Background: an optimization exercise with open tools, aiming at small area, a short achievable clock period and few clock cycles per item. Do not read the settings as production practice.
Where RTL was checked, it was by simulation tests only, not by an equivalence proof against the original.
Some runs may be left out. An edit can pass the tests and still lose a function that they never use.
No functional check of the RTL was part of runs 6, 7 and 12.

--- flow/design.v: outline only ---
// module cordic_vec_top: 3888 lines
module cordic_vec_top (
    input  logic clk,
    input  logic rst_n,
    input  logic in_valid,
    output logic in_ready,
    input  logic signed [15:0] x_start,
    input  logic signed [15:0] y_start,
    output logic out_valid,
    input  logic out_ready,
    output logic signed [15:0] mag,
    output logic signed [31:0] theta
);
  // ...
==> flow/flow/run.sh <==
#!/bin/bash
# Own flow: the standard synthesis and layout (standard.sh), but with the
# post-synthesis / post-CTS / post-route repair_timing aiming at a larger
# setup margin (the clock period and all constraints stay the design's).
set -euo pipefail
MARGIN=$(cat flow/margin.txt)
bash standard.sh synth > synth.log 2>&1
# same make command as standard.sh, with SETUP_SLACK_MARGIN raised
CMD=$(grep '^make ' standard.sh | sed -e 's/"\${@:-finish}"//' -e "s/SETUP_SLACK_MARGIN=[^ ]*//")
eval "$CMD SETUP_SLACK_MARGIN=$MARGIN finish" > layout.log 2>&1
RES=$(ls -d orfs/results/*/cordic_vec_top/base)
: # left out here: write the final layout as DEF
==> flow/flow/margin.txt <==
6
==> flow/standard.sh <==
#!/bin/bash
# synth_recipe.tcl (not shown) runs the flow's synth.tcl, then flattens the netlist and writes it again
# the make line also repeats each setting of config.mk as NAME=value (left out here)
make -C /OpenROAD-flow-scripts/flow DESIGN_CONFIG=/design/flow/config.mk WORK_HOME=/design/flow/orfs CLKGATE_MAP_FILE= SYNTH_SCRIPT=/design/flow/synth_recipe.tcl "${@:-finish}"
==> flow/config.mk <==
export PLATFORM = sky130hd
export DESIGN_NAME = cordic_vec_top
export DESIGN_NICKNAME = cordic_vec_top
export VERILOG_FILES = /design/flow/design.v
export SDC_FILE = /design/flow/constraint.sdc
export NUM_CORES = 4
export LEC_CHECK = 0
export ABC_CLOCK_PERIOD_IN_PS = 2000
export CAP_MARGIN = 20
export CORE_MARGIN = 2
export CORE_UTILIZATION = 60
export PLACE_DENSITY = 0.75
export SETUP_SLACK_MARGIN = 5
export SLEW_MARGIN = 20
==> flow/constraint.sdc <==
create_clock -name core_clock -period 9.0 [get_ports {clk}]
set_input_delay 1.8000 -clock core_clock [delete_from_list [all_inputs] [get_ports {clk}]]
set_output_delay 1.8000 -clock core_clock [all_outputs]
set_load 0.01 [all_outputs]
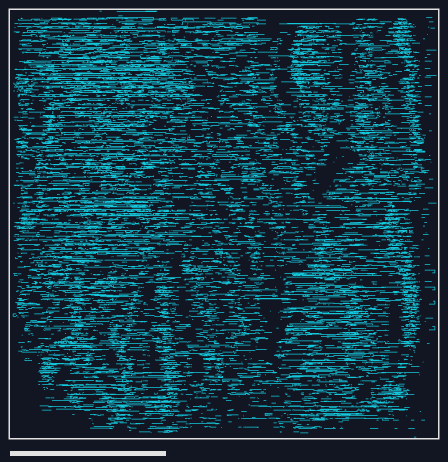
**Above:** run 1 (metal 1).
Scale bar: 100 um.
longest straight run: 76.4 um
nets with wire on the layer: 4132
share of all routed wire: 40%
wire length on this layer: 35.7 mm
main direction: horizontal

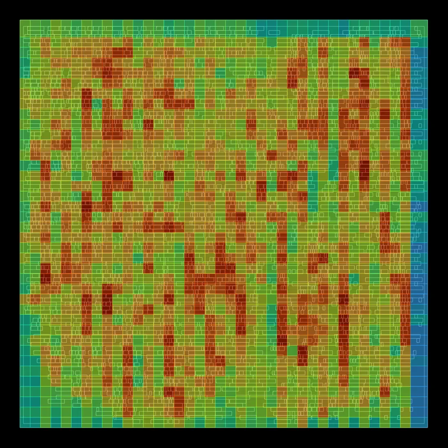
**Above:** run 1 (congestion heat map).
total global-route track usage: 23.40%
global routing usage on met3: 2.746%
wire per inst: 18.85 um
gr busiest metal: met2
GR Util met2: 43.59%

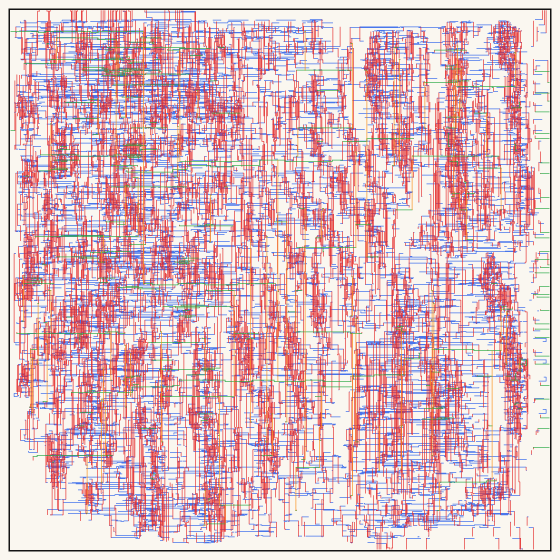
**Above:** run 1 (metal layers overlaid).
[M2] red | wire length: 47.6 mm
[M1] blue | wire length: 35.7 mm
[M4] orange | wire length: 2860 um
[M3] green | wire length: 2680 um
vias: 26360
DRT Wirelength: 88.86 mm

==> reports/metrics.yaml, run 1 <==
critPathMostFrequentCell: "a21o_1"
syn_avg_cell_area_um2: 12.87
clock_path_buffers: 3
hp-class: "reg2reg"
grt_use_met1_pct: 27.97
wl_met1_mm: 35.68
fin_crit_sh_pct: 35.10
finalClockSkew_ns: 0.02003
synthTopCellsByArea: "edfxtp_1 (47%), ha_1 (11%), fa_1 (8.0%)"
detail_route.drc_violations: 0
synth-edff-count: 685
syn_inst: 3388
place_inst: 4368
fin_crit_ns: 3.159
rows: 98
die_area_mm2: 0.07486
async_flop_share_pct: 2.449
final_antenna_net_count: 0
r2r_slack_ns: 5.84
cts_hold_buf: 0
final_cells: 4714
clock_sinks: 735
drv_slew: 0
yosysWarningCount: 1
start_util_pct: 60.80
n_antenna_cell: 0
cts-root-buf: "clkbuf_16"
syn_to_final_growth_pct: 17.65
die_w_um: 273.6
cts_tree: "built"
hold_viol: 0
wl_met2_mm: 47.64
drive_gt1_share_pct: 17.75
seq_area_frac_synth_pct: 49.67
hpwl_mm: 60.88
cts_setup_buffers: 116
grt_max_degree: 98
place_congestion: 0.8807
critPathArrivalTime_ns: 3.51
grt_pass1_vias: 27600
ios: 86
fin_setup_tns_ns: 0
worstMarginPinSlew_ns: 0.7828
cap_violations: 0
synth_area_mm2: 0.04361
portBuffers: 84
synth_top_area_share_pct: 47.16
yosys.area.top_type: "edfxtp_1"
cts_buffers: 78
drt_iter0_drc: 1437
die_h_um: 273.6
slew_headroom_pct: 47.65
rsz0062_at_grt: "true"
synth-seq-cells: 735
crit_type: "reg2reg"
largest_reg_flops: 31
first_pass_iters: 6
syn_nets: 3989
clkSlewWorstSetupHoldPaths_ns: 0.06
synthDistinctLibCells: 94
antenna_found_initial: 0
outcome: "timing/DRC/antenna clean"
crit_path_start_kind: "flip-flop"
top_layer: "met4"
slowest_stage: "edfxtp_1"
setup_viol: 0
synth_top_flop_cell: "edfxtp_1"
rr_worst_depth: 13
dr_wl_met3_mm: 2.679
cp_max_fo: 5
hold_depth: 0
cts_max_level: 3
critPathMaxStageDelay_ns: 0.45
postCtsResizedCells: 312
grt_pass1_wl_mm: 139.9
cp-end-kind: "flip-flop"
nets: 4302
clock_latency_ns: 0.62
grt_remaining_overflow: 0
vias_per_cell: 5.593
crit_chain: "buf_12 > buf_6 > xor2_2 > ha_1 > a21o_1 > a21o_1 > a21o_1 > a41o_1 > o311a_1 > o21ai_2 > nor2_2 > ha_4 > xor2_1"
whs_ns: 0.4117
required_ns: 9.35
core_mm2: 0.07173
timing.fmax_mhz: 316.5
Testbench counts for the RTL of run 1, summed over its fixed seeds: cycles 16,136, items 16,000.
## run 1: layout make-up
class,instances,area [um2]
tap,950,1189
sequential,735,21660
clock inverter,36,356.6
clock buffer,107,2260
timing repair buffer,298,2710
multi-input combinational,2283,21970
fill,4707,20420
inverter,305,1162
## run 1: kinds of logic after synthesis
kind of cell / Yosys count / synth area share [%]
compound gates: 502 / 7.648
xor+xnor: 580 / 11.65
fa+ha+maj: 566 / 19.24
buf+inv: 372 / 3.268
flops: 735 / 49.67
mux: 71 / 1.799
other cells: 1 / 0.008598
simple gates: 561 / 6.719
## run 1: critical path, delay by kind of cell (launching register included)
family | cells | cell delay (ns)
compound gates | 6 | 1.28
fa+ha+maj | 2 | 0.48
flops | 1 | 0.45
xor+xnor | 2 | 0.31
buf+inv | 2 | 0.30
simple gates | 1 | 0.07
## run 1: Yosys cell counts (31+ instances only)
cell type / n
dfxtp_1: 32
fa_1: 175
inv_1: 303
a21oi_1: 144
nor2_1: 112
nand2_1: 115
and3_1: 43
ha_1: 390
xor2_1: 295
xnor2_1: 285
edfxtp_1: 685
mux2_2: 53
o21ai_0: 80
clkbuf_1: 31
nand3_1: 56
nand2b_1: 48
and2_1: 32
nor2b_1: 33
a21o_1: 84
## run 1: metrics by stage
step / instance area (um2) / worst slack [ns] / utilization (%)
after floorplan: 43860 / 4.794 / -
after global placement: 45630 / 4.451 / 63.61
after detailed placement: 45630 / 4.409 / 63.61
after CTS: 49680 / 5.851 / 69.26
after global routing: 51310 / 5.731 / 71.53
final: 51310 / 5.841 / 71.53
## run 1: placed cells by master (no fill, tap or decap), drive strengths merged, types with 50 or more instances in the layout
master / netlist / final
nand3: 56 / 56
a21o: 84 / 84
fa: 175 / 175
mux2: 56 / 56
clkbuf: 31 / 109
ha: 390 / 390
inv: 304 / 308
nor2: 112 / 112
buf: 36 / 258
o21ai: 91 / 91
a21oi: 145 / 145
xor2: 295 / 295
edfxtp: 685 / 685
nand2b: 48 / 50
nand2: 115 / 115
xnor2: 285 / 285
**Run 1: metal 2**

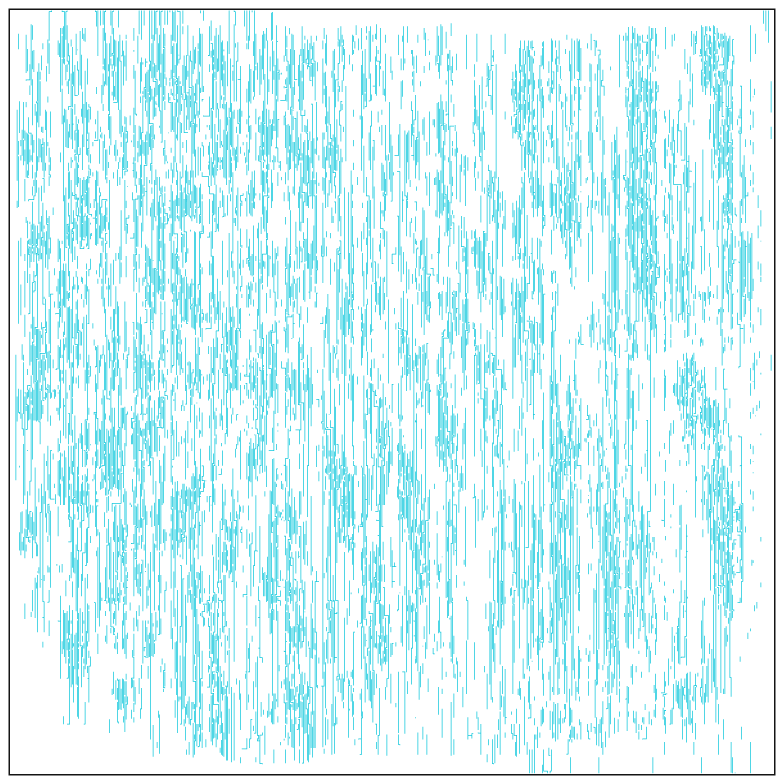

--- run 2 (diff from run 1) ---
--- a/flow/config.mk
+++ b/flow/config.mk
@@ -10,4 +10,5 @@
 export CORE_MARGIN = 2
-export CORE_UTILIZATION = 60
-export PLACE_DENSITY = 0.75
+export CORE_UTILIZATION = 40
+export CTS_CLUSTER_DIAMETER = 80
+export CTS_CLUSTER_SIZE = 20
 export SETUP_SLACK_MARGIN = 5
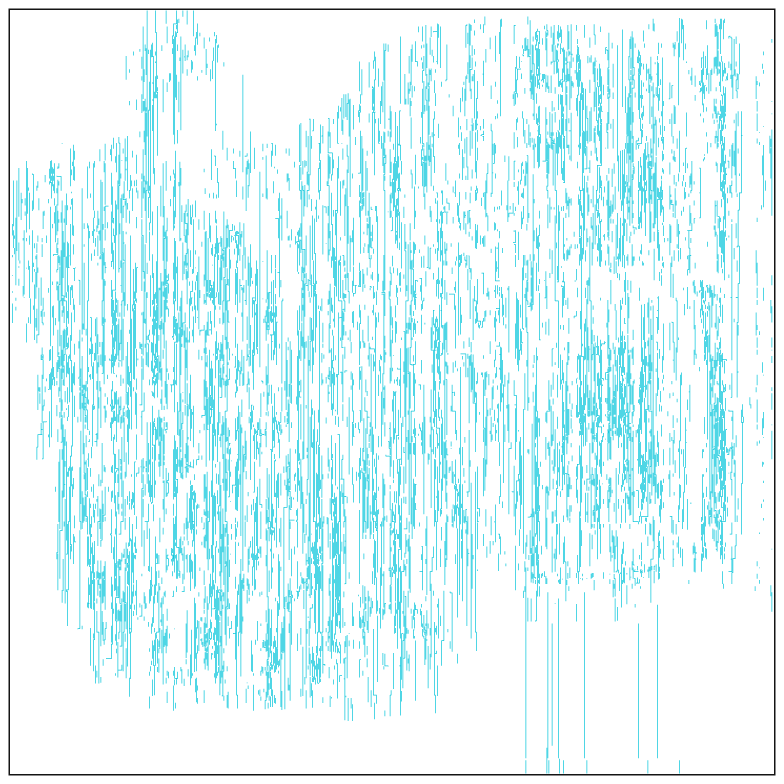
**Above:** run 2 (metal 2).
share of all routed wire: 52%
main direction: vertical
nets with wire on the layer: 3626
GR Util met2: 28.04%
DRT Wirelength: 87.17 mm
vias: 25220

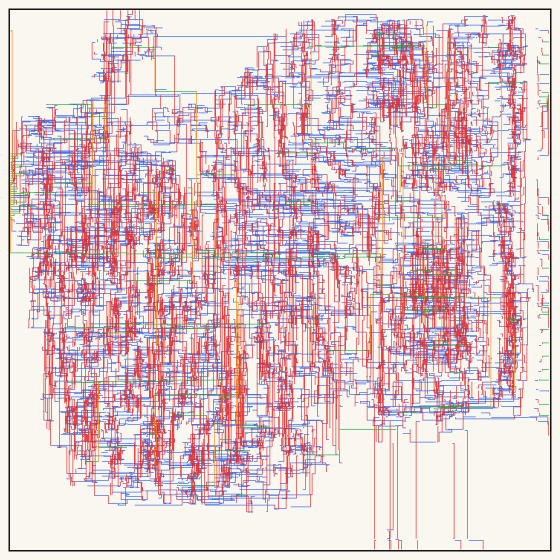
**Above:** run 2 (metal layers overlaid).
total global-route track usage: 15.21%
wire per inst: 17.06 um

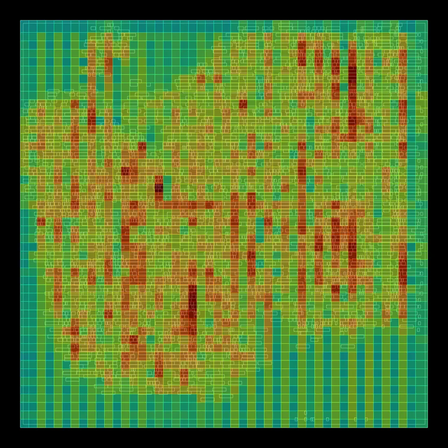
**Above:** run 2 (congestion heat map).
post-route core utilization: 46.85%
met1 usage: 18.60%
global routing usage on met3: 1.913%

==> run 2 against run 1 <==
- utilization down 25 points
- worst hold slack worse by 0.0021 ns
- largest cell class unchanged
- synthesized cell count unchanged
- still clean on timing, DRC and antenna
- setup slack better by 0.026 ns
==> reports/metrics.yaml, run 2 <==
syn_avg_cell_area_um2: 12.87
final_common_cell: "edfxtp_1"
antenna_found_initial: 1
rows: 121
synth-seq-cells: 735
start_util_pct: 40.18
seq_area_frac_synth_pct: 49.67
synthAdderAreaFrac_pct: 19.24
cts_tree: "built"
drv_slew: 0
async_flop_share_pct: 2.449
setup_viol: 0
final_cell_mix: "edfxtp_1 (685), ha_1 (352), inv_1 (286), xor2_1 (283), xnor2_1 (272)"
rsz0062_at_grt: "true"
largest_reg_flops: 31
fin_setup_tns_ns: 0
critPathMaxStageDelay_ns: 0.48
finalClockSkew_ns: 0.01762
slew_headroom_pct: 48.32
die_h_um: 334.2
clkSlewWorstSetupHoldPaths_ns: 0.09
synth-edff-count: 685
crit_path_start_kind: "flip-flop"
place_congestion: 0.8455
grt_pass1_wl_mm: 135.9
r2r_slack_ns: 5.87
vias_per_cell: 4.936
synth_commonest_cells: "edfxtp_1 (685), ha_1 (390), inv_1 (303), xor2_1 (295), xnor2_1 (285)"
synth_most_common_cell: "edfxtp_1"
clock_sinks: 735
grt_max_degree: 106
synthDistinctLibCells: 94
syn_nets: 3989
rr_worst_depth: 14
detail_route.drc_violations: 0
required_ns: 9.38
synthTopCellsByArea: "edfxtp_1 (47%), ha_1 (11%), fa_1 (8.0%)"
hpwl_mm: 60.49
nets: 4265
synth_xor_area_share_pct: 11.65
final.setup.worst_slack_ns: 5.867
outcome: "timing/DRC/antenna clean"
place_inst: 4833
drt_iter0_drc: 1160
hold_depth: 0
core_mm2: 0.1086
synth_top_flop_cell: "edfxtp_1"
synth_area_mm2: 0.04361
clock_path_buffers: 3
synth-compound-area-share_pct: 7.648
hold_viol: 0
final_cells: 5109
worstMarginPinSlew_ns: 0.7727
syn_inst: 3388
hp-class: "reg2reg"
crit_type: "reg2reg"
final_antenna_net_count: 0
first_pass_iters: 6
ios: 86
yosysWarningCount: 1
die_area_mm2: 0.1117
synth_top_area_share_pct: 47.16
die_w_um: 334.2
synth_top_family_by_area: "adder cells"
cp-end-kind: "flip-flop"
crit_chain: "buf_6 > xnor2_2 > ha_1 > o21ai_2 > a21oi_2 > or4b_4 > and2_4 > inv_4 > ha_4 > o21ai_4 > a21oi_4 > o211ai_1 > or2_1 > xnor2_1"
cts_max_level: 2
n_antenna_cell: 0
-- run 2: cell counts after synthesis --
Identical to the previous run, type by type.
-- run 2: worst max-delay path: cells and delay by family, from the launching register on --
family / cells / cell delay [ns]
and+or+nand+nor: 3 / 0.89
AOI/OAI and AO/OA: 5 / 0.58
adders and majority gates: 2 / 0.47
DFF: 1 / 0.47
xor gates and xnor gates: 2 / 0.24
buffers and inverters: 2 / 0.23
-- run 2: cell families (layout without fill, tap and decap cells) --
group	after synthesis	in the layout
xor gates and xnor gates	580	580
buffers and inverters	372	677
muxes	71	71
DFF	735	735
and+or+nand+nor	561	563
adders and majority gates	566	566
AOI/OAI and AO/OA	502	502
other	1	1
-- run 2: per-stage QoR --
stage	util (%)	hold slack [ns]	instance area (um2)
5_1_grt	46.85	0.4184	50860
4_1_cts	45.35	0.4144	49230
6_report	46.85	0.4096	50860
3_3_place_gp	42.59	0.4001	46230
3_5_place_dp	42.59	0.4045	46230
2_1_floorplan	-	0.4003	43860
-- run 2: area by class of cell --
class	instances	area, um2
fillers	9556	57700
flip-flops and latches	735	21660
well taps	1414	1769
repair buffers	288	2763
clock inverters	25	316.6
multi-input cells	2283	21830
inverters	305	1169
clock buffers	59	1349
-- run 2: repair_timing --
action,in CTS,in global routing
cloned,9,9
gates resized for setup,310,173
hold buffers,0,0
pin swaps,44,89
endpoints found under the setup margin,814,268
setup buffers,104,70
-- run 2: layer usage --
layer	part of all wire, %	global-route usage [%]
met1	42	18.60
met3	2.8	1.913
met2	52	28.04
met4	2.7	4.188
met5	0	0
**Run 2: metal 1**

Scale bar: 100 um.
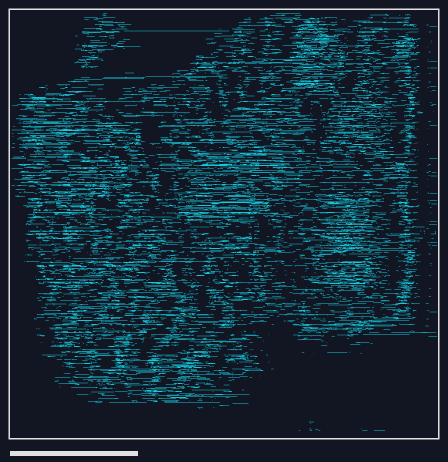

--- run 3 (diff from run 2) ---
==> flow/flow/margin.txt (replaced) <==
6.4
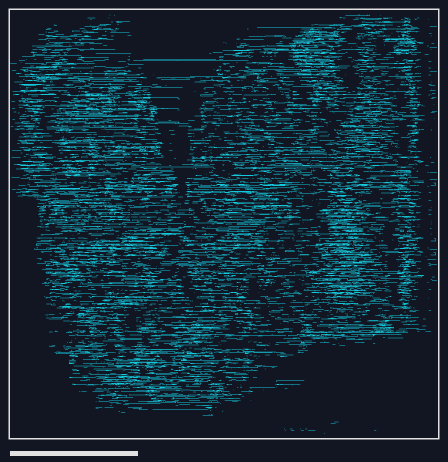
**Above:** run 3 (metal 1).
Scale bar: 100 um.
main direction: horizontal
share of all routed wire: 42%
nets with wire on the layer: 4249
wire length on this layer: 39.3 mm

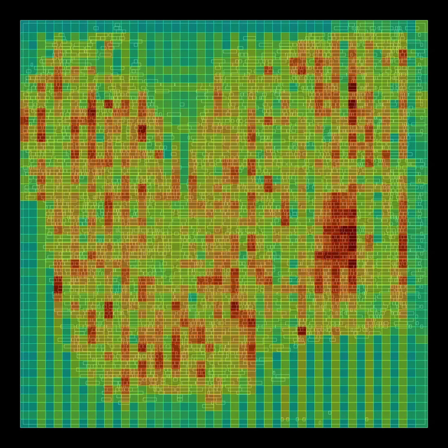
**Above:** run 3 (congestion heat map).
met1 usage: 20.03%
post-route core utilization: 50.73%
wire per inst: 17.53 um
total global-route track usage: 16.04%
global routing usage on met3: 2.058%

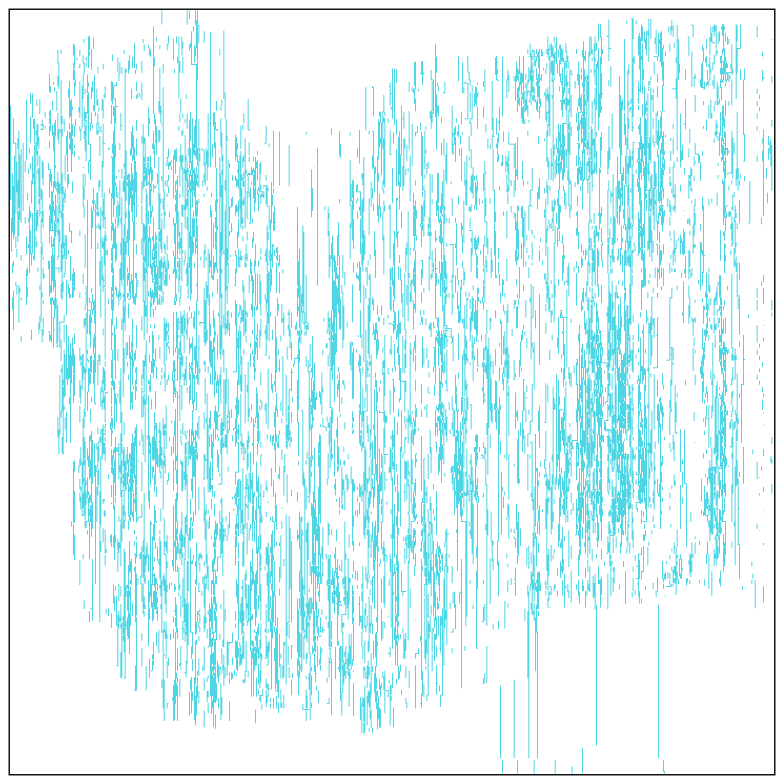
**Above:** run 3 (metal 2).
main direction: vertical
wire length on this layer: 48.4 mm
longest straight run: 96.6 um

==> run 3 against run 2 <==
- still clean
- utilization increased by 3.9 points
- final cell count rose by 3.5%
- largest cell class unchanged
- first-iteration DRC count is 0.69% higher
- worst hold slack improved by 0.0034 ns
- critical path depth decreased by 2
- highest routed layer unchanged
==> reports/metrics.yaml, run 3 <==
syn_inst: 3388
critPathArrivalTime_ns: 3.53
synthDistinctLibCells: 94
synth_xor_area_share_pct: 11.65
rows: 121
worstMarginPinSlew_ns: 0.8262
place_ws_ns: 4.464
rsz0062_at_grt: "true"
vias: 26370
grt_max_degree: 93
rr_worst_depth: 12
final.setup.worst_slack_ns: 5.855
r2r_slack_ns: 5.86
cp_top_family: "compound AO/OA/AOI/OAI gates"
yosys.area.top_type: "edfxtp_1"
async_flop_share_pct: 2.449
synth-compound-area-share_pct: 7.648
hp-class: "reg2reg"
fin_setup_tns_ns: 0
antenna_found_initial: 1
yosysWarningCount: 1
whs_ns: 0.4130
synthAdderAreaFrac_pct: 19.24
slew_headroom_pct: 44.75
synth-seq-cells: 735
crit_chain: "buf_12 > xor2_1 > ha_1 > a21o_1 > a21o_1 > a21oi_2 > o31ai_4 > o31a_1 > a311o_1 > and2_4 > ha_4 > xor2_1"
required_ns: 9.38
fin_crit_ns: 3.145
post_synth_mux_area_share_pct: 1.799
drt_iter0_drc: 1168
hold_depth: 0
hpwl_mm: 60.21
worst-path-stages: 12
final_cell_mix: "edfxtp_1 (685), ha_1 (295), xor2_1 (260), buf_4 (254), inv_1 (250)"
grt_remaining_overflow: 0
crit_buf_inv: 1
crit_path_start_kind: "flip-flop"
die_h_um: 334.2
synth_most_common_cell: "edfxtp_1"
synth_commonest_cells: "edfxtp_1 (685), ha_1 (390), inv_1 (303), xor2_1 (295), xnor2_1 (285)"
synth_area_mm2: 0.04361
synthTopCellsByArea: "edfxtp_1 (47%), ha_1 (11%), fa_1 (8.0%)"
stdcell_area_mm2: 0.05507
setup_viol: 0
dpl_cell_area_mm2: 0.04664
drive_gt1_share_pct: 28.91
start_util_pct: 40.18
slowest_stage: "edfxtp_1"
cap_violations: 0
yosys.area_share.simple_pct: 6.719
synth_top_family_by_area: "adder cells"
grt_pass1_wl_mm: 142.9
vias_per_cell: 4.986
outcome: "timing/DRC/antenna clean"
first_pass_iters: 5
final_common_cell: "edfxtp_1"
grt_pass1_vias: 26680
core_mm2: 0.1086
syn_nets: 3989
wl_mm: 92.73
cp_max_fo: 6
synth_top_flop_cell: "edfxtp_1"
portBuffers: 84
timing.fmax_mhz: 318.0
clock_sinks: 735
largest_reg_flops: 31
cts_max_level: 2
finalClockSkew_ns: 0.03211
die_area_mm2: 0.1117
fin_crit_sh_pct: 34.94
nets: 4450
hold_viol: 0
cts_buffers: 48
die_w_um: 334.2
seq_area_frac_synth_pct: 49.67
clock_path_buffers: 3
detail_route.drc_violations: 0
place_congestion: 0.8429
final_antenna_net_count: 0
cts_tree: "built"
clock_latency_ns: 0.66
cp-end-kind: "flip-flop"
clkSlewWorstSetupHoldPaths_ns: 0.08
synth-edff-count: 685
syn_to_final_growth_pct: 26.26
critPathMaxStageDelay_ns: 0.47
drv_slew: 0
syn_avg_cell_area_um2: 12.87
synth_top_area_share_pct: 47.16
cts-root-buf: "clkbuf_16"
crit_type: "reg2reg"
ios: 86
run 3: stage by stage:
step	std cells
floorplan	3388
global placement	4832
detailed placement	4832
CTS	5163
global route	5289
finish	5289
run 3: logic make-up (layout without fill, tap and decap cells):
logic type               Yosys count  in the layout
adder cells (fa/ha/maj)          566            566
AO/OA/AOI/OAI                    502            502
other                              1              2
buffers and inverters            372            856
multiplexers                      71             71
XOR/XNOR                         580            580
flip-flops                       735            735
AND/OR/NAND/NOR                  561            563
run 3: area by class of cell:
type,count,area (um2)
Multi-Input combinational cell,2283,24230
Antenna cell,1,2.502
Clock buffer,56,1274
Fill cell,9200,53490
Timing Repair Buffer,476,4698
Tap cell,1414,1769
Inverter,305,1195
Clock inverter,19,230.2
Sequential cell,735,21660
run 3: layer usage:
| metal | GRT usage [%] | routed length, um | vias to the layer above |
|---|---|---|---|
| li1 | - | - | 12920 |
| met1 | 20.03 | 39260 | 12980 |
| met2 | 28.81 | 48430 | 321 |
| met3 | 2.058 | 2278 | 147 |
| met4 | 4.917 | 2772 | 0 |
| met5 | 0 | 0 | - |
run 3: timing repair:
item                       4_1_cts  5_1_grt
hold buffers                     0        0
resized for setup              674      335
pin swaps                      210      180
setup endpoints to repair      976      669
cloned                          20        5
buffers inserted               236      120
**Run 3: metal layers overlaid**

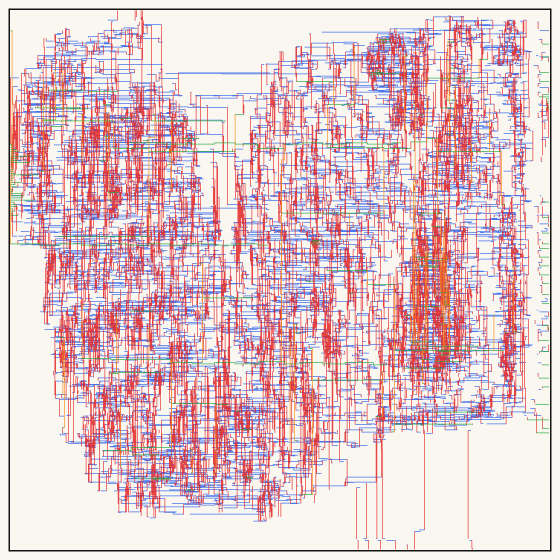

--- run 4 (diff from run 3) ---
==> flow/flow/margin.txt (replaced) <==
5.7
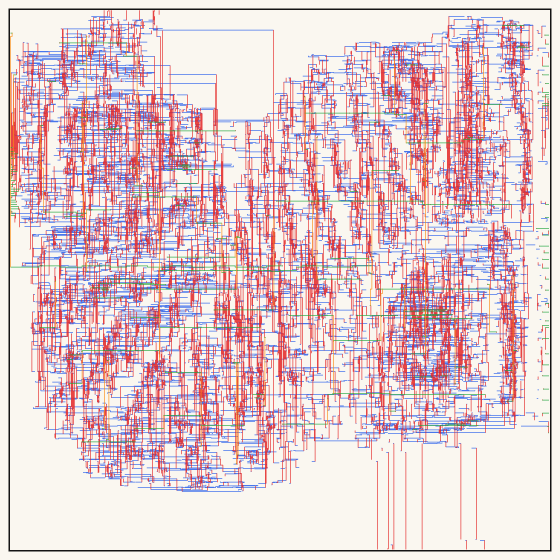
**Above:** run 4 (metal layers overlaid).
wire per inst: 16.41 um
vias: 24710

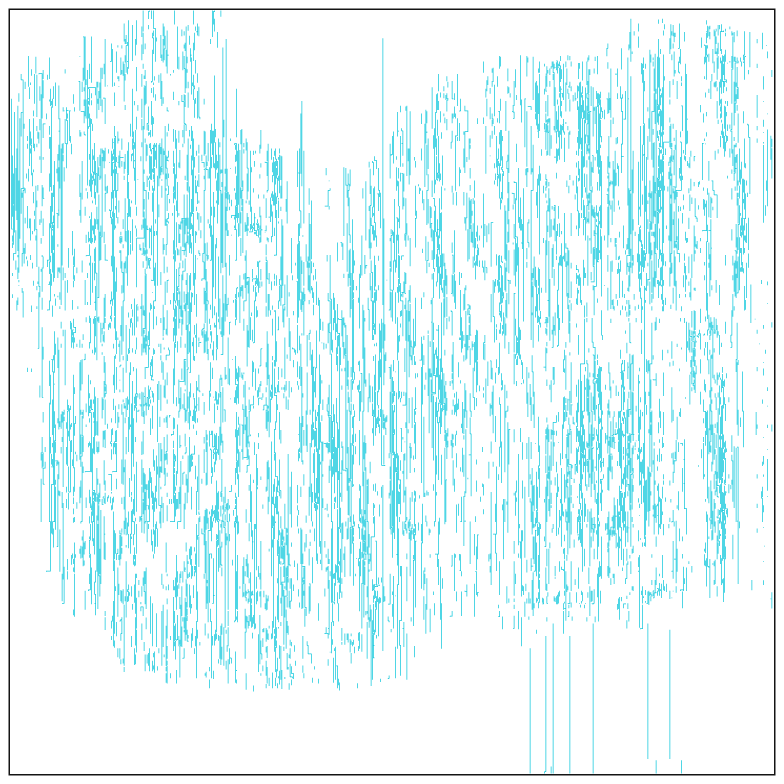
**Above:** run 4 (metal 2).
share of all routed wire: 51%
wire length on this layer: 42.4 mm
main direction: vertical
longest straight run: 117 um
nets with wire on the layer: 3523

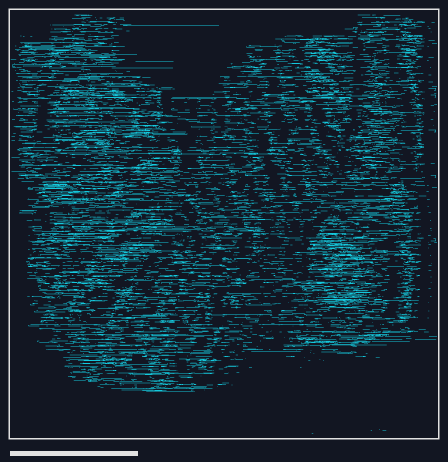
**Above:** run 4 (metal 1).
Scale bar: 100 um.
longest straight run: 74.5 um
nets with wire on the layer: 3963
share of all routed wire: 43%
wire length on this layer: 35.6 mm

==> run 4 against run 3 <==
- still clean on timing, DRC and antenna
- fmax fell by 3.4%
- area after synthesis did not move
- cell area fell by 11%
- sequential share of layout area rose by 5.0 points
- final cell count fell by 5.2%
- worst hold slack improved by 0.0060 ns
- flip-flop and latch count did not move
- global-route usage fell by 1.4 points
- critical path type is now in2reg
- largest cell class is now sequential cells
==> reports/metrics.yaml, run 4 <==
slew_headroom_pct: 38.65
synth_top_area_share_pct: 47.16
outcome: "timing/DRC/antenna clean"
crit_type: "in2reg"
portBuffers: 84
die_h_um: 334.2
core_mm2: 0.1086
grt_pass1_vias: 24650
final_cells: 5014
synth-edff-count: 685
wl_met1_mm: 35.57
critPathMaxStageDelay_ns: 0.56
syn_inst: 3388
grt_remaining_overflow: 0
synth_top_flop_cell: "edfxtp_1"
synthTopCellsByArea: "edfxtp_1 (47%), ha_1 (11%), fa_1 (8.0%)"
vias_per_cell: 4.928
ios: 86
timing.fmax_mhz: 307.2
critPathArrivalTime_ns: 3.63
cts_buffers: 46
crit_buf_inv: 1
finalClockSkew_ns: 0.03237
r2r_slack_ns: 5.77
grt_pass1_wl_mm: 130.1
grt_max_degree: 95
dpl_cell_area_mm2: 0.04613
die_area_mm2: 0.1117
hold_viol: 0
start_util_pct: 40.18
utilization_pct: 44.97
synthDistinctLibCells: 94
top_layer: "met4"
rr_worst_depth: 12
first_pass_iters: 7
cts_max_level: 2
clock_latency_ns: 0.63
cap_violations: 0
synth_area_mm2: 0.04361
detail_route.drc_violations: 0
crit_chain: "clkdlybuf4s50_1 > mux2_1 > or4_4 > nor3_4 > nand2b_4 > a21oi_1"
fin_crit_ns: 3.255
antenna_found_initial: 1
cp_max_fo: 3
yosysWarningCount: 1
drive_gt1_share_pct: 8.641
worst-path-stages: 6
hold_depth: 0
synth-seq-cells: 735
wl_mm: 82.27
clock_sinks: 735
slowest_stage: "or4_4"
required_ns: 9.37
wl_met2_mm: 42.36
whs_ns: 0.4189
fin_crit_sh_pct: 36.17
dr_wl_met3_mm: 2.350
grt_usage_pct: 14.59
crit_path_start_kind: "input pin"
final_cell_mix: "edfxtp_1 (685), ha_1 (381), inv_1 (296), xor2_1 (291), xnor2_1 (285)"
place_congestion: 0.8438
drv_slew: 0
drt_iter0_drc: 1145
[run 4: cell counts after synthesis]
No cell type changed its count.
[run 4: what timing repair did]
| item | 4_1_cts | 5_1_grt |
|---|---|---|
| pin swaps | 3 | 30 |
| gates cloned | 7 | 3 |
| resized for setup | 81 | 55 |
| setup endpoints to repair | 701 | 95 |
| buffers inserted | 26 | 66 |
[run 4: final cells by class]
| class | instances | area, um2 | area share, % |
|---|---|---|---|
| Antenna cell | 1 | 2.502 | 0.005126 |
| Clock buffer | 60 | 1225 | 2.509 |
| Clock inverter | 16 | 215.2 | 0.4409 |
| Inverter | 305 | 1147 | 2.350 |
| Multi-Input combinational cell | 2283 | 20830 | 42.67 |
| Sequential cell | 735 | 21660 | 44.38 |
| Tap cell | 1414 | 1769 | 3.624 |
| Timing Repair Buffer | 200 | 1963 | 4.022 |
[run 4: logic make-up (layout without fill, tap and decap cells)]
logic type                 Yosys count  after routing  share of synthesized area [%]
AOI/OAI and AO/OA                  502            502                          7.648
xor gates and xnor gates           580            580                          11.65
adders and majority gates          566            566                          19.24
buffers and inverters              372            581                          3.268
DFF                                735            735                          49.67
muxes                               71             71                          1.799
other                                1              2                       0.008598
and+or+nand+nor                    561            563                          6.719
[run 4: metal layers]
| layer | GRT usage [%] | vias up |
|---|---|---|
| met1 | 17.98 | 12000 |
| li1 | - | 12330 |
| met2 | 26.80 | 283 |
| met4 | 4.006 | 0 |
| met3 | 1.740 | 100 |
| met5 | 0 | - |
[run 4: metrics by stage]
step	setup WS, ns
5_1_grt	5.640
4_1_cts	5.616
3_3_place_gp	4.333
6_report	5.745
2_1_floorplan	4.794
3_5_place_dp	4.315
**Run 4: congestion heat map**

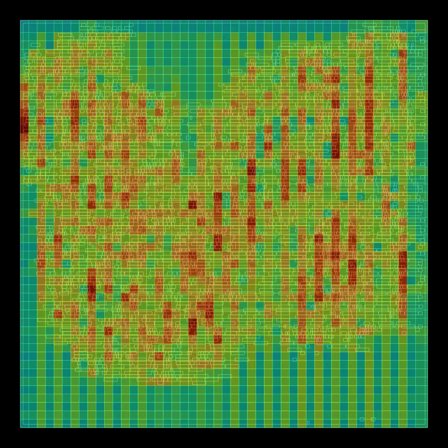

--- run 5 (diff from run 4) ---
==> flow/flow/margin.txt (replaced) <==
5.8
--- a/flow/config.mk
+++ b/flow/config.mk
@@ -7,3 +7,3 @@
 export LEC_CHECK = 0
-export ABC_CLOCK_PERIOD_IN_PS = 2000
+export ABC_CLOCK_PERIOD_IN_PS = 3000
 export CAP_MARGIN = 20
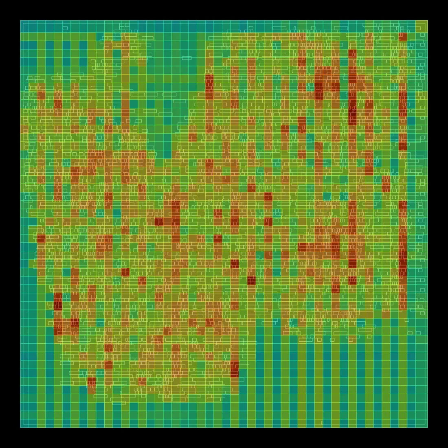
**Above:** run 5 (congestion heat map).
GR Util met2: 26.94%
met1 usage: 18.88%

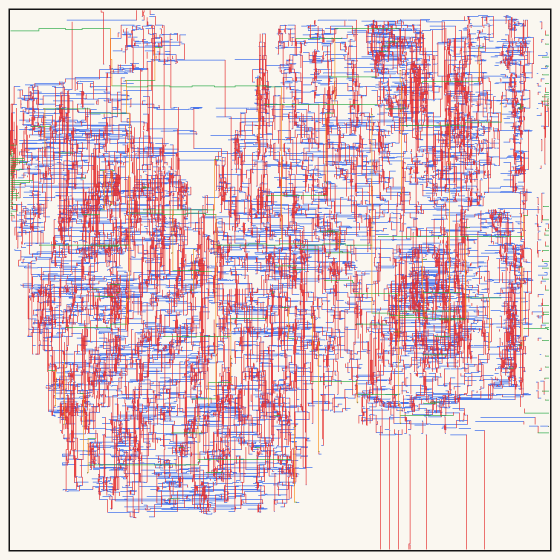
**Above:** run 5 (metal layers overlaid).
[M3] green | wire length: 2110 um
[M1] blue | wire length: 37.0 mm
[M4] orange | wire length: 1700 um
[M2] red | wire length: 42.8 mm
wire per inst: 16.69 um
total global-route track usage: 14.91%
DRT Wirelength: 83.69 mm
vias: 24830

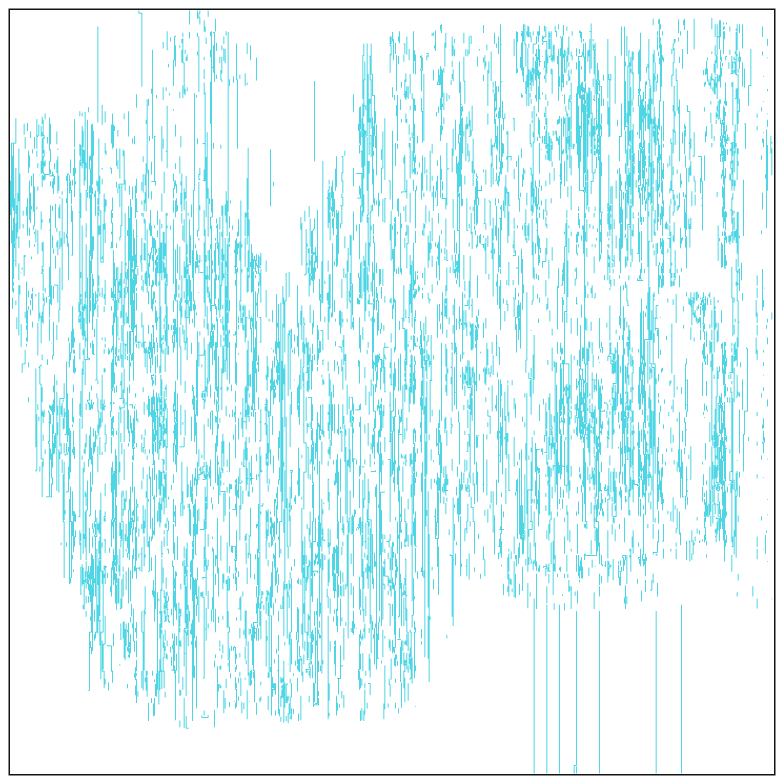
**Above:** run 5 (metal 2).

==> run 5 against run 4 <==
- fmax about the same
- register-to-register slack improved by 0.08 ns
- count of clock-buffer cells in the layout shrank 1
- utilization increased by 0.16 points
- cell area is 0.36% higher
- wire length up 1.7%
- first-iteration DRC count up 9.3%
- synthesized cell count is the same
- critical path type unchanged
- highest routed layer unchanged
==> reports/metrics.yaml, run 5 <==
outcome: "timing/DRC/antenna clean"
place_ws_ns: 4.693
critPathArrivalTime_ns: 3.52
synthTopCellsByArea: "edfxtp_1 (47%), ha_1 (11%), fa_1 (8.0%)"
core_mm2: 0.1086
worstMarginPinSlew_ns: 0.8249
slowest_stage: "clkdlybuf4s50_1"
synthDistinctLibCells: 94
syn_nets: 3989
cp-end-kind: "flip-flop"
hp-class: "reg2reg"
hold_viol: 0
clkSlewWorstSetupHoldPaths_ns: 0.08
synth_top_flop_cell: "edfxtp_1"
ios: 86
final_common_cell: "edfxtp_1"
place_inst: 4833
cp_max_fo: 121
cts_tree: "built"
grt_pass1_wl_mm: 133.9
die_h_um: 334.2
n_fill_cell: 9819
finalClockSkew_ns: 0.03980
synth_most_common_cell: "edfxtp_1"
rr_worst_depth: 13
start_util_pct: 40.18
cts_buffers: 49
timing.fmax_mhz: 307.1
place_congestion: 0.8616
synth_area_mm2: 0.04361
stdcell_area_mm2: 0.04899
drv_slew: 0
clock_sinks: 735
syn_to_final_growth_pct: 12.34
final.setup.worst_slack_ns: 5.743
detail_route.drc_violations: 0
clock_path_buffers: 3
critPathMaxStageDelay_ns: 0.58
yosysWarningCount: 1
setup_viol: 0
hold_depth: 0
final_antenna_net_count: 0
drt_iter0_drc: 1252
yosys.area.top_type: "edfxtp_1"
fin_setup_tns_ns: 0
fin_crit_ns: 3.257
vias_per_cell: 4.953
rows: 121
hpwl_mm: 60.42
first_pass_iters: 5
drive_gt1_share_pct: 9.280
cap_violations: 0
final_cell_mix: "edfxtp_1 (685), ha_1 (383), inv_1 (293), xor2_1 (288), xnor2_1 (283)"
synth_top_area_share_pct: 47.16
antenna_found_initial: 0
synth-seq-cells: 735
grt_remaining_overflow: 0
syn_inst: 3388
syn_avg_cell_area_um2: 12.87
n_antenna_cell: 0
synth_commonest_cells: "edfxtp_1 (685), ha_1 (390), inv_1 (303), xor2_1 (295), xnor2_1 (285)"
clock_latency_ns: 0.65
async_flop_share_pct: 2.449
largest_reg_flops: 31
required_ns: 9.26
r2r_slack_ns: 5.85
portBuffers: 84
grt_max_degree: 122
slew_headroom_pct: 45.00
rsz0062_at_grt: "true"
seq_area_frac_synth_pct: 49.67
nets: 4169
fin_crit_sh_pct: 36.18
die_w_um: 334.2
cts_max_level: 2
crit_path_start_kind: "input pin"
dpl_cell_area_mm2: 0.04618
die_area_mm2: 0.1117
final_cells: 5013
synth-edff-count: 685
crit_type: "in2reg"
grt_pass1_vias: 25240
crit_chain: "clkdlybuf4s50_1 > nand2b_4 > buf_16"
cts-root-buf: "clkbuf_16"
-- run 5: repair_timing --
item	4_1_cts	5_1_grt
cloned	6	2
endpoints found under the hold margin	0	0
pin swaps	10	35
hold buffers	0	0
setup buffers	48	42
endpoints found under the setup margin	766	212
resized for setup	91	71
-- run 5: cell families after synthesis --
family	count (synthesis)	share of synthesized area, %
flops	735	49.67
xor+xnor	580	11.65
fa+ha+maj	566	19.24
simple gates	561	6.719
compound gates	502	7.648
buf+inv	372	3.268
mux	71	1.799
other cells	1	0.008598
-- run 5: critical path: cells and delay by family --
family        cells  cell delay (ns)
buf+inv           2             1.03
simple gates      1             0.50
-- run 5: area by class of cell --
| type | count | area [um2] | area share (%) |
|---|---|---|---|
| Clock inverter | 23 | 215.2 | 0.4393 |
| Inverter | 305 | 1150 | 2.347 |
| Clock buffer | 59 | 1328 | 2.710 |
| Tap cell | 1414 | 1769 | 3.611 |
| Sequential cell | 735 | 21660 | 44.22 |
| Timing Repair Buffer | 194 | 1922 | 3.923 |
| Multi-Input combinational cell | 2283 | 20950 | 42.75 |
-- run 5: metal layers --
metal | wire length, um | global-route usage, % | vias up
li1 | - | - | 12340
met1 | 37040 | 18.88 | 12120
met2 | 42840 | 26.94 | 266
met3 | 2108 | 1.908 | 98
met4 | 1695 | 3.546 | 0
met5 | 0 | 0 | -
-- run 5: through the flow --
stage	util (%)	hold WS, ns
after floorplan	-	0.4003
after global placement	42.54	0.4013
after detailed placement	42.54	0.4045
after CTS	44.54	0.4021
after global routing	45.13	0.4215
final	45.13	0.4070
**Run 5: metal 1**

Scale bar: 100 um.
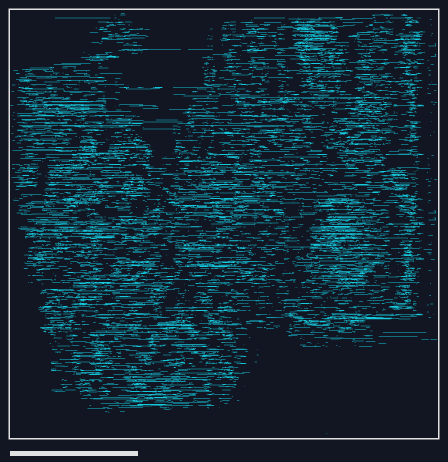

--- run 6 (diff from run 5) ---
--- a/flow/design.v
+++ b/flow/design.v
@@ -12,7 +12,7 @@
 );
-    logic i_v, o_v, adv;
-    assign adv = ~o_v | out_ready;
-    assign in_ready = ~i_v;
-    logic [15:0] i_x, i_y;
-    always_ff @(posedge clk) if (~i_v) begin i_x <= x_start; i_y <= y_start; end
+    logic k_v, o_v, adv;
+    assign adv = ~k_v;
+    assign in_ready = adv;
+    logic o_en;
+    assign o_en = ~o_v | out_ready;
     logic [15:0] s0_x, s0_y;
@@ -20,4 +20,4 @@
     logic [15:0] e_x, e_y;
-    assign e_x = i_v ? i_x : x_start;
-    assign e_y = i_v ? i_y : y_start;
+    assign e_x = x_start;
+    assign e_y = y_start;
     logic e_xn, e_yn, e_xz, e_yz, e_sf;
@@ -3856,3 +3856,3 @@
             s15_v <= 1'b0;
-            i_v <= 1'b0;
+            k_v <= 1'b0;
             o_v <= 1'b0;
@@ -3860,3 +3860,3 @@
             if (adv) begin
-                s0_v <= i_v | in_valid;
+                s0_v <= in_valid;
                 s1_v <= s0_v;
@@ -3876,10 +3876,14 @@
                 s15_v <= s14_v;
-                o_v <= s15_v;
             end
-            i_v <= ~adv & (i_v | in_valid);
+            k_v <= ~o_en & (k_v | s15_v);
+            if (o_en) o_v <= k_v | s15_v;
         end
     end
-    logic [15:0] o_mag;
-    logic [31:0] o_theta;
-    always_ff @(posedge clk) if (adv) begin o_mag <= f_mag; o_theta <= f_theta; end
+    logic [15:0] k_mag, o_mag;
+    logic [31:0] k_theta, o_theta;
+    always_ff @(posedge clk) if (adv) begin k_mag <= f_mag; k_theta <= f_theta; end
+    always_ff @(posedge clk) if (o_en) begin
+        o_mag <= k_v ? k_mag : f_mag;
+        o_theta <= k_v ? k_theta : f_theta;
+    end
     assign out_valid = o_v;
--- a/flow/config.mk
+++ b/flow/config.mk
@@ -7,3 +7,3 @@
 export LEC_CHECK = 0
-export ABC_CLOCK_PERIOD_IN_PS = 3000
+export ABC_CLOCK_PERIOD_IN_PS = 2000
 export CAP_MARGIN = 20
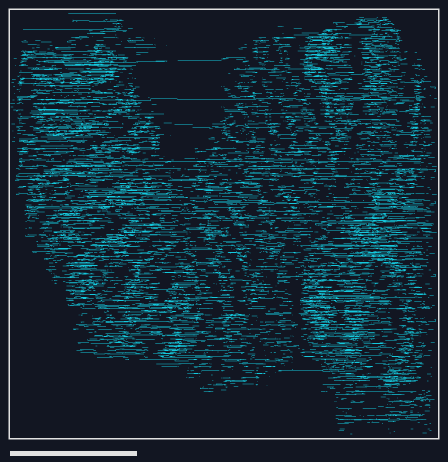
**Above:** run 6 (metal 1).
Scale bar: 100 um.
nets with wire on the layer: 4056
share of all routed wire: 43%
main direction: horizontal
wire length on this layer: 35.8 mm
met1 usage: 18.00%
vias: 25090
DRT Wirelength: 84.03 mm

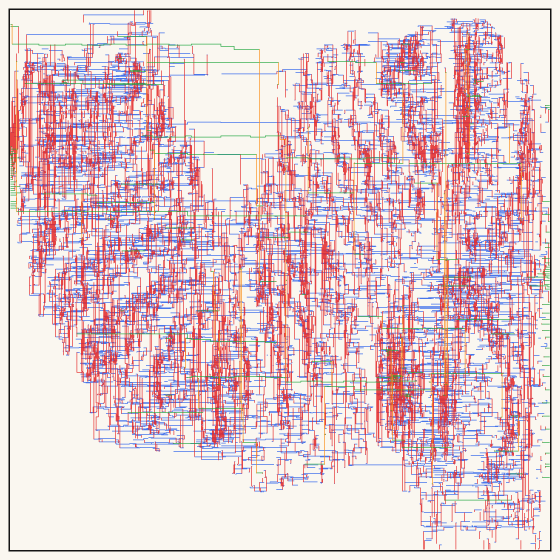
**Above:** run 6 (metal layers overlaid).
[M4] orange | wire length: 2040 um
[M3] green | wire length: 2400 um
[M1] blue | wire length: 35.8 mm
[M2] red | wire length: 43.8 mm

==> run 6 against run 5 <==
- final cell count is 1.8% higher
- critical path depth rose by 14
- still clean on timing, DRC and antenna
- utilization is 0.48 points higher
- die area increased by 0.90%
- via count increased by 1.1%
- critical endpoint is now s14_x[13]$_DFFE_PN_
- sequential share of layout area up 0.055 points
==> reports/metrics.yaml, run 6 <==
drt_iter0_drc: 1367
required_ns: 9.41
wl_met1_mm: 35.82
cts_buffers: 50
dr_wl_met3_mm: 2.400
grt_use_met2_pct: 27.60
seq_area_frac_synth_pct: 50.01
synth_top_area_share_pct: 46.81
hp-class: "reg2reg"
portBuffers: 85
slew_headroom_pct: 36.45
fin_setup_tns_ns: 0
die_w_um: 335.7
synth_area_mm2: 0.04401
top_layer: "met4"
hold_depth: 0
clock_path_buffers: 3
first_pass_iters: 6
wl_met2_mm: 43.77
antenna_found_initial: 0
outcome: "timing/DRC/antenna clean"
synth-seq-cells: 752
fin_crit_sh_pct: 38.53
syn_nets: 4051
hold_viol: 0
yosysWarningCount: 1
clkSlewWorstSetupHoldPaths_ns: 0.09
clock_sinks: 752
cts-root-buf: "clkbuf_16"
cap_violations: 0
die_area_mm2: 0.1127
synth_most_common_cell: "edfxtp_1"
crit_type: "reg2reg"
cts_tree: "built"
grt_pass1_wl_mm: 133.9
synth_top_flop_cell: "edfxtp_1"
synthTopCellsByArea: "edfxtp_1 (47%), ha_1 (11%), fa_1 (8.0%)"
core_mm2: 0.1090
vias_per_cell: 4.918
crit_path_start_kind: "flip-flop"
rows: 121
grt_remaining_overflow: 0
grt_max_degree: 97
n_antenna_cell: 0
fin_crit_ns: 3.468
cp-end-kind: "flip-flop"
setup_viol: 0
utilization_pct: 45.62
hpwl_mm: 59.69
cp_max_fo: 5
clock_latency_ns: 0.65
syn_to_final_growth_pct: 12.99
cts_max_level: 2
r2r_slack_ns: 5.53
final_antenna_net_count: 0
final_cell_mix: "edfxtp_1 (686), ha_1 (377), inv_1 (297), xnor2_1 (287), xor2_1 (278)"
syn_inst: 3450
async_flop_share_pct: 2.394
synth-edff-count: 686
synthDistinctLibCells: 96
whs_ns: 0.3819
wire_per_inst_um: 16.47
detail_route.drc_violations: 0
die_h_um: 335.7
ios: 86
syn_avg_cell_area_um2: 12.76
yosys.area.top_type: "edfxtp_1"
drv_slew: 0
rr_worst_depth: 17
worstMarginPinSlew_ns: 0.9533
top_usage_layer: "met2"
finalClockSkew_ns: 0.04330
drive_gt1_share_pct: 10.30
cts_hold_buf: 0
final.setup.worst_slack_ns: 5.532
place_ws_ns: 4.770
grt_pass1_vias: 25420
critPathArrivalTime_ns: 3.88
synth_commonest_cells: "edfxtp_1 (686), ha_1 (390), inv_1 (306), xnor2_1 (291), xor2_1 (286)"
start_util_pct: 40.37
nets: 4251
timing.fmax_mhz: 288.4
place_congestion: 0.8766
rsz0062_at_grt: "true"
final_common_cell: "edfxtp_1"
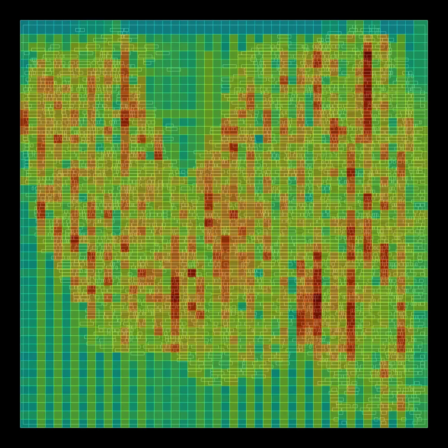
**Above:** run 6 (congestion heat map).
total global-route track usage: 14.89%
global routing usage on met3: 2.085%

run 6: cell types whose count changed in the layout (fill, tap and decap cells not counted), sizes merged, moves of 22 or more:
| cell | change |
|---|---|
| nand2 | +50 |
| a21oi | -26 |
| buf | +25 |
| mux2 | -23 |
| o21ai | +22 |
| nor3 | +33 |
run 6: worst max-delay path, stage by stage (launching register included):
cell and delay (ns):
edfxtp_1 0.39, buf_6 0.15, buf_12 0.12, xnor2_1 0.11, ha_1 0.34, o21ai_4 0.08, a21o_1 0.20, a211oi_4 0.31
inv_2 0.08, ha_4 0.17, nand3b_1 0.14, o21ai_2 0.07, o221ai_2 0.22, xor2_1 0.11, nor3_2 0.28, and4b_1 0.24
o21ai_2 0.06, xnor2_1 0.12
run 6: kinds of logic (layout without fill, tap and decap cells):
group | Yosys count | in the layout | synth area share, %
flip-flops | 752 | 752 | 50.01
multiplexers | 45 | 45 | 1.134
AO/OA/AOI/OAI | 489 | 489 | 7.551
XOR/XNOR | 578 | 578 | 11.52
buffers and inverters | 383 | 621 | 3.380
AND/OR/NAND/NOR | 638 | 638 | 7.352
adder cells (fa/ha/maj) | 565 | 565 | 19.05
run 6: layout make-up:
cell class / instances / area (um2)
clock buffer: 70 / 1390
clock inverter: 20 / 264.0
fill: 9884 / 59280
inverter: 309 / 1192
multi-input combinational: 2315 / 20990
sequential: 752 / 22010
tap: 1414 / 1769
timing repair buffer: 219 / 2053
timing repair inverter: 3 / 48.80
run 6: stage by stage:
step / cell area [um2] / std cells
after global placement: 46520 / 4890
after detailed placement: 46520 / 4890
final: 49730 / 5102
after floorplan: 44150 / 3450
after global routing: 49730 / 5102
after CTS: 48790 / 5035
run 6: timing repair:
action | in CTS | in global routing
gates cloned | 5 | 2
gates resized for setup | 91 | 83
setup buffers | 50 | 65
pin swaps | 17 | 38
endpoints found under the setup margin | 266 | 123
**Run 6: metal 2**

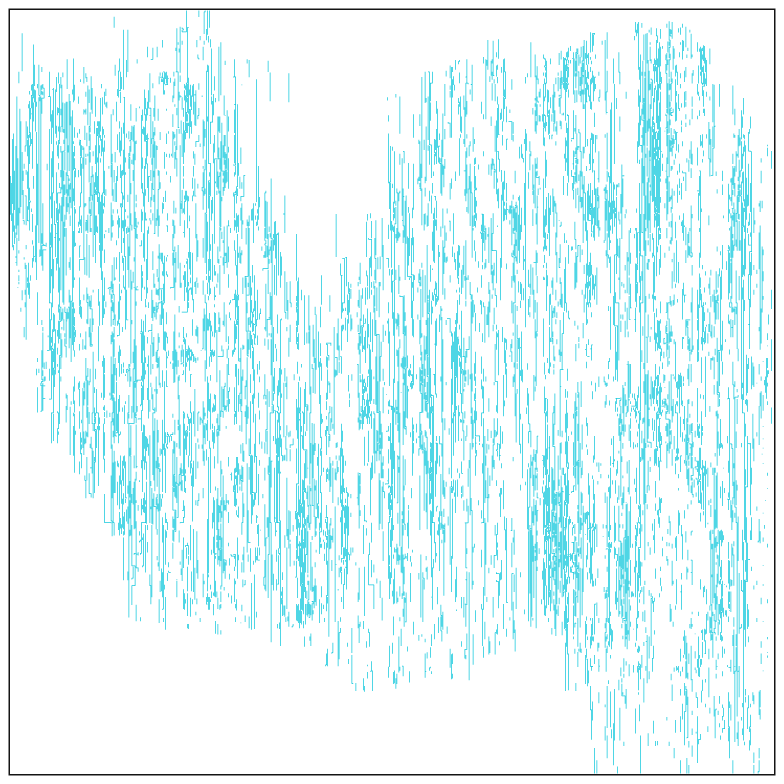

==> run 7: too many edits to list; what changed since run 6 <==
flow/design.v: 3892 -> 3928 lines; modules unchanged: 0
  cordic_vec_top: edited, 3892 -> 3928 lines
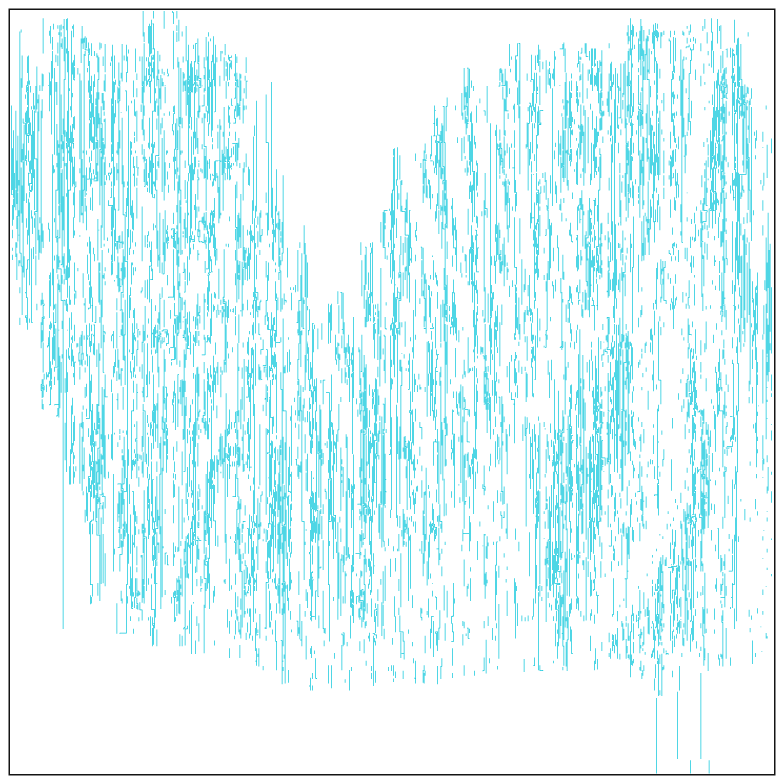
**Above:** run 7 (metal 2).
longest straight run: 144 um
nets with wire on the layer: 3499
vias: 24720
DRT Wirelength: 82.37 mm

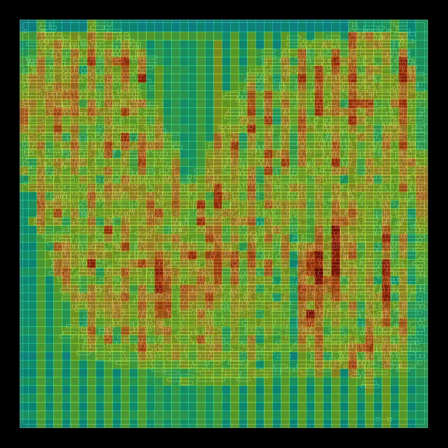
**Above:** run 7 (congestion heat map).
GR Util met2: 27.71%
total global-route track usage: 14.70%
post-route core utilization: 44.89%
wire per inst: 16.42 um

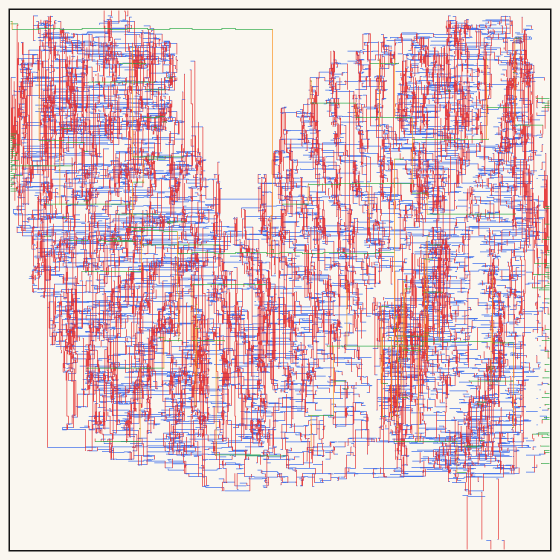
**Above:** run 7 (metal layers overlaid).
[M2] red | wire length: 43.3 mm
[M4] orange | wire length: 1920 um
[M1] blue | wire length: 35.2 mm
[M3] green | wire length: 1940 um

==> run 7 against run 6 <==
- utilization decreased by 0.73 points
- cell area down 2.2%
- still clean
- sequential share of layout area is 0.97 points higher
- setup slack gained 0.24 ns
==> reports/metrics.yaml, run 7 <==
outcome: "timing/DRC/antenna clean"
die_w_um: 334.0
critPathMaxStageDelay_ns: 0.55
rows: 121
n_fill_cell: 9907
hold_depth: 0
synth_area_mm2: 0.04356
fin_crit_ns: 3.228
hold_viol: 0
core_mm2: 0.1084
setup_viol: 0
crit_type: "reg2out"
antenna_found_initial: 0
finalClockSkew_ns: 0.03506
synth_top_area_share_pct: 47.29
synth_top_flop_cell: "edfxtp_1"
worst-path-stages: 2
start_util_pct: 40.18
drive_gt1_share_pct: 8.551
synth_most_common_cell: "edfxtp_1"
yosys.area.top_type: "edfxtp_1"
async_flop_share_pct: 2.394
rsz0062_at_grt: "true"
portBuffers: 85
nets: 4156
grt_pass1_vias: 24900
final_common_cell: "edfxtp_1"
yosysWarningCount: 1
grt_pass1_wl_mm: 132.1
cts_tree: "built"
syn_to_final_growth_pct: 11.70
synth_commonest_cells: "edfxtp_1 (686), ha_1 (374), inv_1 (306), xnor2_1 (304), xor2_1 (285)"
clock_latency_ns: 0.63
place_congestion: 0.8471
hpwl_mm: 60.15
cts_max_level: 2
slowest_stage: "dfrtp_4"
die_h_um: 334.0
rr_worst_depth: 12
cp-end-kind: "output port"
syn_inst: 3389
cp_max_fo: 8
cts_hold_buf: 0
place_ws_ns: 5.050
crit_buf_inv: 2
critPathArrivalTime_ns: 1.43
fin_setup_tns_ns: 0
final_antenna_net_count: 0
die_area_mm2: 0.1116
synth-edff-count: 686
drv_slew: 0
ios: 86
cts-root-buf: "clkbuf_16"
drt_iter0_drc: 1068
final.setup.worst_slack_ns: 5.772
clkSlewWorstSetupHoldPaths_ns: 0.08
synthDistinctLibCells: 86
seq_area_frac_synth_pct: 50.53
cp_top_family: "flip-flops"
cts_buffers: 48
syn_nets: 3974
synth-seq-cells: 752
detail_route.drc_violations: 0
clock_sinks: 752
required_ns: 7.20
first_pass_iters: 7
timing.fmax_mhz: 309.7
syn_avg_cell_area_um2: 12.85
n_antenna_cell: 0
vias_per_cell: 4.929
cap_violations: 0
slew_headroom_pct: 34.33
crit_chain: "clkinv_16 > clkbuf_2"
r2r_slack_ns: 5.88
fin_crit_sh_pct: 35.87
stdcell_area_mm2: 0.04866
grt_max_degree: 80
hp-class: "reg2reg"
crit_path_start_kind: "flip-flop"
clock_path_buffers: 3
dpl_cell_area_mm2: 0.04604
grt_remaining_overflow: 0
synthTopCellsByArea: "edfxtp_1 (47%), ha_1 (11%), fa_1 (8.0%)"
final_cell_mix: "edfxtp_1 (686), ha_1 (364), xnor2_1 (301), inv_1 (295), xor2_1 (281)"
worstMarginPinSlew_ns: 0.9850
[run 7: repair_timing]
action                                  CTS  global route
gates cloned                              3             2
pin swaps                                 7            29
resized for setup                        78            58
endpoints found under the setup margin  337            38
setup buffers                            60            34
[run 7: metal layers]
layer | GRT usage [%] | routed length (um)
met3 | 1.606 | 1939
met1 | 17.67 | 35220
met5 | 0 | 0
met4 | 3.882 | 1916
met2 | 27.71 | 43290
[run 7: kinds of logic after synthesis]
group | share of synthesized area [%]
AOI/OAI and AO/OA | 8.011
xor gates and xnor gates | 11.84
adders and majority gates | 18.81
buffers and inverters | 3.306
DFF | 50.53
muxes | 1.034
and+or+nand+nor | 6.463
[run 7: area by class of cell]
type / instances / area [um2] / area share [%]
Tap cell: 1414 / 1769 / 3.636
Clock inverter: 17 / 187.7 / 0.3857
Clock buffer: 64 / 1271 / 2.613
Inverter: 308 / 1190 / 2.446
Timing Repair Buffer: 195 / 1728 / 3.551
Sequential cell: 752 / 22010 / 45.25
Timing Repair inverter: 3 / 48.80 / 0.1003
Multi-Input combinational cell: 2263 / 20450 / 42.02
[run 7: stage by stage]
stage,util (%),hold slack (ns),std cells
global placement,42.47,0.4011,4836
detailed placement,42.47,0.4045,4836
CTS,44.34,0.3900,4980
finish,44.89,0.3939,5016
floorplan,-,0.4003,3389
global route,44.89,0.4026,5016
**Run 7: metal 1**

Scale bar: 100 um.
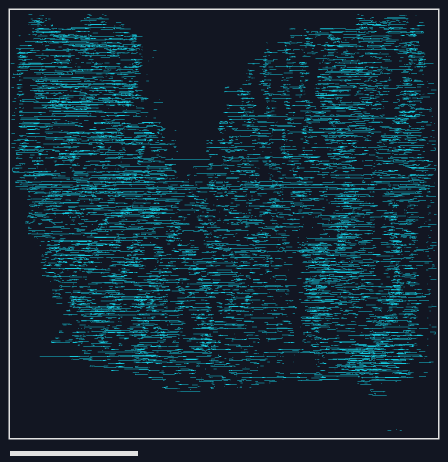

--- run 8 (diff from run 7) ---
--- a/flow/design.v
+++ b/flow/design.v
@@ -14,3 +14,4 @@
     assign adv = ~k_v;
-    assign in_ready = adv;
+    logic rdy_q;
+    assign in_ready = rdy_q;
     logic o_en;
@@ -3893,2 +3894,3 @@
             k_v <= 1'b0;
+            rdy_q <= 1'b1;
             o_v <= 1'b0;
@@ -3914,2 +3916,3 @@
             k_v <= ~o_en & (k_v | s15_v);
+            rdy_q <= o_en | ~(k_v | s15_v);
             if (o_en) o_v <= k_v | s15_v;
==> flow/flow/margin.txt (replaced) <==
6.0
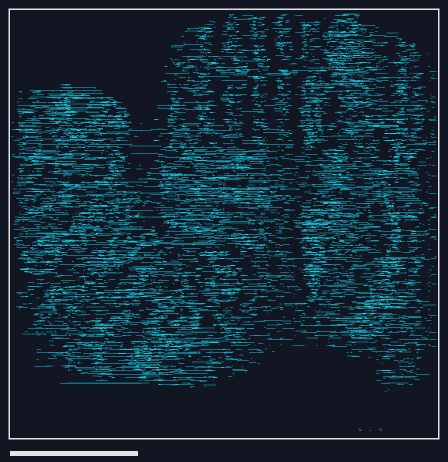
**Above:** run 8 (metal 1).
Scale bar: 100 um.
nets with wire on the layer: 4065
share of all routed wire: 43%
main direction: horizontal
wire length on this layer: 36.2 mm

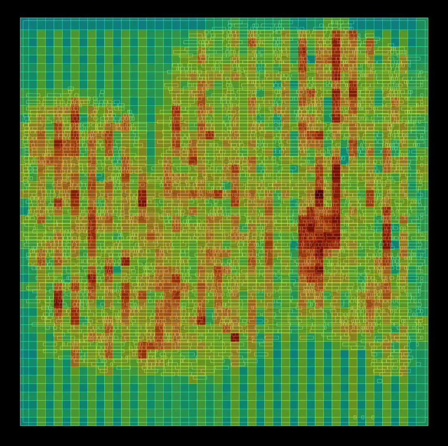
**Above:** run 8 (congestion heat map).
wire per inst: 16.40 um
met1 usage: 18.15%
global routing usage on met3: 1.641%
total global-route track usage: 14.73%

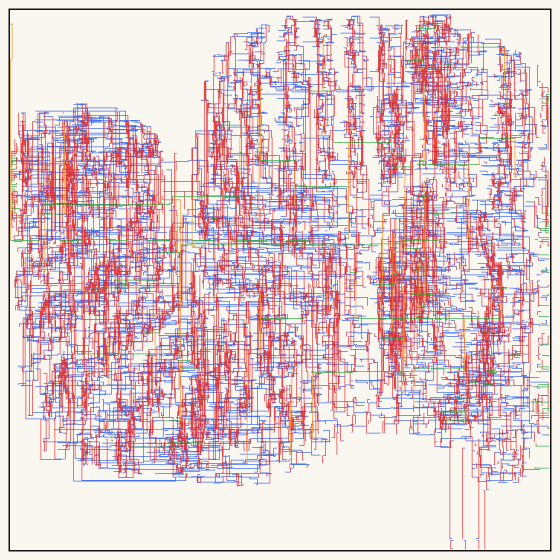
**Above:** run 8 (metal layers overlaid).
vias: 25010
DRT Wirelength: 83.91 mm

==> run 8 against run 7 <==
- area after synthesis barely moved
- flip-flop and latch count rose by 1
- still clean on timing, DRC and antenna
- via count rose by 1.1%
- sequential share of layout area fell by 0.99 points
- cell area rose by 2.4%
- fmax rose by 3.4%
==> reports/metrics.yaml, run 8 <==
top_layer: "met4"
critPathMaxStageDelay_ns: 0.51
final_antenna_net_count: 0
cp-end-kind: "flip-flop"
fin_crit_ns: 3.121
clock_latency_ns: 0.64
synth_top_area_share_pct: 47.28
synth-seq-cells: 753
cts_hold_buf: 0
crit_path_start_kind: "flip-flop"
place_inst: 4868
yosysWarningCount: 1
hpwl_mm: 60.03
fin_crit_sh_pct: 34.68
yosys.area.top_type: "edfxtp_1"
start_util_pct: 40.20
core_mm2: 0.1084
drive_gt1_share_pct: 13.92
cp_max_fo: 4
grt_pass1_wl_mm: 132.4
n_antenna_cell: 0
hold_depth: 0
cts_max_level: 2
clock_path_buffers: 3
vias_per_cell: 4.889
cts_buffers: 47
grt_remaining_overflow: 0
rows: 121
place_congestion: 0.8691
crit_buf_inv: 2
required_ns: 9.36
grt_max_degree: 115
syn_nets: 4003
drt_iter0_drc: 1154
die_h_um: 334.0
ios: 86
synth_area_mm2: 0.04357
final_common_cell: "edfxtp_1"
setup_viol: 0
whs_ns: 0.4145
synth_commonest_cells: "edfxtp_1 (686), ha_1 (374), inv_1 (309), xnor2_1 (305), xor2_1 (287)"
cts-root-buf: "clkbuf_16"
clkSlewWorstSetupHoldPaths_ns: 0.09
finalClockSkew_ns: 0.03156
slowest_stage: "edfxtp_1"
fin_setup_tns_ns: 0
crit_chain: "xor2_1 > ha_1 > inv_2 > fa_2 > nor2b_2 > o31a_1 > o211ai_1 > buf_4 > a211o_1 > a21oi_2 > nor4_1 > a311o_1"
clock_sinks: 753
portBuffers: 85
syn_avg_cell_area_um2: 12.75
dr_wl_met3_mm: 2.196
rr_worst_depth: 12
wl_met2_mm: 43.10
drv_slew: 0
synthDistinctLibCells: 77
critPathArrivalTime_ns: 3.49
hp-class: "reg2reg"
worstMarginPinSlew_ns: 1.010
synth_most_common_cell: "edfxtp_1"
syn_to_final_growth_pct: 14.29
slew_headroom_pct: 32.64
synth-edff-count: 686
syn_inst: 3418
crit_type: "reg2reg"
first_pass_iters: 5
async_flop_share_pct: 2.523
detail_route.drc_violations: 0
rsz0062_at_grt: "true"
final_cell_mix: "edfxtp_1 (686), ha_1 (351), xnor2_1 (301), inv_1 (293), xor2_1 (276)"
wl_met1_mm: 36.20
antenna_found_initial: 0
seq_area_frac_synth_pct: 50.58
cap_violations: 0
die_w_um: 334.0
r2r_slack_ns: 5.88
nets: 4254
outcome: "timing/DRC/antenna clean"
timing.fmax_mhz: 320.4
die_area_mm2: 0.1116
cts_tree: "built"
cp_top_family: "compound AO/OA/AOI/OAI gates"
final_cells: 5115
hold_viol: 0
worst-path-stages: 12
synth_top_flop_cell: "edfxtp_1"
grt_pass1_vias: 25110
synthTopCellsByArea: "edfxtp_1 (47%), ha_1 (11%), fa_1 (8.0%)"
Testbench counts for the RTL of run 8, summed over its fixed seeds: cycles 16,136, items 16,000.
[run 8: worst register-to-register path, stage by stage, from the launching register on]
cell and delay, ns:
edfxtp_1 0.51, xor2_1 0.21, ha_1 0.34, inv_2 0.05, fa_2 0.34, nor2b_2 0.14
o31a_1 0.16, o211ai_1 0.10, buf_4 0.16, a211o_1 0.29, a21oi_2 0.19, nor4_1 0.08
a311o_1 0.30
[run 8: cell families (layout without fill, tap and decap cells)]
logic type      count (synthesis)  count (layout)  share of synthesized area, %
flops                         753             753                         50.58
mux                            42              42                         1.062
compound gates                525             525                         7.877
xor+xnor                      592             592                         11.90
simple gates                  578             578                         6.490
fa+ha+maj                     549             549                         18.78
buf+inv                       379             662                         3.314
[run 8: cell type report]
cell class | instances | area [um2]
timing repair buffer | 269 | 2263
clock buffer | 67 | 1294
fill | 9744 | 58600
tap | 1414 | 1769
multi-input combinational | 2286 | 21050
clock inverter | 14 | 180.2
inverter | 312 | 1199
sequential | 753 | 22040
[run 8: per-layer routing]
layer | global-route usage (%) | up-vias
li1 | - | 12530
met1 | 18.15 | 12040
met2 | 27.06 | 312
met3 | 1.641 | 125
met4 | 4.294 | 0
met5 | 0 | -
[run 8: repair_timing]
action,in CTS,in global routing
setup buffers,73,86
gates resized for setup,273,142
cloned,3,4
pin swaps,35,82
endpoints found under the setup margin,351,218
hold endpoints to repair,0,0
[run 8: through the flow]
step	util [%]	area (um2)	setup slack, ns
floorplan	-	43740	5.934
global placement	42.56	46130	5.395
global route	45.94	49800	5.776
CTS	44.63	48380	5.748
finish	45.94	49800	5.879
detailed placement	42.56	46130	5.342
**Run 8: metal 2**

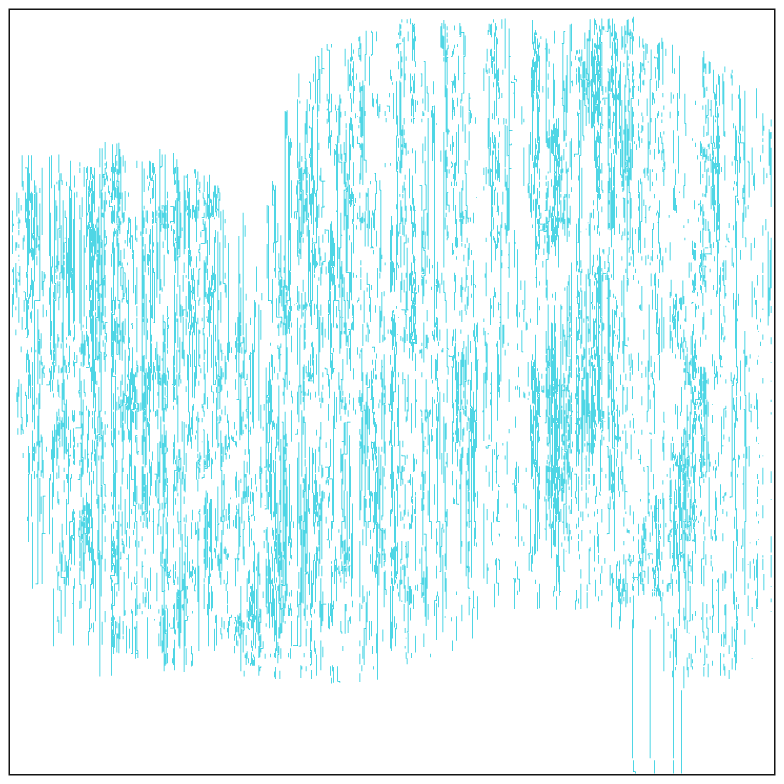

--- run 9 (diff from run 8) ---
==> flow/flow/margin.txt (replaced) <==
5.8
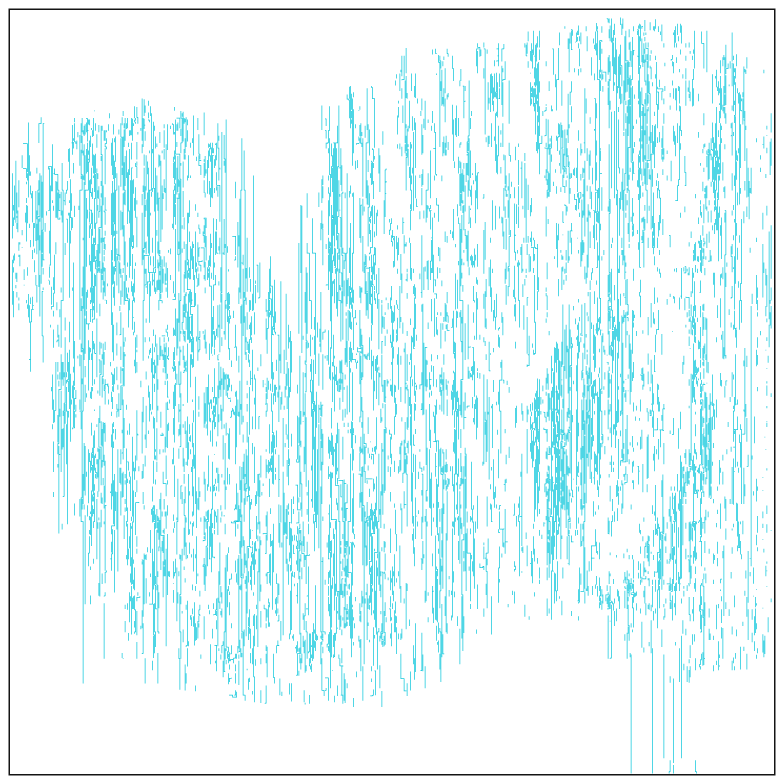
**Above:** run 9 (metal 2).
longest straight run: 114 um
main direction: vertical
GR Util met2: 26.29%
vias: 24430
DRT Wirelength: 80.20 mm

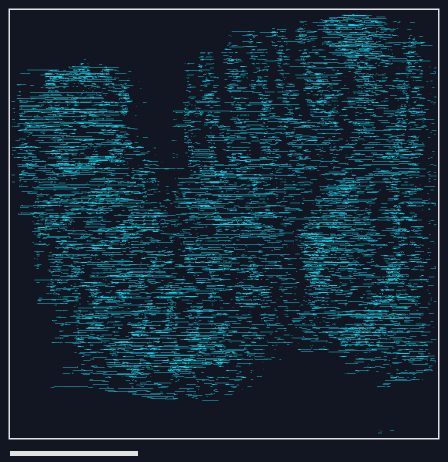
**Above:** run 9 (metal 1).
Scale bar: 100 um.
wire length on this layer: 35.3 mm
longest straight run: 57.5 um
nets with wire on the layer: 3975
share of all routed wire: 44%

==> run 9 against run 8 <==
- register-to-register slack about the same
- highest routed layer unchanged
- wire length is 4.4% lower
- synthesized cell count is the same
- final cell count fell by 1.6%
- count of clock-buffer cells in the layout is 1 lower
- fmax fell by 0.13%
- critical path type is now reg2out
- cell area shrank 2.6%
- utilization shrank 1.2 points
==> reports/metrics.yaml, run 9 <==
nets: 4169
hp-class: "reg2reg"
critPathMaxStageDelay_ns: 0.40
die_w_um: 334.0
fin_setup_tns_ns: 0
synth_commonest_cells: "edfxtp_1 (686), ha_1 (374), inv_1 (309), xnor2_1 (305), xor2_1 (287)"
synth-edff-count: 686
fin_crit_ns: 3.126
timing.fmax_mhz: 319.9
syn_to_final_growth_pct: 11.35
place_congestion: 0.8336
synthDistinctLibCells: 77
async_flop_share_pct: 2.523
worstMarginPinSlew_ns: 0.9736
synthTopCellsByArea: "edfxtp_1 (47%), ha_1 (11%), fa_1 (8.0%)"
clkSlewWorstSetupHoldPaths_ns: 0.08
cp-end-kind: "output port"
outcome: "timing/DRC/antenna clean"
rows: 121
crit_type: "reg2out"
antenna_found_initial: 0
clock_path_buffers: 3
worst-path-stages: 1
synth_top_area_share_pct: 47.28
crit_path_start_kind: "flip-flop"
critPathArrivalTime_ns: 1.33
start_util_pct: 40.20
hold_depth: 0
syn_avg_cell_area_um2: 12.75
drive_gt1_share_pct: 7.933
drt_iter0_drc: 1209
hpwl_mm: 59.71
final_common_cell: "edfxtp_1"
portBuffers: 85
cts_buffers: 48
die_h_um: 334.0
crit_buf_inv: 1
whs_ns: 0.4156
slew_headroom_pct: 35.09
n_fill_cell: 9947
n_antenna_cell: 0
detail_route.drc_violations: 0
cts-root-buf: "clkbuf_16"
yosysWarningCount: 1
synth_area_mm2: 0.04357
grt_remaining_overflow: 0
crit_chain: "dlygate4sd2_1"
synth_most_common_cell: "edfxtp_1"
syn_inst: 3418
synth-seq-cells: 753
cp_max_fo: 1
yosys.area.top_type: "edfxtp_1"
final_cell_mix: "edfxtp_1 (686), ha_1 (368), xnor2_1 (303), inv_1 (299), xor2_1 (285)"
seq_area_frac_synth_pct: 50.58
rr_worst_depth: 11
clock_latency_ns: 0.65
place_inst: 4864
vias_per_cell: 4.856
required_ns: 7.20
rsz0062_at_grt: "true"
slowest_stage: "edfxtp_1"
clock_sinks: 753
final_cells: 5032
grt_pass1_wl_mm: 129.4
setup_viol: 0
finalClockSkew_ns: 0.02733
cts_max_level: 2
core_mm2: 0.1084
synth_top_flop_cell: "edfxtp_1"
r2r_slack_ns: 5.88
grt_pass1_vias: 24690
cts_tree: "built"
ios: 86
die_area_mm2: 0.1116
cap_violations: 0
final_antenna_net_count: 0
first_pass_iters: 4
grt_max_degree: 182
fin_crit_sh_pct: 34.73
drv_slew: 0
hold_viol: 0
cp_top_family: "flip-flops"
syn_nets: 4003
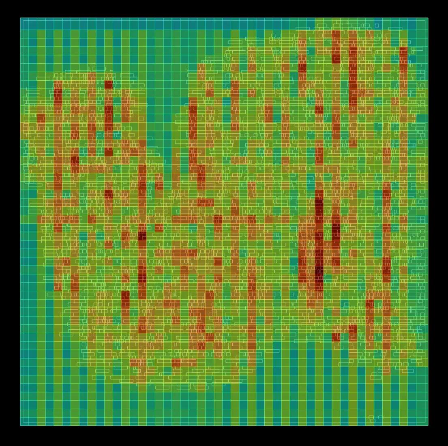
**Above:** run 9 (congestion heat map).
global routing usage on met3: 1.780%
post-route core utilization: 44.76%
wire per inst: 15.94 um
met1 usage: 17.77%
total global-route track usage: 14.33%

run 9: cell counts after synthesis:
Identical to the previous run, type by type.
run 9: logic make-up (layout without fill, tap and decap cells):
| family | count (synthesis) | in the layout | synth area share (%) |
|---|---|---|---|
| adders and majority gates | 549 | 549 | 18.78 |
| AOI/OAI and AO/OA | 525 | 525 | 7.877 |
| DFF | 753 | 753 | 50.58 |
| xor gates and xnor gates | 592 | 592 | 11.90 |
| and+or+nand+nor | 578 | 578 | 6.490 |
| buffers and inverters | 379 | 579 | 3.314 |
| muxes | 42 | 42 | 1.062 |
run 9: metrics by stage:
step                setup WS, ns  util, %  instance area [um2]
floorplan                  5.807        -                43620
global placement           5.380    42.51                46080
detailed placement         5.363    42.51                46080
CTS                        5.747    44.10                47810
global route               5.696    44.76                48520
finish                     5.874    44.76                48520
run 9: what timing repair did:
action / in CTS / in global routing
cloned: 0 / 2
endpoints found under the setup margin: 113 / 74
buffers inserted: 33 / 49
hold buffers: 0 / 0
pin swaps: 5 / 24
gates resized for setup: 73 / 59
run 9: layout make-up:
type	count	area, um2	area share, %
multi-input combinational	2286	20390	42.03
clock buffer	66	1304	2.687
sequential	753	22040	45.43
tap	1414	1769	3.646
clock inverter	18	195.2	0.4023
timing repair buffer	183	1634	3.368
inverter	312	1181	2.434
run 9: per-layer routing:
metal | track usage [%] | wire, um | vias up
met5 | 0 | 0 | -
met4 | 3.652 | 1721 | 0
met3 | 1.780 | 2016 | 82
met2 | 26.29 | 41210 | 254
met1 | 17.77 | 35250 | 11730
li1 | - | - | 12370
**Run 9: metal layers overlaid**

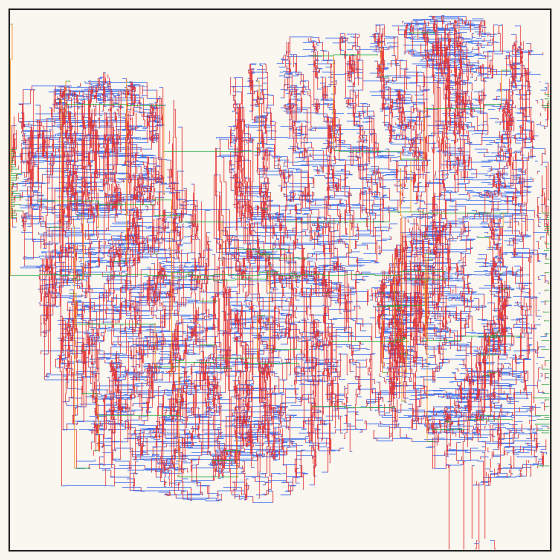

--- run 10 (diff from run 9) ---
--- a/flow/config.mk
+++ b/flow/config.mk
@@ -11,4 +11,4 @@
 export CORE_UTILIZATION = 40
-export CTS_CLUSTER_DIAMETER = 80
-export CTS_CLUSTER_SIZE = 20
+export CTS_CLUSTER_DIAMETER = 90
+export CTS_CLUSTER_SIZE = 25
 export SETUP_SLACK_MARGIN = 5
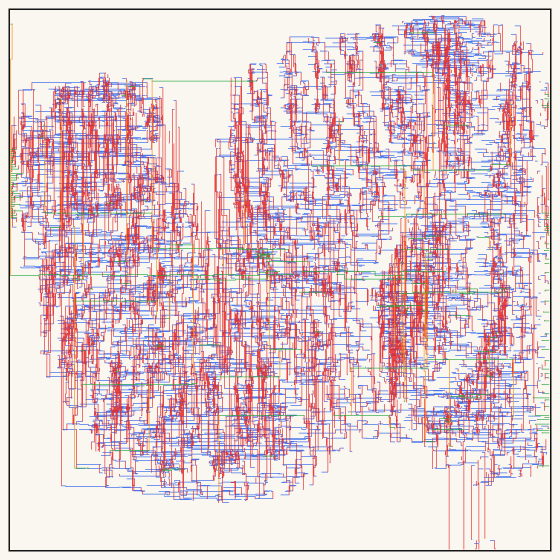
**Above:** run 10 (metal layers overlaid).
[M4] orange | wire length: 1840 um
[M3] green | wire length: 2130 um
[M2] red | wire length: 40.9 mm
[M1] blue | wire length: 35.4 mm

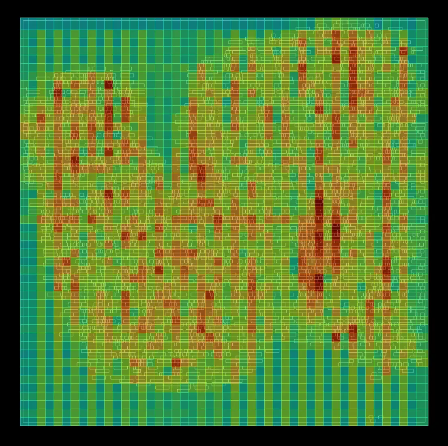
**Above:** run 10 (congestion heat map).
global routing usage on met3: 1.803%
met1 usage: 17.78%

==> run 10 against run 9 <==
- register-to-register slack about the same
- still clean
- non-clock buffer count up 2
- final cell count shrank 0.20%
- global-route usage hardly changed
==> reports/metrics.yaml, run 10 <==
rows: 121
timing.fmax_mhz: 321.2
cts_hold_buf: 0
critPathArrivalTime_ns: 3.49
synth_top_area_share_pct: 47.28
vias_per_cell: 4.867
worstMarginPinSlew_ns: 1.002
fin_crit_ns: 3.113
crit_path_start_kind: "flip-flop"
final_antenna_net_count: 0
rsz0062_at_grt: "true"
cts_tree: "built"
ios: 86
utilization_pct: 44.64
start_util_pct: 40.20
die_area_mm2: 0.1116
async_flop_share_pct: 2.523
syn_avg_cell_area_um2: 12.75
hold_depth: 0
crit_chain: "inv_4 > fa_1 > fa_1 > inv_1 > fa_1 > ha_4 > a21o_1 > a211o_1 > o22a_1"
fin_crit_sh_pct: 34.59
cp-end-kind: "flip-flop"
dpl_cell_area_mm2: 0.04608
syn_to_final_growth_pct: 11.07
multi_input_area_mm2: 0.02043
first_pass_iters: 5
n_antenna_cell: 0
cp_max_fo: 4
slowest_stage: "fa_1"
drive_gt1_share_pct: 7.871
slew_headroom_pct: 33.22
r2r_slack_ns: 5.89
cts-root-buf: "clkbuf_16"
nets: 4164
clkSlewWorstSetupHoldPaths_ns: 0.09
detail_route.drc_violations: 0
synth_most_common_cell: "edfxtp_1"
syn_nets: 4003
cap_violations: 0
die_w_um: 334.0
drv_slew: 0
grt_pass1_vias: 24620
stdcell_area_mm2: 0.04839
grt_max_degree: 182
critPathMaxStageDelay_ns: 0.49
final_common_cell: "edfxtp_1"
cts_max_level: 2
synth-seq-cells: 753
grt_usage_pct: 14.29
die_h_um: 334.0
clock_path_buffers: 3
required_ns: 9.37
syn_inst: 3418
hold_viol: 0
clock_latency_ns: 0.63
outcome: "timing/DRC/antenna clean"
clock_sinks: 753
portBuffers: 85
setup_viol: 0
synth-edff-count: 686
synthDistinctLibCells: 77
synth_commonest_cells: "edfxtp_1 (686), ha_1 (374), inv_1 (309), xnor2_1 (305), xor2_1 (287)"
n_fill_cell: 9954
place_congestion: 0.8336
core_mm2: 0.1084
wire_per_inst_um: 15.98
seq_area_frac_synth_pct: 50.58
seqCellArea_mm2: 0.02204
cts_buffers: 41
synth_top_flop_cell: "edfxtp_1"
yosys.area.top_type: "edfxtp_1"
whs_ns: 0.4088
rr_worst_depth: 9
synth_area_mm2: 0.04357
critPathMostFrequentCell: "fa_1"
crit_type: "reg2reg"
cp_top_family: "adder cells"
yosysWarningCount: 1
hp-class: "reg2reg"
finalClockSkew_ns: 0.04801
final_cell_mix: "edfxtp_1 (686), ha_1 (367), xnor2_1 (303), inv_1 (299), xor2_1 (285)"
synthTopCellsByArea: "edfxtp_1 (47%), ha_1 (11%), fa_1 (8.0%)"
hpwl_mm: 59.71
worst-path-stages: 9
crit_buf_inv: 2
grt_pass1_wl_mm: 129.1
grt_remaining_overflow: 0
drt_iter0_drc: 1191
fin_setup_tns_ns: 0
antenna_found_initial: 0
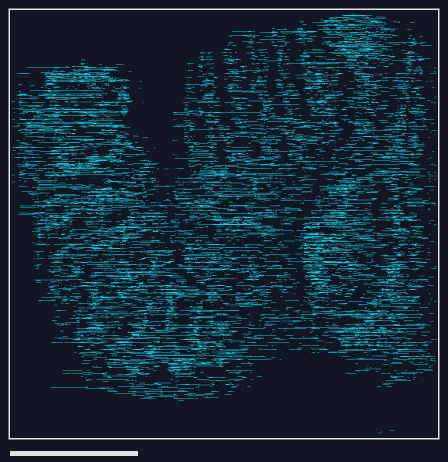
**Above:** run 10 (metal 1).
Scale bar: 100 um.
vias: 24440
DRT Wirelength: 80.23 mm

==> run 10: cell type report <==
type	instances	area share, %
Sequential cell	753	45.55
Multi-Input combinational cell	2286	42.21
Tap cell	1414	3.656
Timing Repair Buffer	185	3.436
Inverter	312	2.441
Clock buffer	56	2.327
Clock inverter	16	0.3852
==> run 10: cell families after synthesis <==
logic type	count (synthesis)	synth area share, %
DFF	753	50.58
xor gates and xnor gates	592	11.90
and+or+nand+nor	578	6.490
adders and majority gates	549	18.78
AOI/OAI and AO/OA	525	7.877
buffers and inverters	379	3.314
muxes	42	1.062
==> run 10: worst reg2reg max path, delay by kind of cell, from the launching register on <==
| kind | cells | cell delay (ns) |
|---|---|---|
| adder cells (fa/ha/maj) | 4 | 1.63 |
| flip-flops | 1 | 0.46 |
| AO/OA/AOI/OAI | 3 | 0.61 |
| buffers and inverters | 2 | 0.19 |
==> run 10: per-stage QoR <==
stage	worst slack [ns]	std cells
2_1_floorplan	5.807	3418
3_3_place_gp	5.380	4864
3_5_place_dp	5.363	4864
4_1_cts	5.749	4970
5_1_grt	5.772	5022
6_report	5.887	5022
==> run 10: layer usage <==
metal  routed length, um  global-route usage, %  part of all wire [%]
met1               35400                  17.78                    44
met4                1843                  3.632                   2.3
met3                2125                  1.803                   2.6
met2               40860                  26.12                    51
met5                   0                      0                     0
==> run 10: repair_timing <==
item | 4_1_cts | 5_1_grt
gates cloned | 0 | 2
setup endpoints to repair | 115 | 73
resized for setup | 74 | 68
pin swaps | 5 | 27
setup buffers | 34 | 50
**Run 10: metal 2**

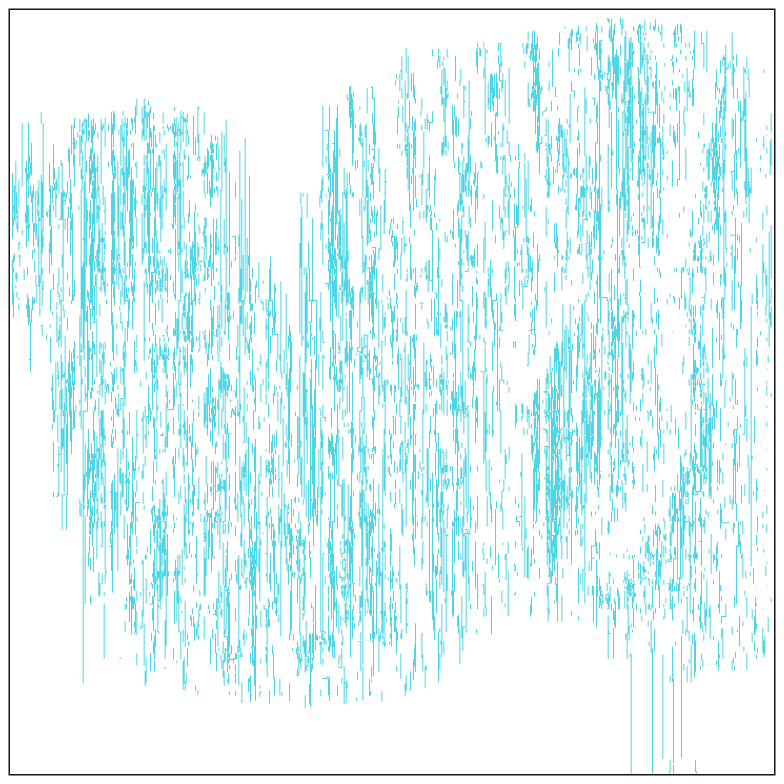

--- run 11 (diff from run 10) ---
==> flow/flow/margin.txt (replaced) <==
5.9
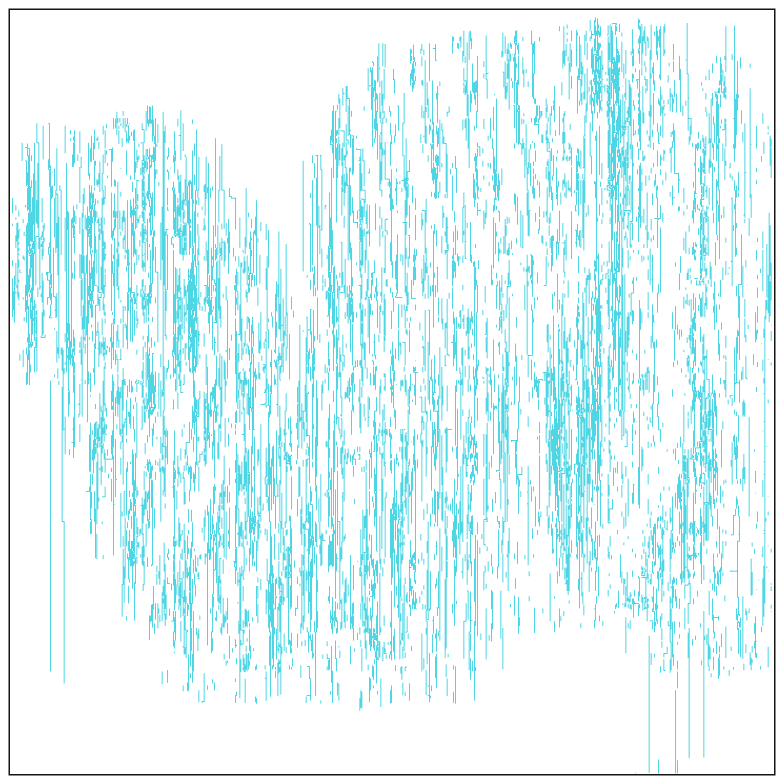
**Above:** run 11 (metal 2).
GR Util met2: 27.05%
vias: 24730

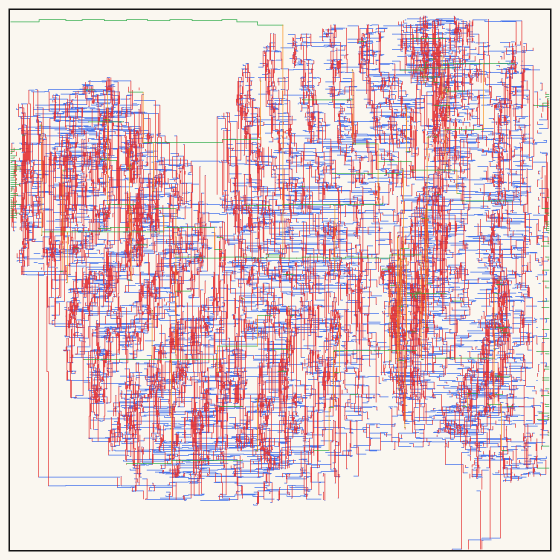
**Above:** run 11 (metal layers overlaid).
[M4] orange | wire length: 2000 um
[M3] green | wire length: 1860 um
[M1] blue | wire length: 35.1 mm
[M2] red | wire length: 42.6 mm
wire per inst: 16.15 um
total global-route track usage: 14.52%
DRT Wirelength: 81.54 mm

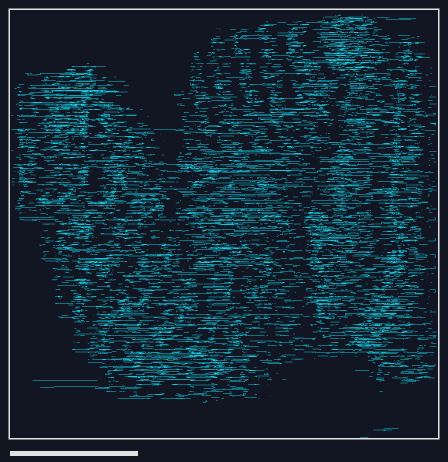
**Above:** run 11 (metal 1).
Scale bar: 100 um.
nets with wire on the layer: 3988
share of all routed wire: 43%
wire length on this layer: 35.1 mm
met1 usage: 17.75%

==> run 11 against run 10 <==
- worst hold slack worse by 0.0066 ns
- final cell count rose by 0.52%
- global-route usage up 0.23 points
- cell area up 1.1%
- first-iteration DRC count shrank 6.6%
- die area did not move
- synthesized cell count did not move
- flip-flop and latch count is the same
- non-clock buffer count up 26
- via count rose by 1.2%
- critical endpoint is now theta[4]
==> reports/metrics.yaml, run 11 <==
outcome: "timing/DRC/antenna clean"
cts_max_level: 2
hold_depth: 0
finalClockSkew_ns: 0.03300
setup_viol: 0
rsz0062_at_grt: "true"
hpwl_mm: 59.66
synth_top_family_by_area: "adder cells"
crit_type: "reg2out"
die_h_um: 334.0
slowest_stage: "edfxtp_1"
rows: 121
cts_tree: "built"
grt_pass1_vias: 24910
portBuffers: 85
r2r_slack_ns: 5.95
synthDistinctLibCells: 77
synthTopCellsByArea: "edfxtp_1 (47%), ha_1 (11%), fa_1 (8.0%)"
rr_worst_depth: 9
synth-seq-cells: 753
clock_path_buffers: 3
cts_buffers: 40
syn_to_final_growth_pct: 12.32
cp_top_family: "flip-flops"
fin_crit_sh_pct: 34.09
cp-end-kind: "output port"
final.setup.worst_slack_ns: 5.932
crit_path_start_kind: "flip-flop"
required_ns: 7.20
antenna_found_initial: 0
synth_commonest_cells: "edfxtp_1 (686), ha_1 (374), inv_1 (309), xnor2_1 (305), xor2_1 (287)"
first_pass_iters: 5
worst-path-stages: 1
vias_per_cell: 4.899
clkSlewWorstSetupHoldPaths_ns: 0.10
syn_nets: 4003
drv_slew: 0
die_w_um: 334.0
cts-root-buf: "clkbuf_16"
synth-compound-area-share_pct: 7.877
grt_pass1_wl_mm: 131.3
cp_max_fo: 1
start_util_pct: 40.20
yosys.area.top_type: "edfxtp_1"
die_area_mm2: 0.1116
n_antenna_cell: 0
seq_area_frac_synth_pct: 50.58
cts_hold_buf: 0
final_antenna_net_count: 0
yosys.area_share.simple_pct: 6.490
grt_remaining_overflow: 0
fin_crit_ns: 3.068
synth_most_common_cell: "edfxtp_1"
place_congestion: 0.8684
synth_xor_area_share_pct: 11.90
synthAdderAreaFrac_pct: 18.78
synth_top_area_share_pct: 47.28
hold_viol: 0
nets: 4189
fin_setup_tns_ns: 0
synth-edff-count: 686
yosysWarningCount: 1
grt_max_degree: 169
post_synth_mux_area_share_pct: 1.062
worstMarginPinSlew_ns: 1.047
drt_iter0_drc: 1112
synth_top_flop_cell: "edfxtp_1"
crit_buf_inv: 1
critPathArrivalTime_ns: 1.27
place_ws_ns: 5.283
clock_sinks: 753
final_common_cell: "edfxtp_1"
async_flop_share_pct: 2.523
final_cell_mix: "edfxtp_1 (686), ha_1 (358), xnor2_1 (302), inv_1 (296), xor2_1 (278)"
syn_avg_cell_area_um2: 12.75
core_mm2: 0.1084
detail_route.drc_violations: 0
clock_latency_ns: 0.65
synth_area_mm2: 0.04357
timing.fmax_mhz: 325.9
syn_inst: 3418
slew_headroom_pct: 30.19
critPathMaxStageDelay_ns: 0.46
ios: 86
hp-class: "reg2reg"
cap_violations: 0
drive_gt1_share_pct: 10.54
crit_chain: "buf_2"
run 11: cell families after synthesis:
family,Yosys count
flops,753
xor+xnor,592
simple gates,578
fa+ha+maj,549
compound gates,525
mux,42
buf+inv,379
run 11: timing repair:
| item | CTS | global route |
|---|---|---|
| pin swaps | 17 | 53 |
| gates resized for setup | 192 | 110 |
| gates cloned | 1 | 2 |
| endpoints found under the setup margin | 233 | 74 |
| setup buffers | 63 | 48 |
run 11: stage by stage:
step / instance area, um2 / utilization (%) / hold slack (ns) / std cells
6_report: 48940 / 45.15 / 0.4022 / 5048
3_5_place_dp: 46050 / 42.49 / 0.4045 / 4862
5_1_grt: 48940 / 45.15 / 0.4111 / 5048
3_3_place_gp: 46050 / 42.49 / 0.4023 / 4862
2_1_floorplan: 43670 / - / 0.4003 / 3418
4_1_cts: 47980 / 44.26 / 0.4031 / 4998
run 11: per-layer routing:
metal / track usage [%] / vias to the layer above / wire (um)
met3: 1.554 / 105 / 1855
met4: 3.862 / 0 / 2003
met5: 0 / - / 0
met2: 27.05 / 285 / 42570
li1: - / 12410 / -
met1: 17.75 / 11930 / 35110
run 11: area by class of cell:
class / count / area [um2]
fill: 9853 / 59460
clock inverter: 19 / 210.2
clock buffer: 53 / 1060
timing repair buffer: 211 / 1874
sequential: 753 / 22040
multi-input combinational: 2286 / 20800
inverter: 312 / 1189
tap: 1414 / 1769
**Run 11: congestion heat map**

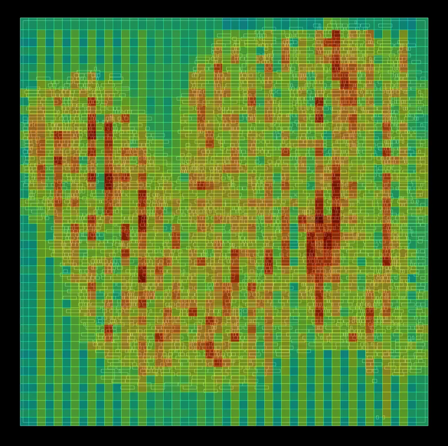

--- run 12 (diff from run 11) ---
--- a/flow/design.v
+++ b/flow/design.v
@@ -12,8 +12,7 @@
 );
-    logic k_v, o_v, adv;
-    assign adv = ~k_v;
-    logic rdy_q;
-    assign in_ready = rdy_q;
-    logic o_en;
-    assign o_en = ~o_v | out_ready;
+    logic i_v, o_v, adv;
+    assign adv = ~o_v | out_ready;
+    assign in_ready = ~i_v;
+    logic [15:0] i_x, i_y;
+    always_ff @(posedge clk) if (~i_v) begin i_x <= x_start; i_y <= y_start; end
     logic [15:0] s0_x, s0_y;
@@ -21,4 +20,4 @@
     logic [15:0] e_x, e_y;
-    assign e_x = x_start;
-    assign e_y = y_start;
+    assign e_x = i_v ? i_x : x_start;
+    assign e_y = i_v ? i_y : y_start;
     logic e_xn, e_yn, e_xz, e_yz, e_sf;
@@ -3893,4 +3892,3 @@
             s15_v <= 1'b0;
-            k_v <= 1'b0;
-            rdy_q <= 1'b1;
+            i_v <= 1'b0;
             o_v <= 1'b0;
@@ -3898,3 +3896,3 @@
             if (adv) begin
-                s0_v <= in_valid;
+                s0_v <= i_v | in_valid;
                 s1_v <= s0_v;
@@ -3914,15 +3912,10 @@
                 s15_v <= s14_v;
+                o_v <= s15_v;
             end
-            k_v <= ~o_en & (k_v | s15_v);
-            rdy_q <= o_en | ~(k_v | s15_v);
-            if (o_en) o_v <= k_v | s15_v;
+            i_v <= ~adv & (i_v | in_valid);
         end
     end
-    logic [15:0] k_mag, o_mag;
-    logic [31:0] k_theta, o_theta;
-    always_ff @(posedge clk) if (adv) begin k_mag <= f_mag; k_theta <= f_theta; end
-    always_ff @(posedge clk) if (o_en) begin
-        o_mag <= k_v ? k_mag : f_mag;
-        o_theta <= k_v ? k_theta : f_theta;
-    end
+    logic [15:0] o_mag;
+    logic [31:0] o_theta;
+    always_ff @(posedge clk) if (adv) begin o_mag <= f_mag; o_theta <= f_theta; end
     assign out_valid = o_v;
==> flow/flow/margin.txt (replaced) <==
5.8
--- a/flow/config.mk
+++ b/flow/config.mk
@@ -11,4 +11,4 @@
 export CORE_UTILIZATION = 40
-export CTS_CLUSTER_DIAMETER = 90
-export CTS_CLUSTER_SIZE = 25
+export CTS_CLUSTER_DIAMETER = 80
+export CTS_CLUSTER_SIZE = 20
 export SETUP_SLACK_MARGIN = 5
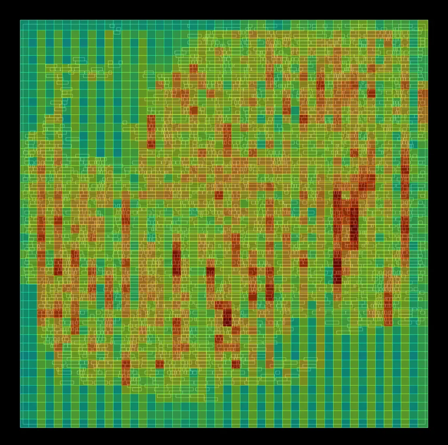
**Above:** run 12 (congestion heat map).
GR Util met2: 25.37%
total global-route track usage: 14.34%

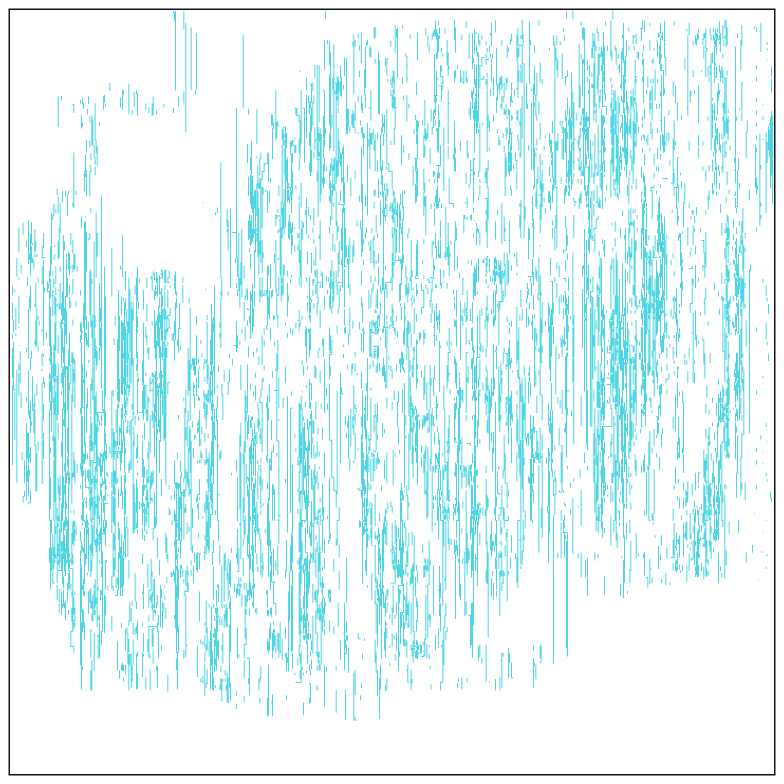
**Above:** run 12 (metal 2).
longest straight run: 96.9 um
nets with wire on the layer: 3350
wire length on this layer: 39.6 mm
share of all routed wire: 50%
main direction: vertical
DRT Wirelength: 79.50 mm
vias: 24000

==> run 12 against run 11 <==
- area after synthesis shrank 0.91%
- count of clock-buffer cells in the layout grew 8
- wire length shrank 2.5%
- first-iteration DRC count shrank 11%
- highest routed layer unchanged
- critical path depth grew 2
- sequential share of layout area is essentially flat
- final cell count shrank 2.2%
==> reports/metrics.yaml, run 12 <==
outcome: "timing/DRC/antenna clean"
core_mm2: 0.1071
fin_setup_tns_ns: 0
slew_headroom_pct: 43.27
synth_most_common_cell: "edfxtp_1"
synth-edff-count: 685
place_congestion: 0.8265
required_ns: 7.20
syn_inst: 3340
final_antenna_net_count: 0
final_cell_mix: "edfxtp_1 (685), ha_1 (371), xnor2_1 (311), inv_1 (307), xor2_1 (280)"
setup_viol: 0
clock_sinks: 735
die_area_mm2: 0.1106
synth_area_mm2: 0.04318
portBuffers: 84
critPathArrivalTime_ns: 1.43
largest_reg_flops: 31
hpwl_mm: 57.68
drt_iter0_drc: 985
crit_path_start_kind: "flip-flop"
die_h_um: 332.5
cts_buffers: 48
clock_path_buffers: 3
grt_max_degree: 109
rows: 120
synth_commonest_cells: "edfxtp_1 (685), ha_1 (374), inv_1 (317), xnor2_1 (315), xor2_1 (281)"
clock_latency_ns: 0.66
final_common_cell: "edfxtp_1"
drive_gt1_share_pct: 8.119
grt_remaining_overflow: 0
critPathMaxStageDelay_ns: 0.43
vias_per_cell: 4.861
cts-root-buf: "clkbuf_16"
synth-seq-cells: 735
first_pass_iters: 5
slowest_stage: "dfrtp_2"
rr_worst_depth: 12
async_flop_share_pct: 2.449
seq_area_frac_synth_pct: 50.17
finalClockSkew_ns: 0.04194
crit_type: "reg2out"
clkSlewWorstSetupHoldPaths_ns: 0.08
rsz0062_at_grt: "true"
ios: 86
cp_max_fo: 18
n_antenna_cell: 0
cap_violations: 0
hp-class: "reg2reg"
whs_ns: 0.4064
yosysWarningCount: 1
timing.fmax_mhz: 309.3
start_util_pct: 40.33
syn_avg_cell_area_um2: 12.93
cp-end-kind: "output port"
drv_slew: 0
fin_crit_sh_pct: 35.92
syn_to_final_growth_pct: 11.48
synth_top_area_share_pct: 47.64
wire_per_inst_um: 16.10
hold_depth: 0
r2r_slack_ns: 5.79
cts_max_level: 2
yosys.area.top_type: "edfxtp_1"
synthTopCellsByArea: "edfxtp_1 (48%), ha_1 (11%), fa_1 (8.1%)"
grt_pass1_vias: 24220
grt_pass1_wl_mm: 128.2
worstMarginPinSlew_ns: 0.8510
synthDistinctLibCells: 91
die_w_um: 332.5
cts_tree: "built"
hold_viol: 0
nets: 4091
synth_top_flop_cell: "edfxtp_1"
antenna_found_initial: 0
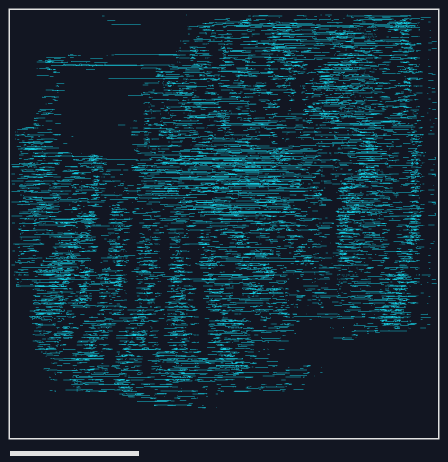
**Above:** run 12 (metal 1).
Scale bar: 100 um.
share of all routed wire: 45%
nets with wire on the layer: 3916
longest straight run: 104 um
met1 usage: 18.25%

## run 12: cells by family after synthesis
| family | Yosys count | share of synthesized area (%) |
|---|---|---|
| AO/OA/AOI/OAI | 490 | 7.541 |
| XOR/XNOR | 597 | 12.13 |
| adder cells (fa/ha/maj) | 549 | 18.95 |
| buffers and inverters | 381 | 3.396 |
| flip-flops | 735 | 50.17 |
| multiplexers | 65 | 1.669 |
| other | 1 | 0.008686 |
| AND/OR/NAND/NOR | 522 | 6.135 |
## run 12: worst max-delay path: cells and delay by family, from the launching register on
kind | cells | cell delay, ns
flip-flops | 1 | 0.43
buffers and inverters | 3 | 0.37
## run 12: what timing repair did
| action | CTS | global route |
|---|---|---|
| gates cloned | 5 | 2 |
| resized for setup | 69 | 52 |
| hold buffers | 0 | 0 |
| pin swaps | 3 | 18 |
| buffers inserted | 33 | 40 |
| setup endpoints to repair | 743 | 49 |
## run 12: area by class of cell
type                       instances  area [um2]  share of cell area, %
sequential                       735       21660                  45.01
multi-input combinational       2226       20260                  42.10
timing repair buffer             176        1772                  3.681
tap                             1403        1755                  3.647
clock buffer                      61        1306                  2.714
inverter                         319        1200                  2.493
clock inverter                    18       168.9                 0.3510
## run 12: routing by layer
layer | track usage (%) | share of wire [%] | vias to the layer above
met1 | 18.25 | 45 | 11490
li1 | - | - | 12140
met5 | 0 | 0 | -
met2 | 25.37 | 50 | 271
met4 | 4.014 | 2.6 | 0
met3 | 2.046 | 2.8 | 106
## run 12: per-stage QoR
stage	worst slack (ns)	util (%)	std cells	cell area [um2]
2_1_floorplan	4.794	-	3340	43210
3_3_place_gp	4.639	42.66	4779	45670
3_5_place_dp	4.615	42.66	4779	45670
4_1_cts	5.527	44.45	4896	47580
5_1_grt	5.687	44.96	4938	48130
6_report	5.767	44.96	4938	48130
**Run 12: metal layers overlaid**

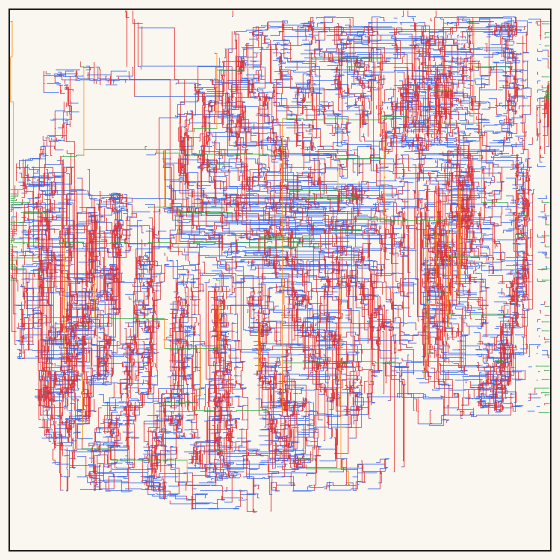

==> run 13: too many edits to list; what changed since run 12 <==
flow/design.v: 3924 -> 3843 lines; modules unchanged: 0
  cordic_vec_top: edited, 3924 -> 3843 lines
--- a/flow/config.mk
+++ b/flow/config.mk
@@ -10,6 +10,6 @@
 export CORE_MARGIN = 2
 export CORE_UTILIZATION = 40
-export CTS_CLUSTER_DIAMETER = 80
-export CTS_CLUSTER_SIZE = 20
+export CTS_CLUSTER_DIAMETER = 90
+export CTS_CLUSTER_SIZE = 25
 export SETUP_SLACK_MARGIN = 5
 export SLEW_MARGIN = 20
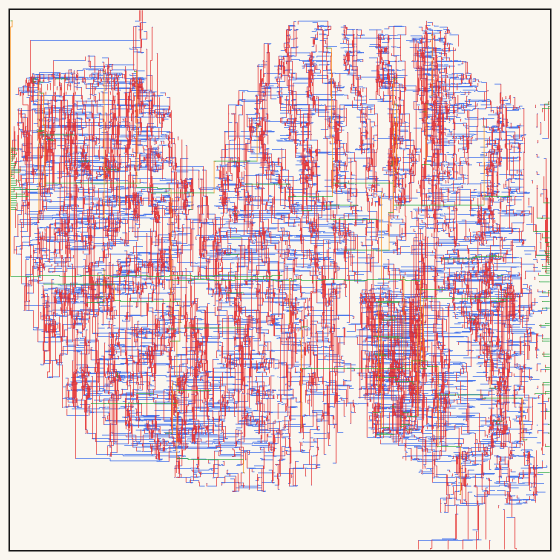
**Above:** run 13 (metal layers overlaid).
[M4] orange | wire length: 1730 um
[M2] red | wire length: 42.8 mm
[M1] blue | wire length: 35.6 mm
[M3] green | wire length: 1880 um
total global-route track usage: 14.56%
wire per inst: 16.22 um
DRT Wirelength: 81.94 mm
vias: 25000

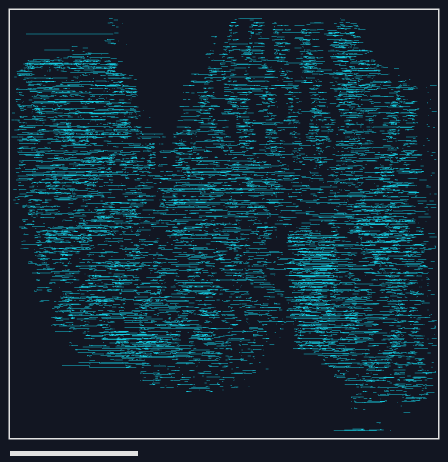
**Above:** run 13 (metal 1).
Scale bar: 100 um.
wire length on this layer: 35.6 mm
longest straight run: 68.1 um
main direction: horizontal
nets with wire on the layer: 3971
met1 usage: 18.09%

==> run 13 against run 12 <==
- still clean on timing, DRC and antenna
- critical path depth fell by 2
- worst hold slack improved by 0.0076 ns
- register-to-register slack improved by 0.12 ns
- flip-flop and latch count rose by 19
- via count rose by 4.2%
- first-iteration DRC count rose by 33%
- critical endpoint is now out_valid
- highest routed layer unchanged
==> reports/metrics.yaml, run 13 <==
rsz0062_at_grt: "true"
worstMarginPinSlew_ns: 1.055
place_ws_ns: 5.301
synth_area_mm2: 0.04377
fin_crit_ns: 3.130
clkSlewWorstSetupHoldPaths_ns: 0.09
dpl_cell_area_mm2: 0.04622
nets: 4162
synth-seq-cells: 754
clock_latency_ns: 0.62
required_ns: 7.20
whs_ns: 0.4140
finalClockSkew_ns: 0.03404
outcome: "timing/DRC/antenna clean"
grt_pass1_wl_mm: 131.7
final_cell_mix: "edfxtp_1 (687), ha_1 (370), xnor2_1 (304), xor2_1 (288), inv_1 (257)"
first_pass_iters: 5
cp_top_family: "flip-flops"
hpwl_mm: 61.22
syn_inst: 3486
critPathArrivalTime_ns: 1.33
yosys.area.top_type: "edfxtp_1"
portBuffers: 85
cts-root-buf: "clkbuf_16"
synth_top_flop_cell: "edfxtp_1"
synth_commonest_cells: "edfxtp_1 (687), ha_1 (371), xnor2_1 (305), xor2_1 (292), inv_1 (265)"
fin_crit_sh_pct: 34.78
timing.fmax_mhz: 319.4
rr_worst_depth: 12
syn_avg_cell_area_um2: 12.56
syn_nets: 4044
n_fill_cell: 9947
cts_hold_buf: 0
Testbench counts for the RTL of run 13, summed over its fixed seeds: cycles 16,136, items 16,000.
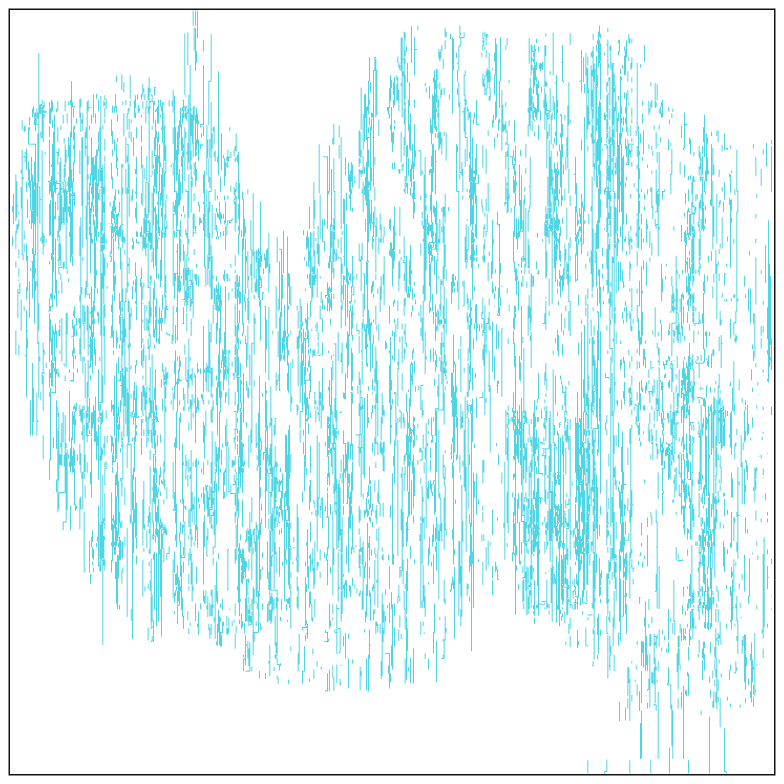
**Above:** run 13 (metal 2).
share of all routed wire: 52%
wire length on this layer: 42.8 mm

[run 13: changes by cell type after synthesis, moves of 14 or more]
| cell | previous run | this run |
|---|---|---|
| mux2_2 | 55 | 34 |
| nand2_1 | 129 | 181 |
| a21o_1 | 72 | 93 |
| clkbuf_1 | 32 | 54 |
| inv_1 | 317 | 265 |
| o21ai_0 | 72 | 146 |
| nor2_1 | 98 | 130 |
| fa_1 | 175 | 151 |
| dfxtp_1 | 32 | 48 |
| a211oi_1 | 8 | 26 |
| o21ai_1 | 14 | 0 |
[run 13: final cells by class]
class | instances | area [um2] | area share [%]
sequential | 754 | 22070 | 45.79
multi-input combinational | 2383 | 20530 | 42.60
tap | 1414 | 1769 | 3.671
timing repair buffer | 157 | 1431 | 2.970
clock buffer | 60 | 1171 | 2.430
inverter | 267 | 1026 | 2.129
clock inverter | 15 | 200.2 | 0.4153
[run 13: metal layers]
metal,up-vias,track usage (%),share of wire [%]
met4,0,3.559,2.1
li1,12660,-,-
met2,266,26.88,52
met1,11990,18.09,43
met3,90,1.579,2.3
met5,-,0,0
[run 13: what timing repair did]
| action | CTS | global route |
|---|---|---|
| setup buffers | 27 | 28 |
| resized for setup | 63 | 48 |
| pin swaps | 1 | 9 |
| setup endpoints to repair | 303 | 171 |
[run 13: cells by family (layout without fill, tap and decap cells)]
family                   Yosys count  count (layout)  synth area share, %
XOR/XNOR                         597             597                11.95
flip-flops                       754             754                50.42
multiplexers                      49              49                1.275
adder cells (fa/ha/maj)          522             522                17.51
buffers and inverters            349             499                3.070
AND/OR/NAND/NOR                  607             607                6.866
AO/OA/AOI/OAI                    608             608                8.916

afterwards: timing with drivers on the ports:
The flow's constraints put no driver on any port. The routed layouts listed below were extracted and timed again, unchanged, in two steps. Step 1 sets driving cells, clkbuf_16 on the clock port and buf_2 on the other inputs (assumed; they add their load-dependent delay and slew). Step 2 adds t to the input delays and takes it off the output delays; t is the mean of the earliest and latest rising clock arrival at the registers after step 1. Input paths then give back, and output paths get back, about the clock's delay inside the block. Three values: ideal ports, drivers, drivers and shift; two values: the first two.
| run | t, ns | slack for setup (ns) | cell pins on the clock port's net |
|---|---|---|---|
| run 1 | 0.678 | 5.841 / 5.828 / 5.360 | 1 |
| run 2 | 0.689 | 5.867 / 5.825 / 5.296 | 1 |
| run 3 | 0.711 | 5.855 / 5.794 / 5.600 | 1 |
| run 4 | 0.679 | 5.745 / 5.741 / 5.113 | 1 |
| run 5 | 0.700 | 5.743 / 5.698 / 5.088 | 1 |
| run 6 | 0.711 | 5.532 / 5.532 / 5.404 | 1 |
| run 7 | 0.679 | 5.772 / 5.707 / 5.349 | 1 |
| run 8 | 0.693 | 5.879 / 5.850 / 5.564 | 1 |
| run 9 | 0.705 | 5.874 / 5.805 / 5.387 | 1 |
| run 10 | 0.675 | 5.887 / 5.822 / 5.444 | 1 |
| run 11 | 0.693 | 5.932 / 5.866 / 5.595 | 1 |
| run 12 | 0.705 | 5.767 / 5.702 / 5.219 | 1 |
| run 13 | 0.677 | 5.870 / 5.801 / 5.332 | 1 |
After both steps setup and hold are still met in every run listed. The setup slack of run 5, which loses most, moves by -0.045 ns with the drivers and by -0.655 ns with both steps.
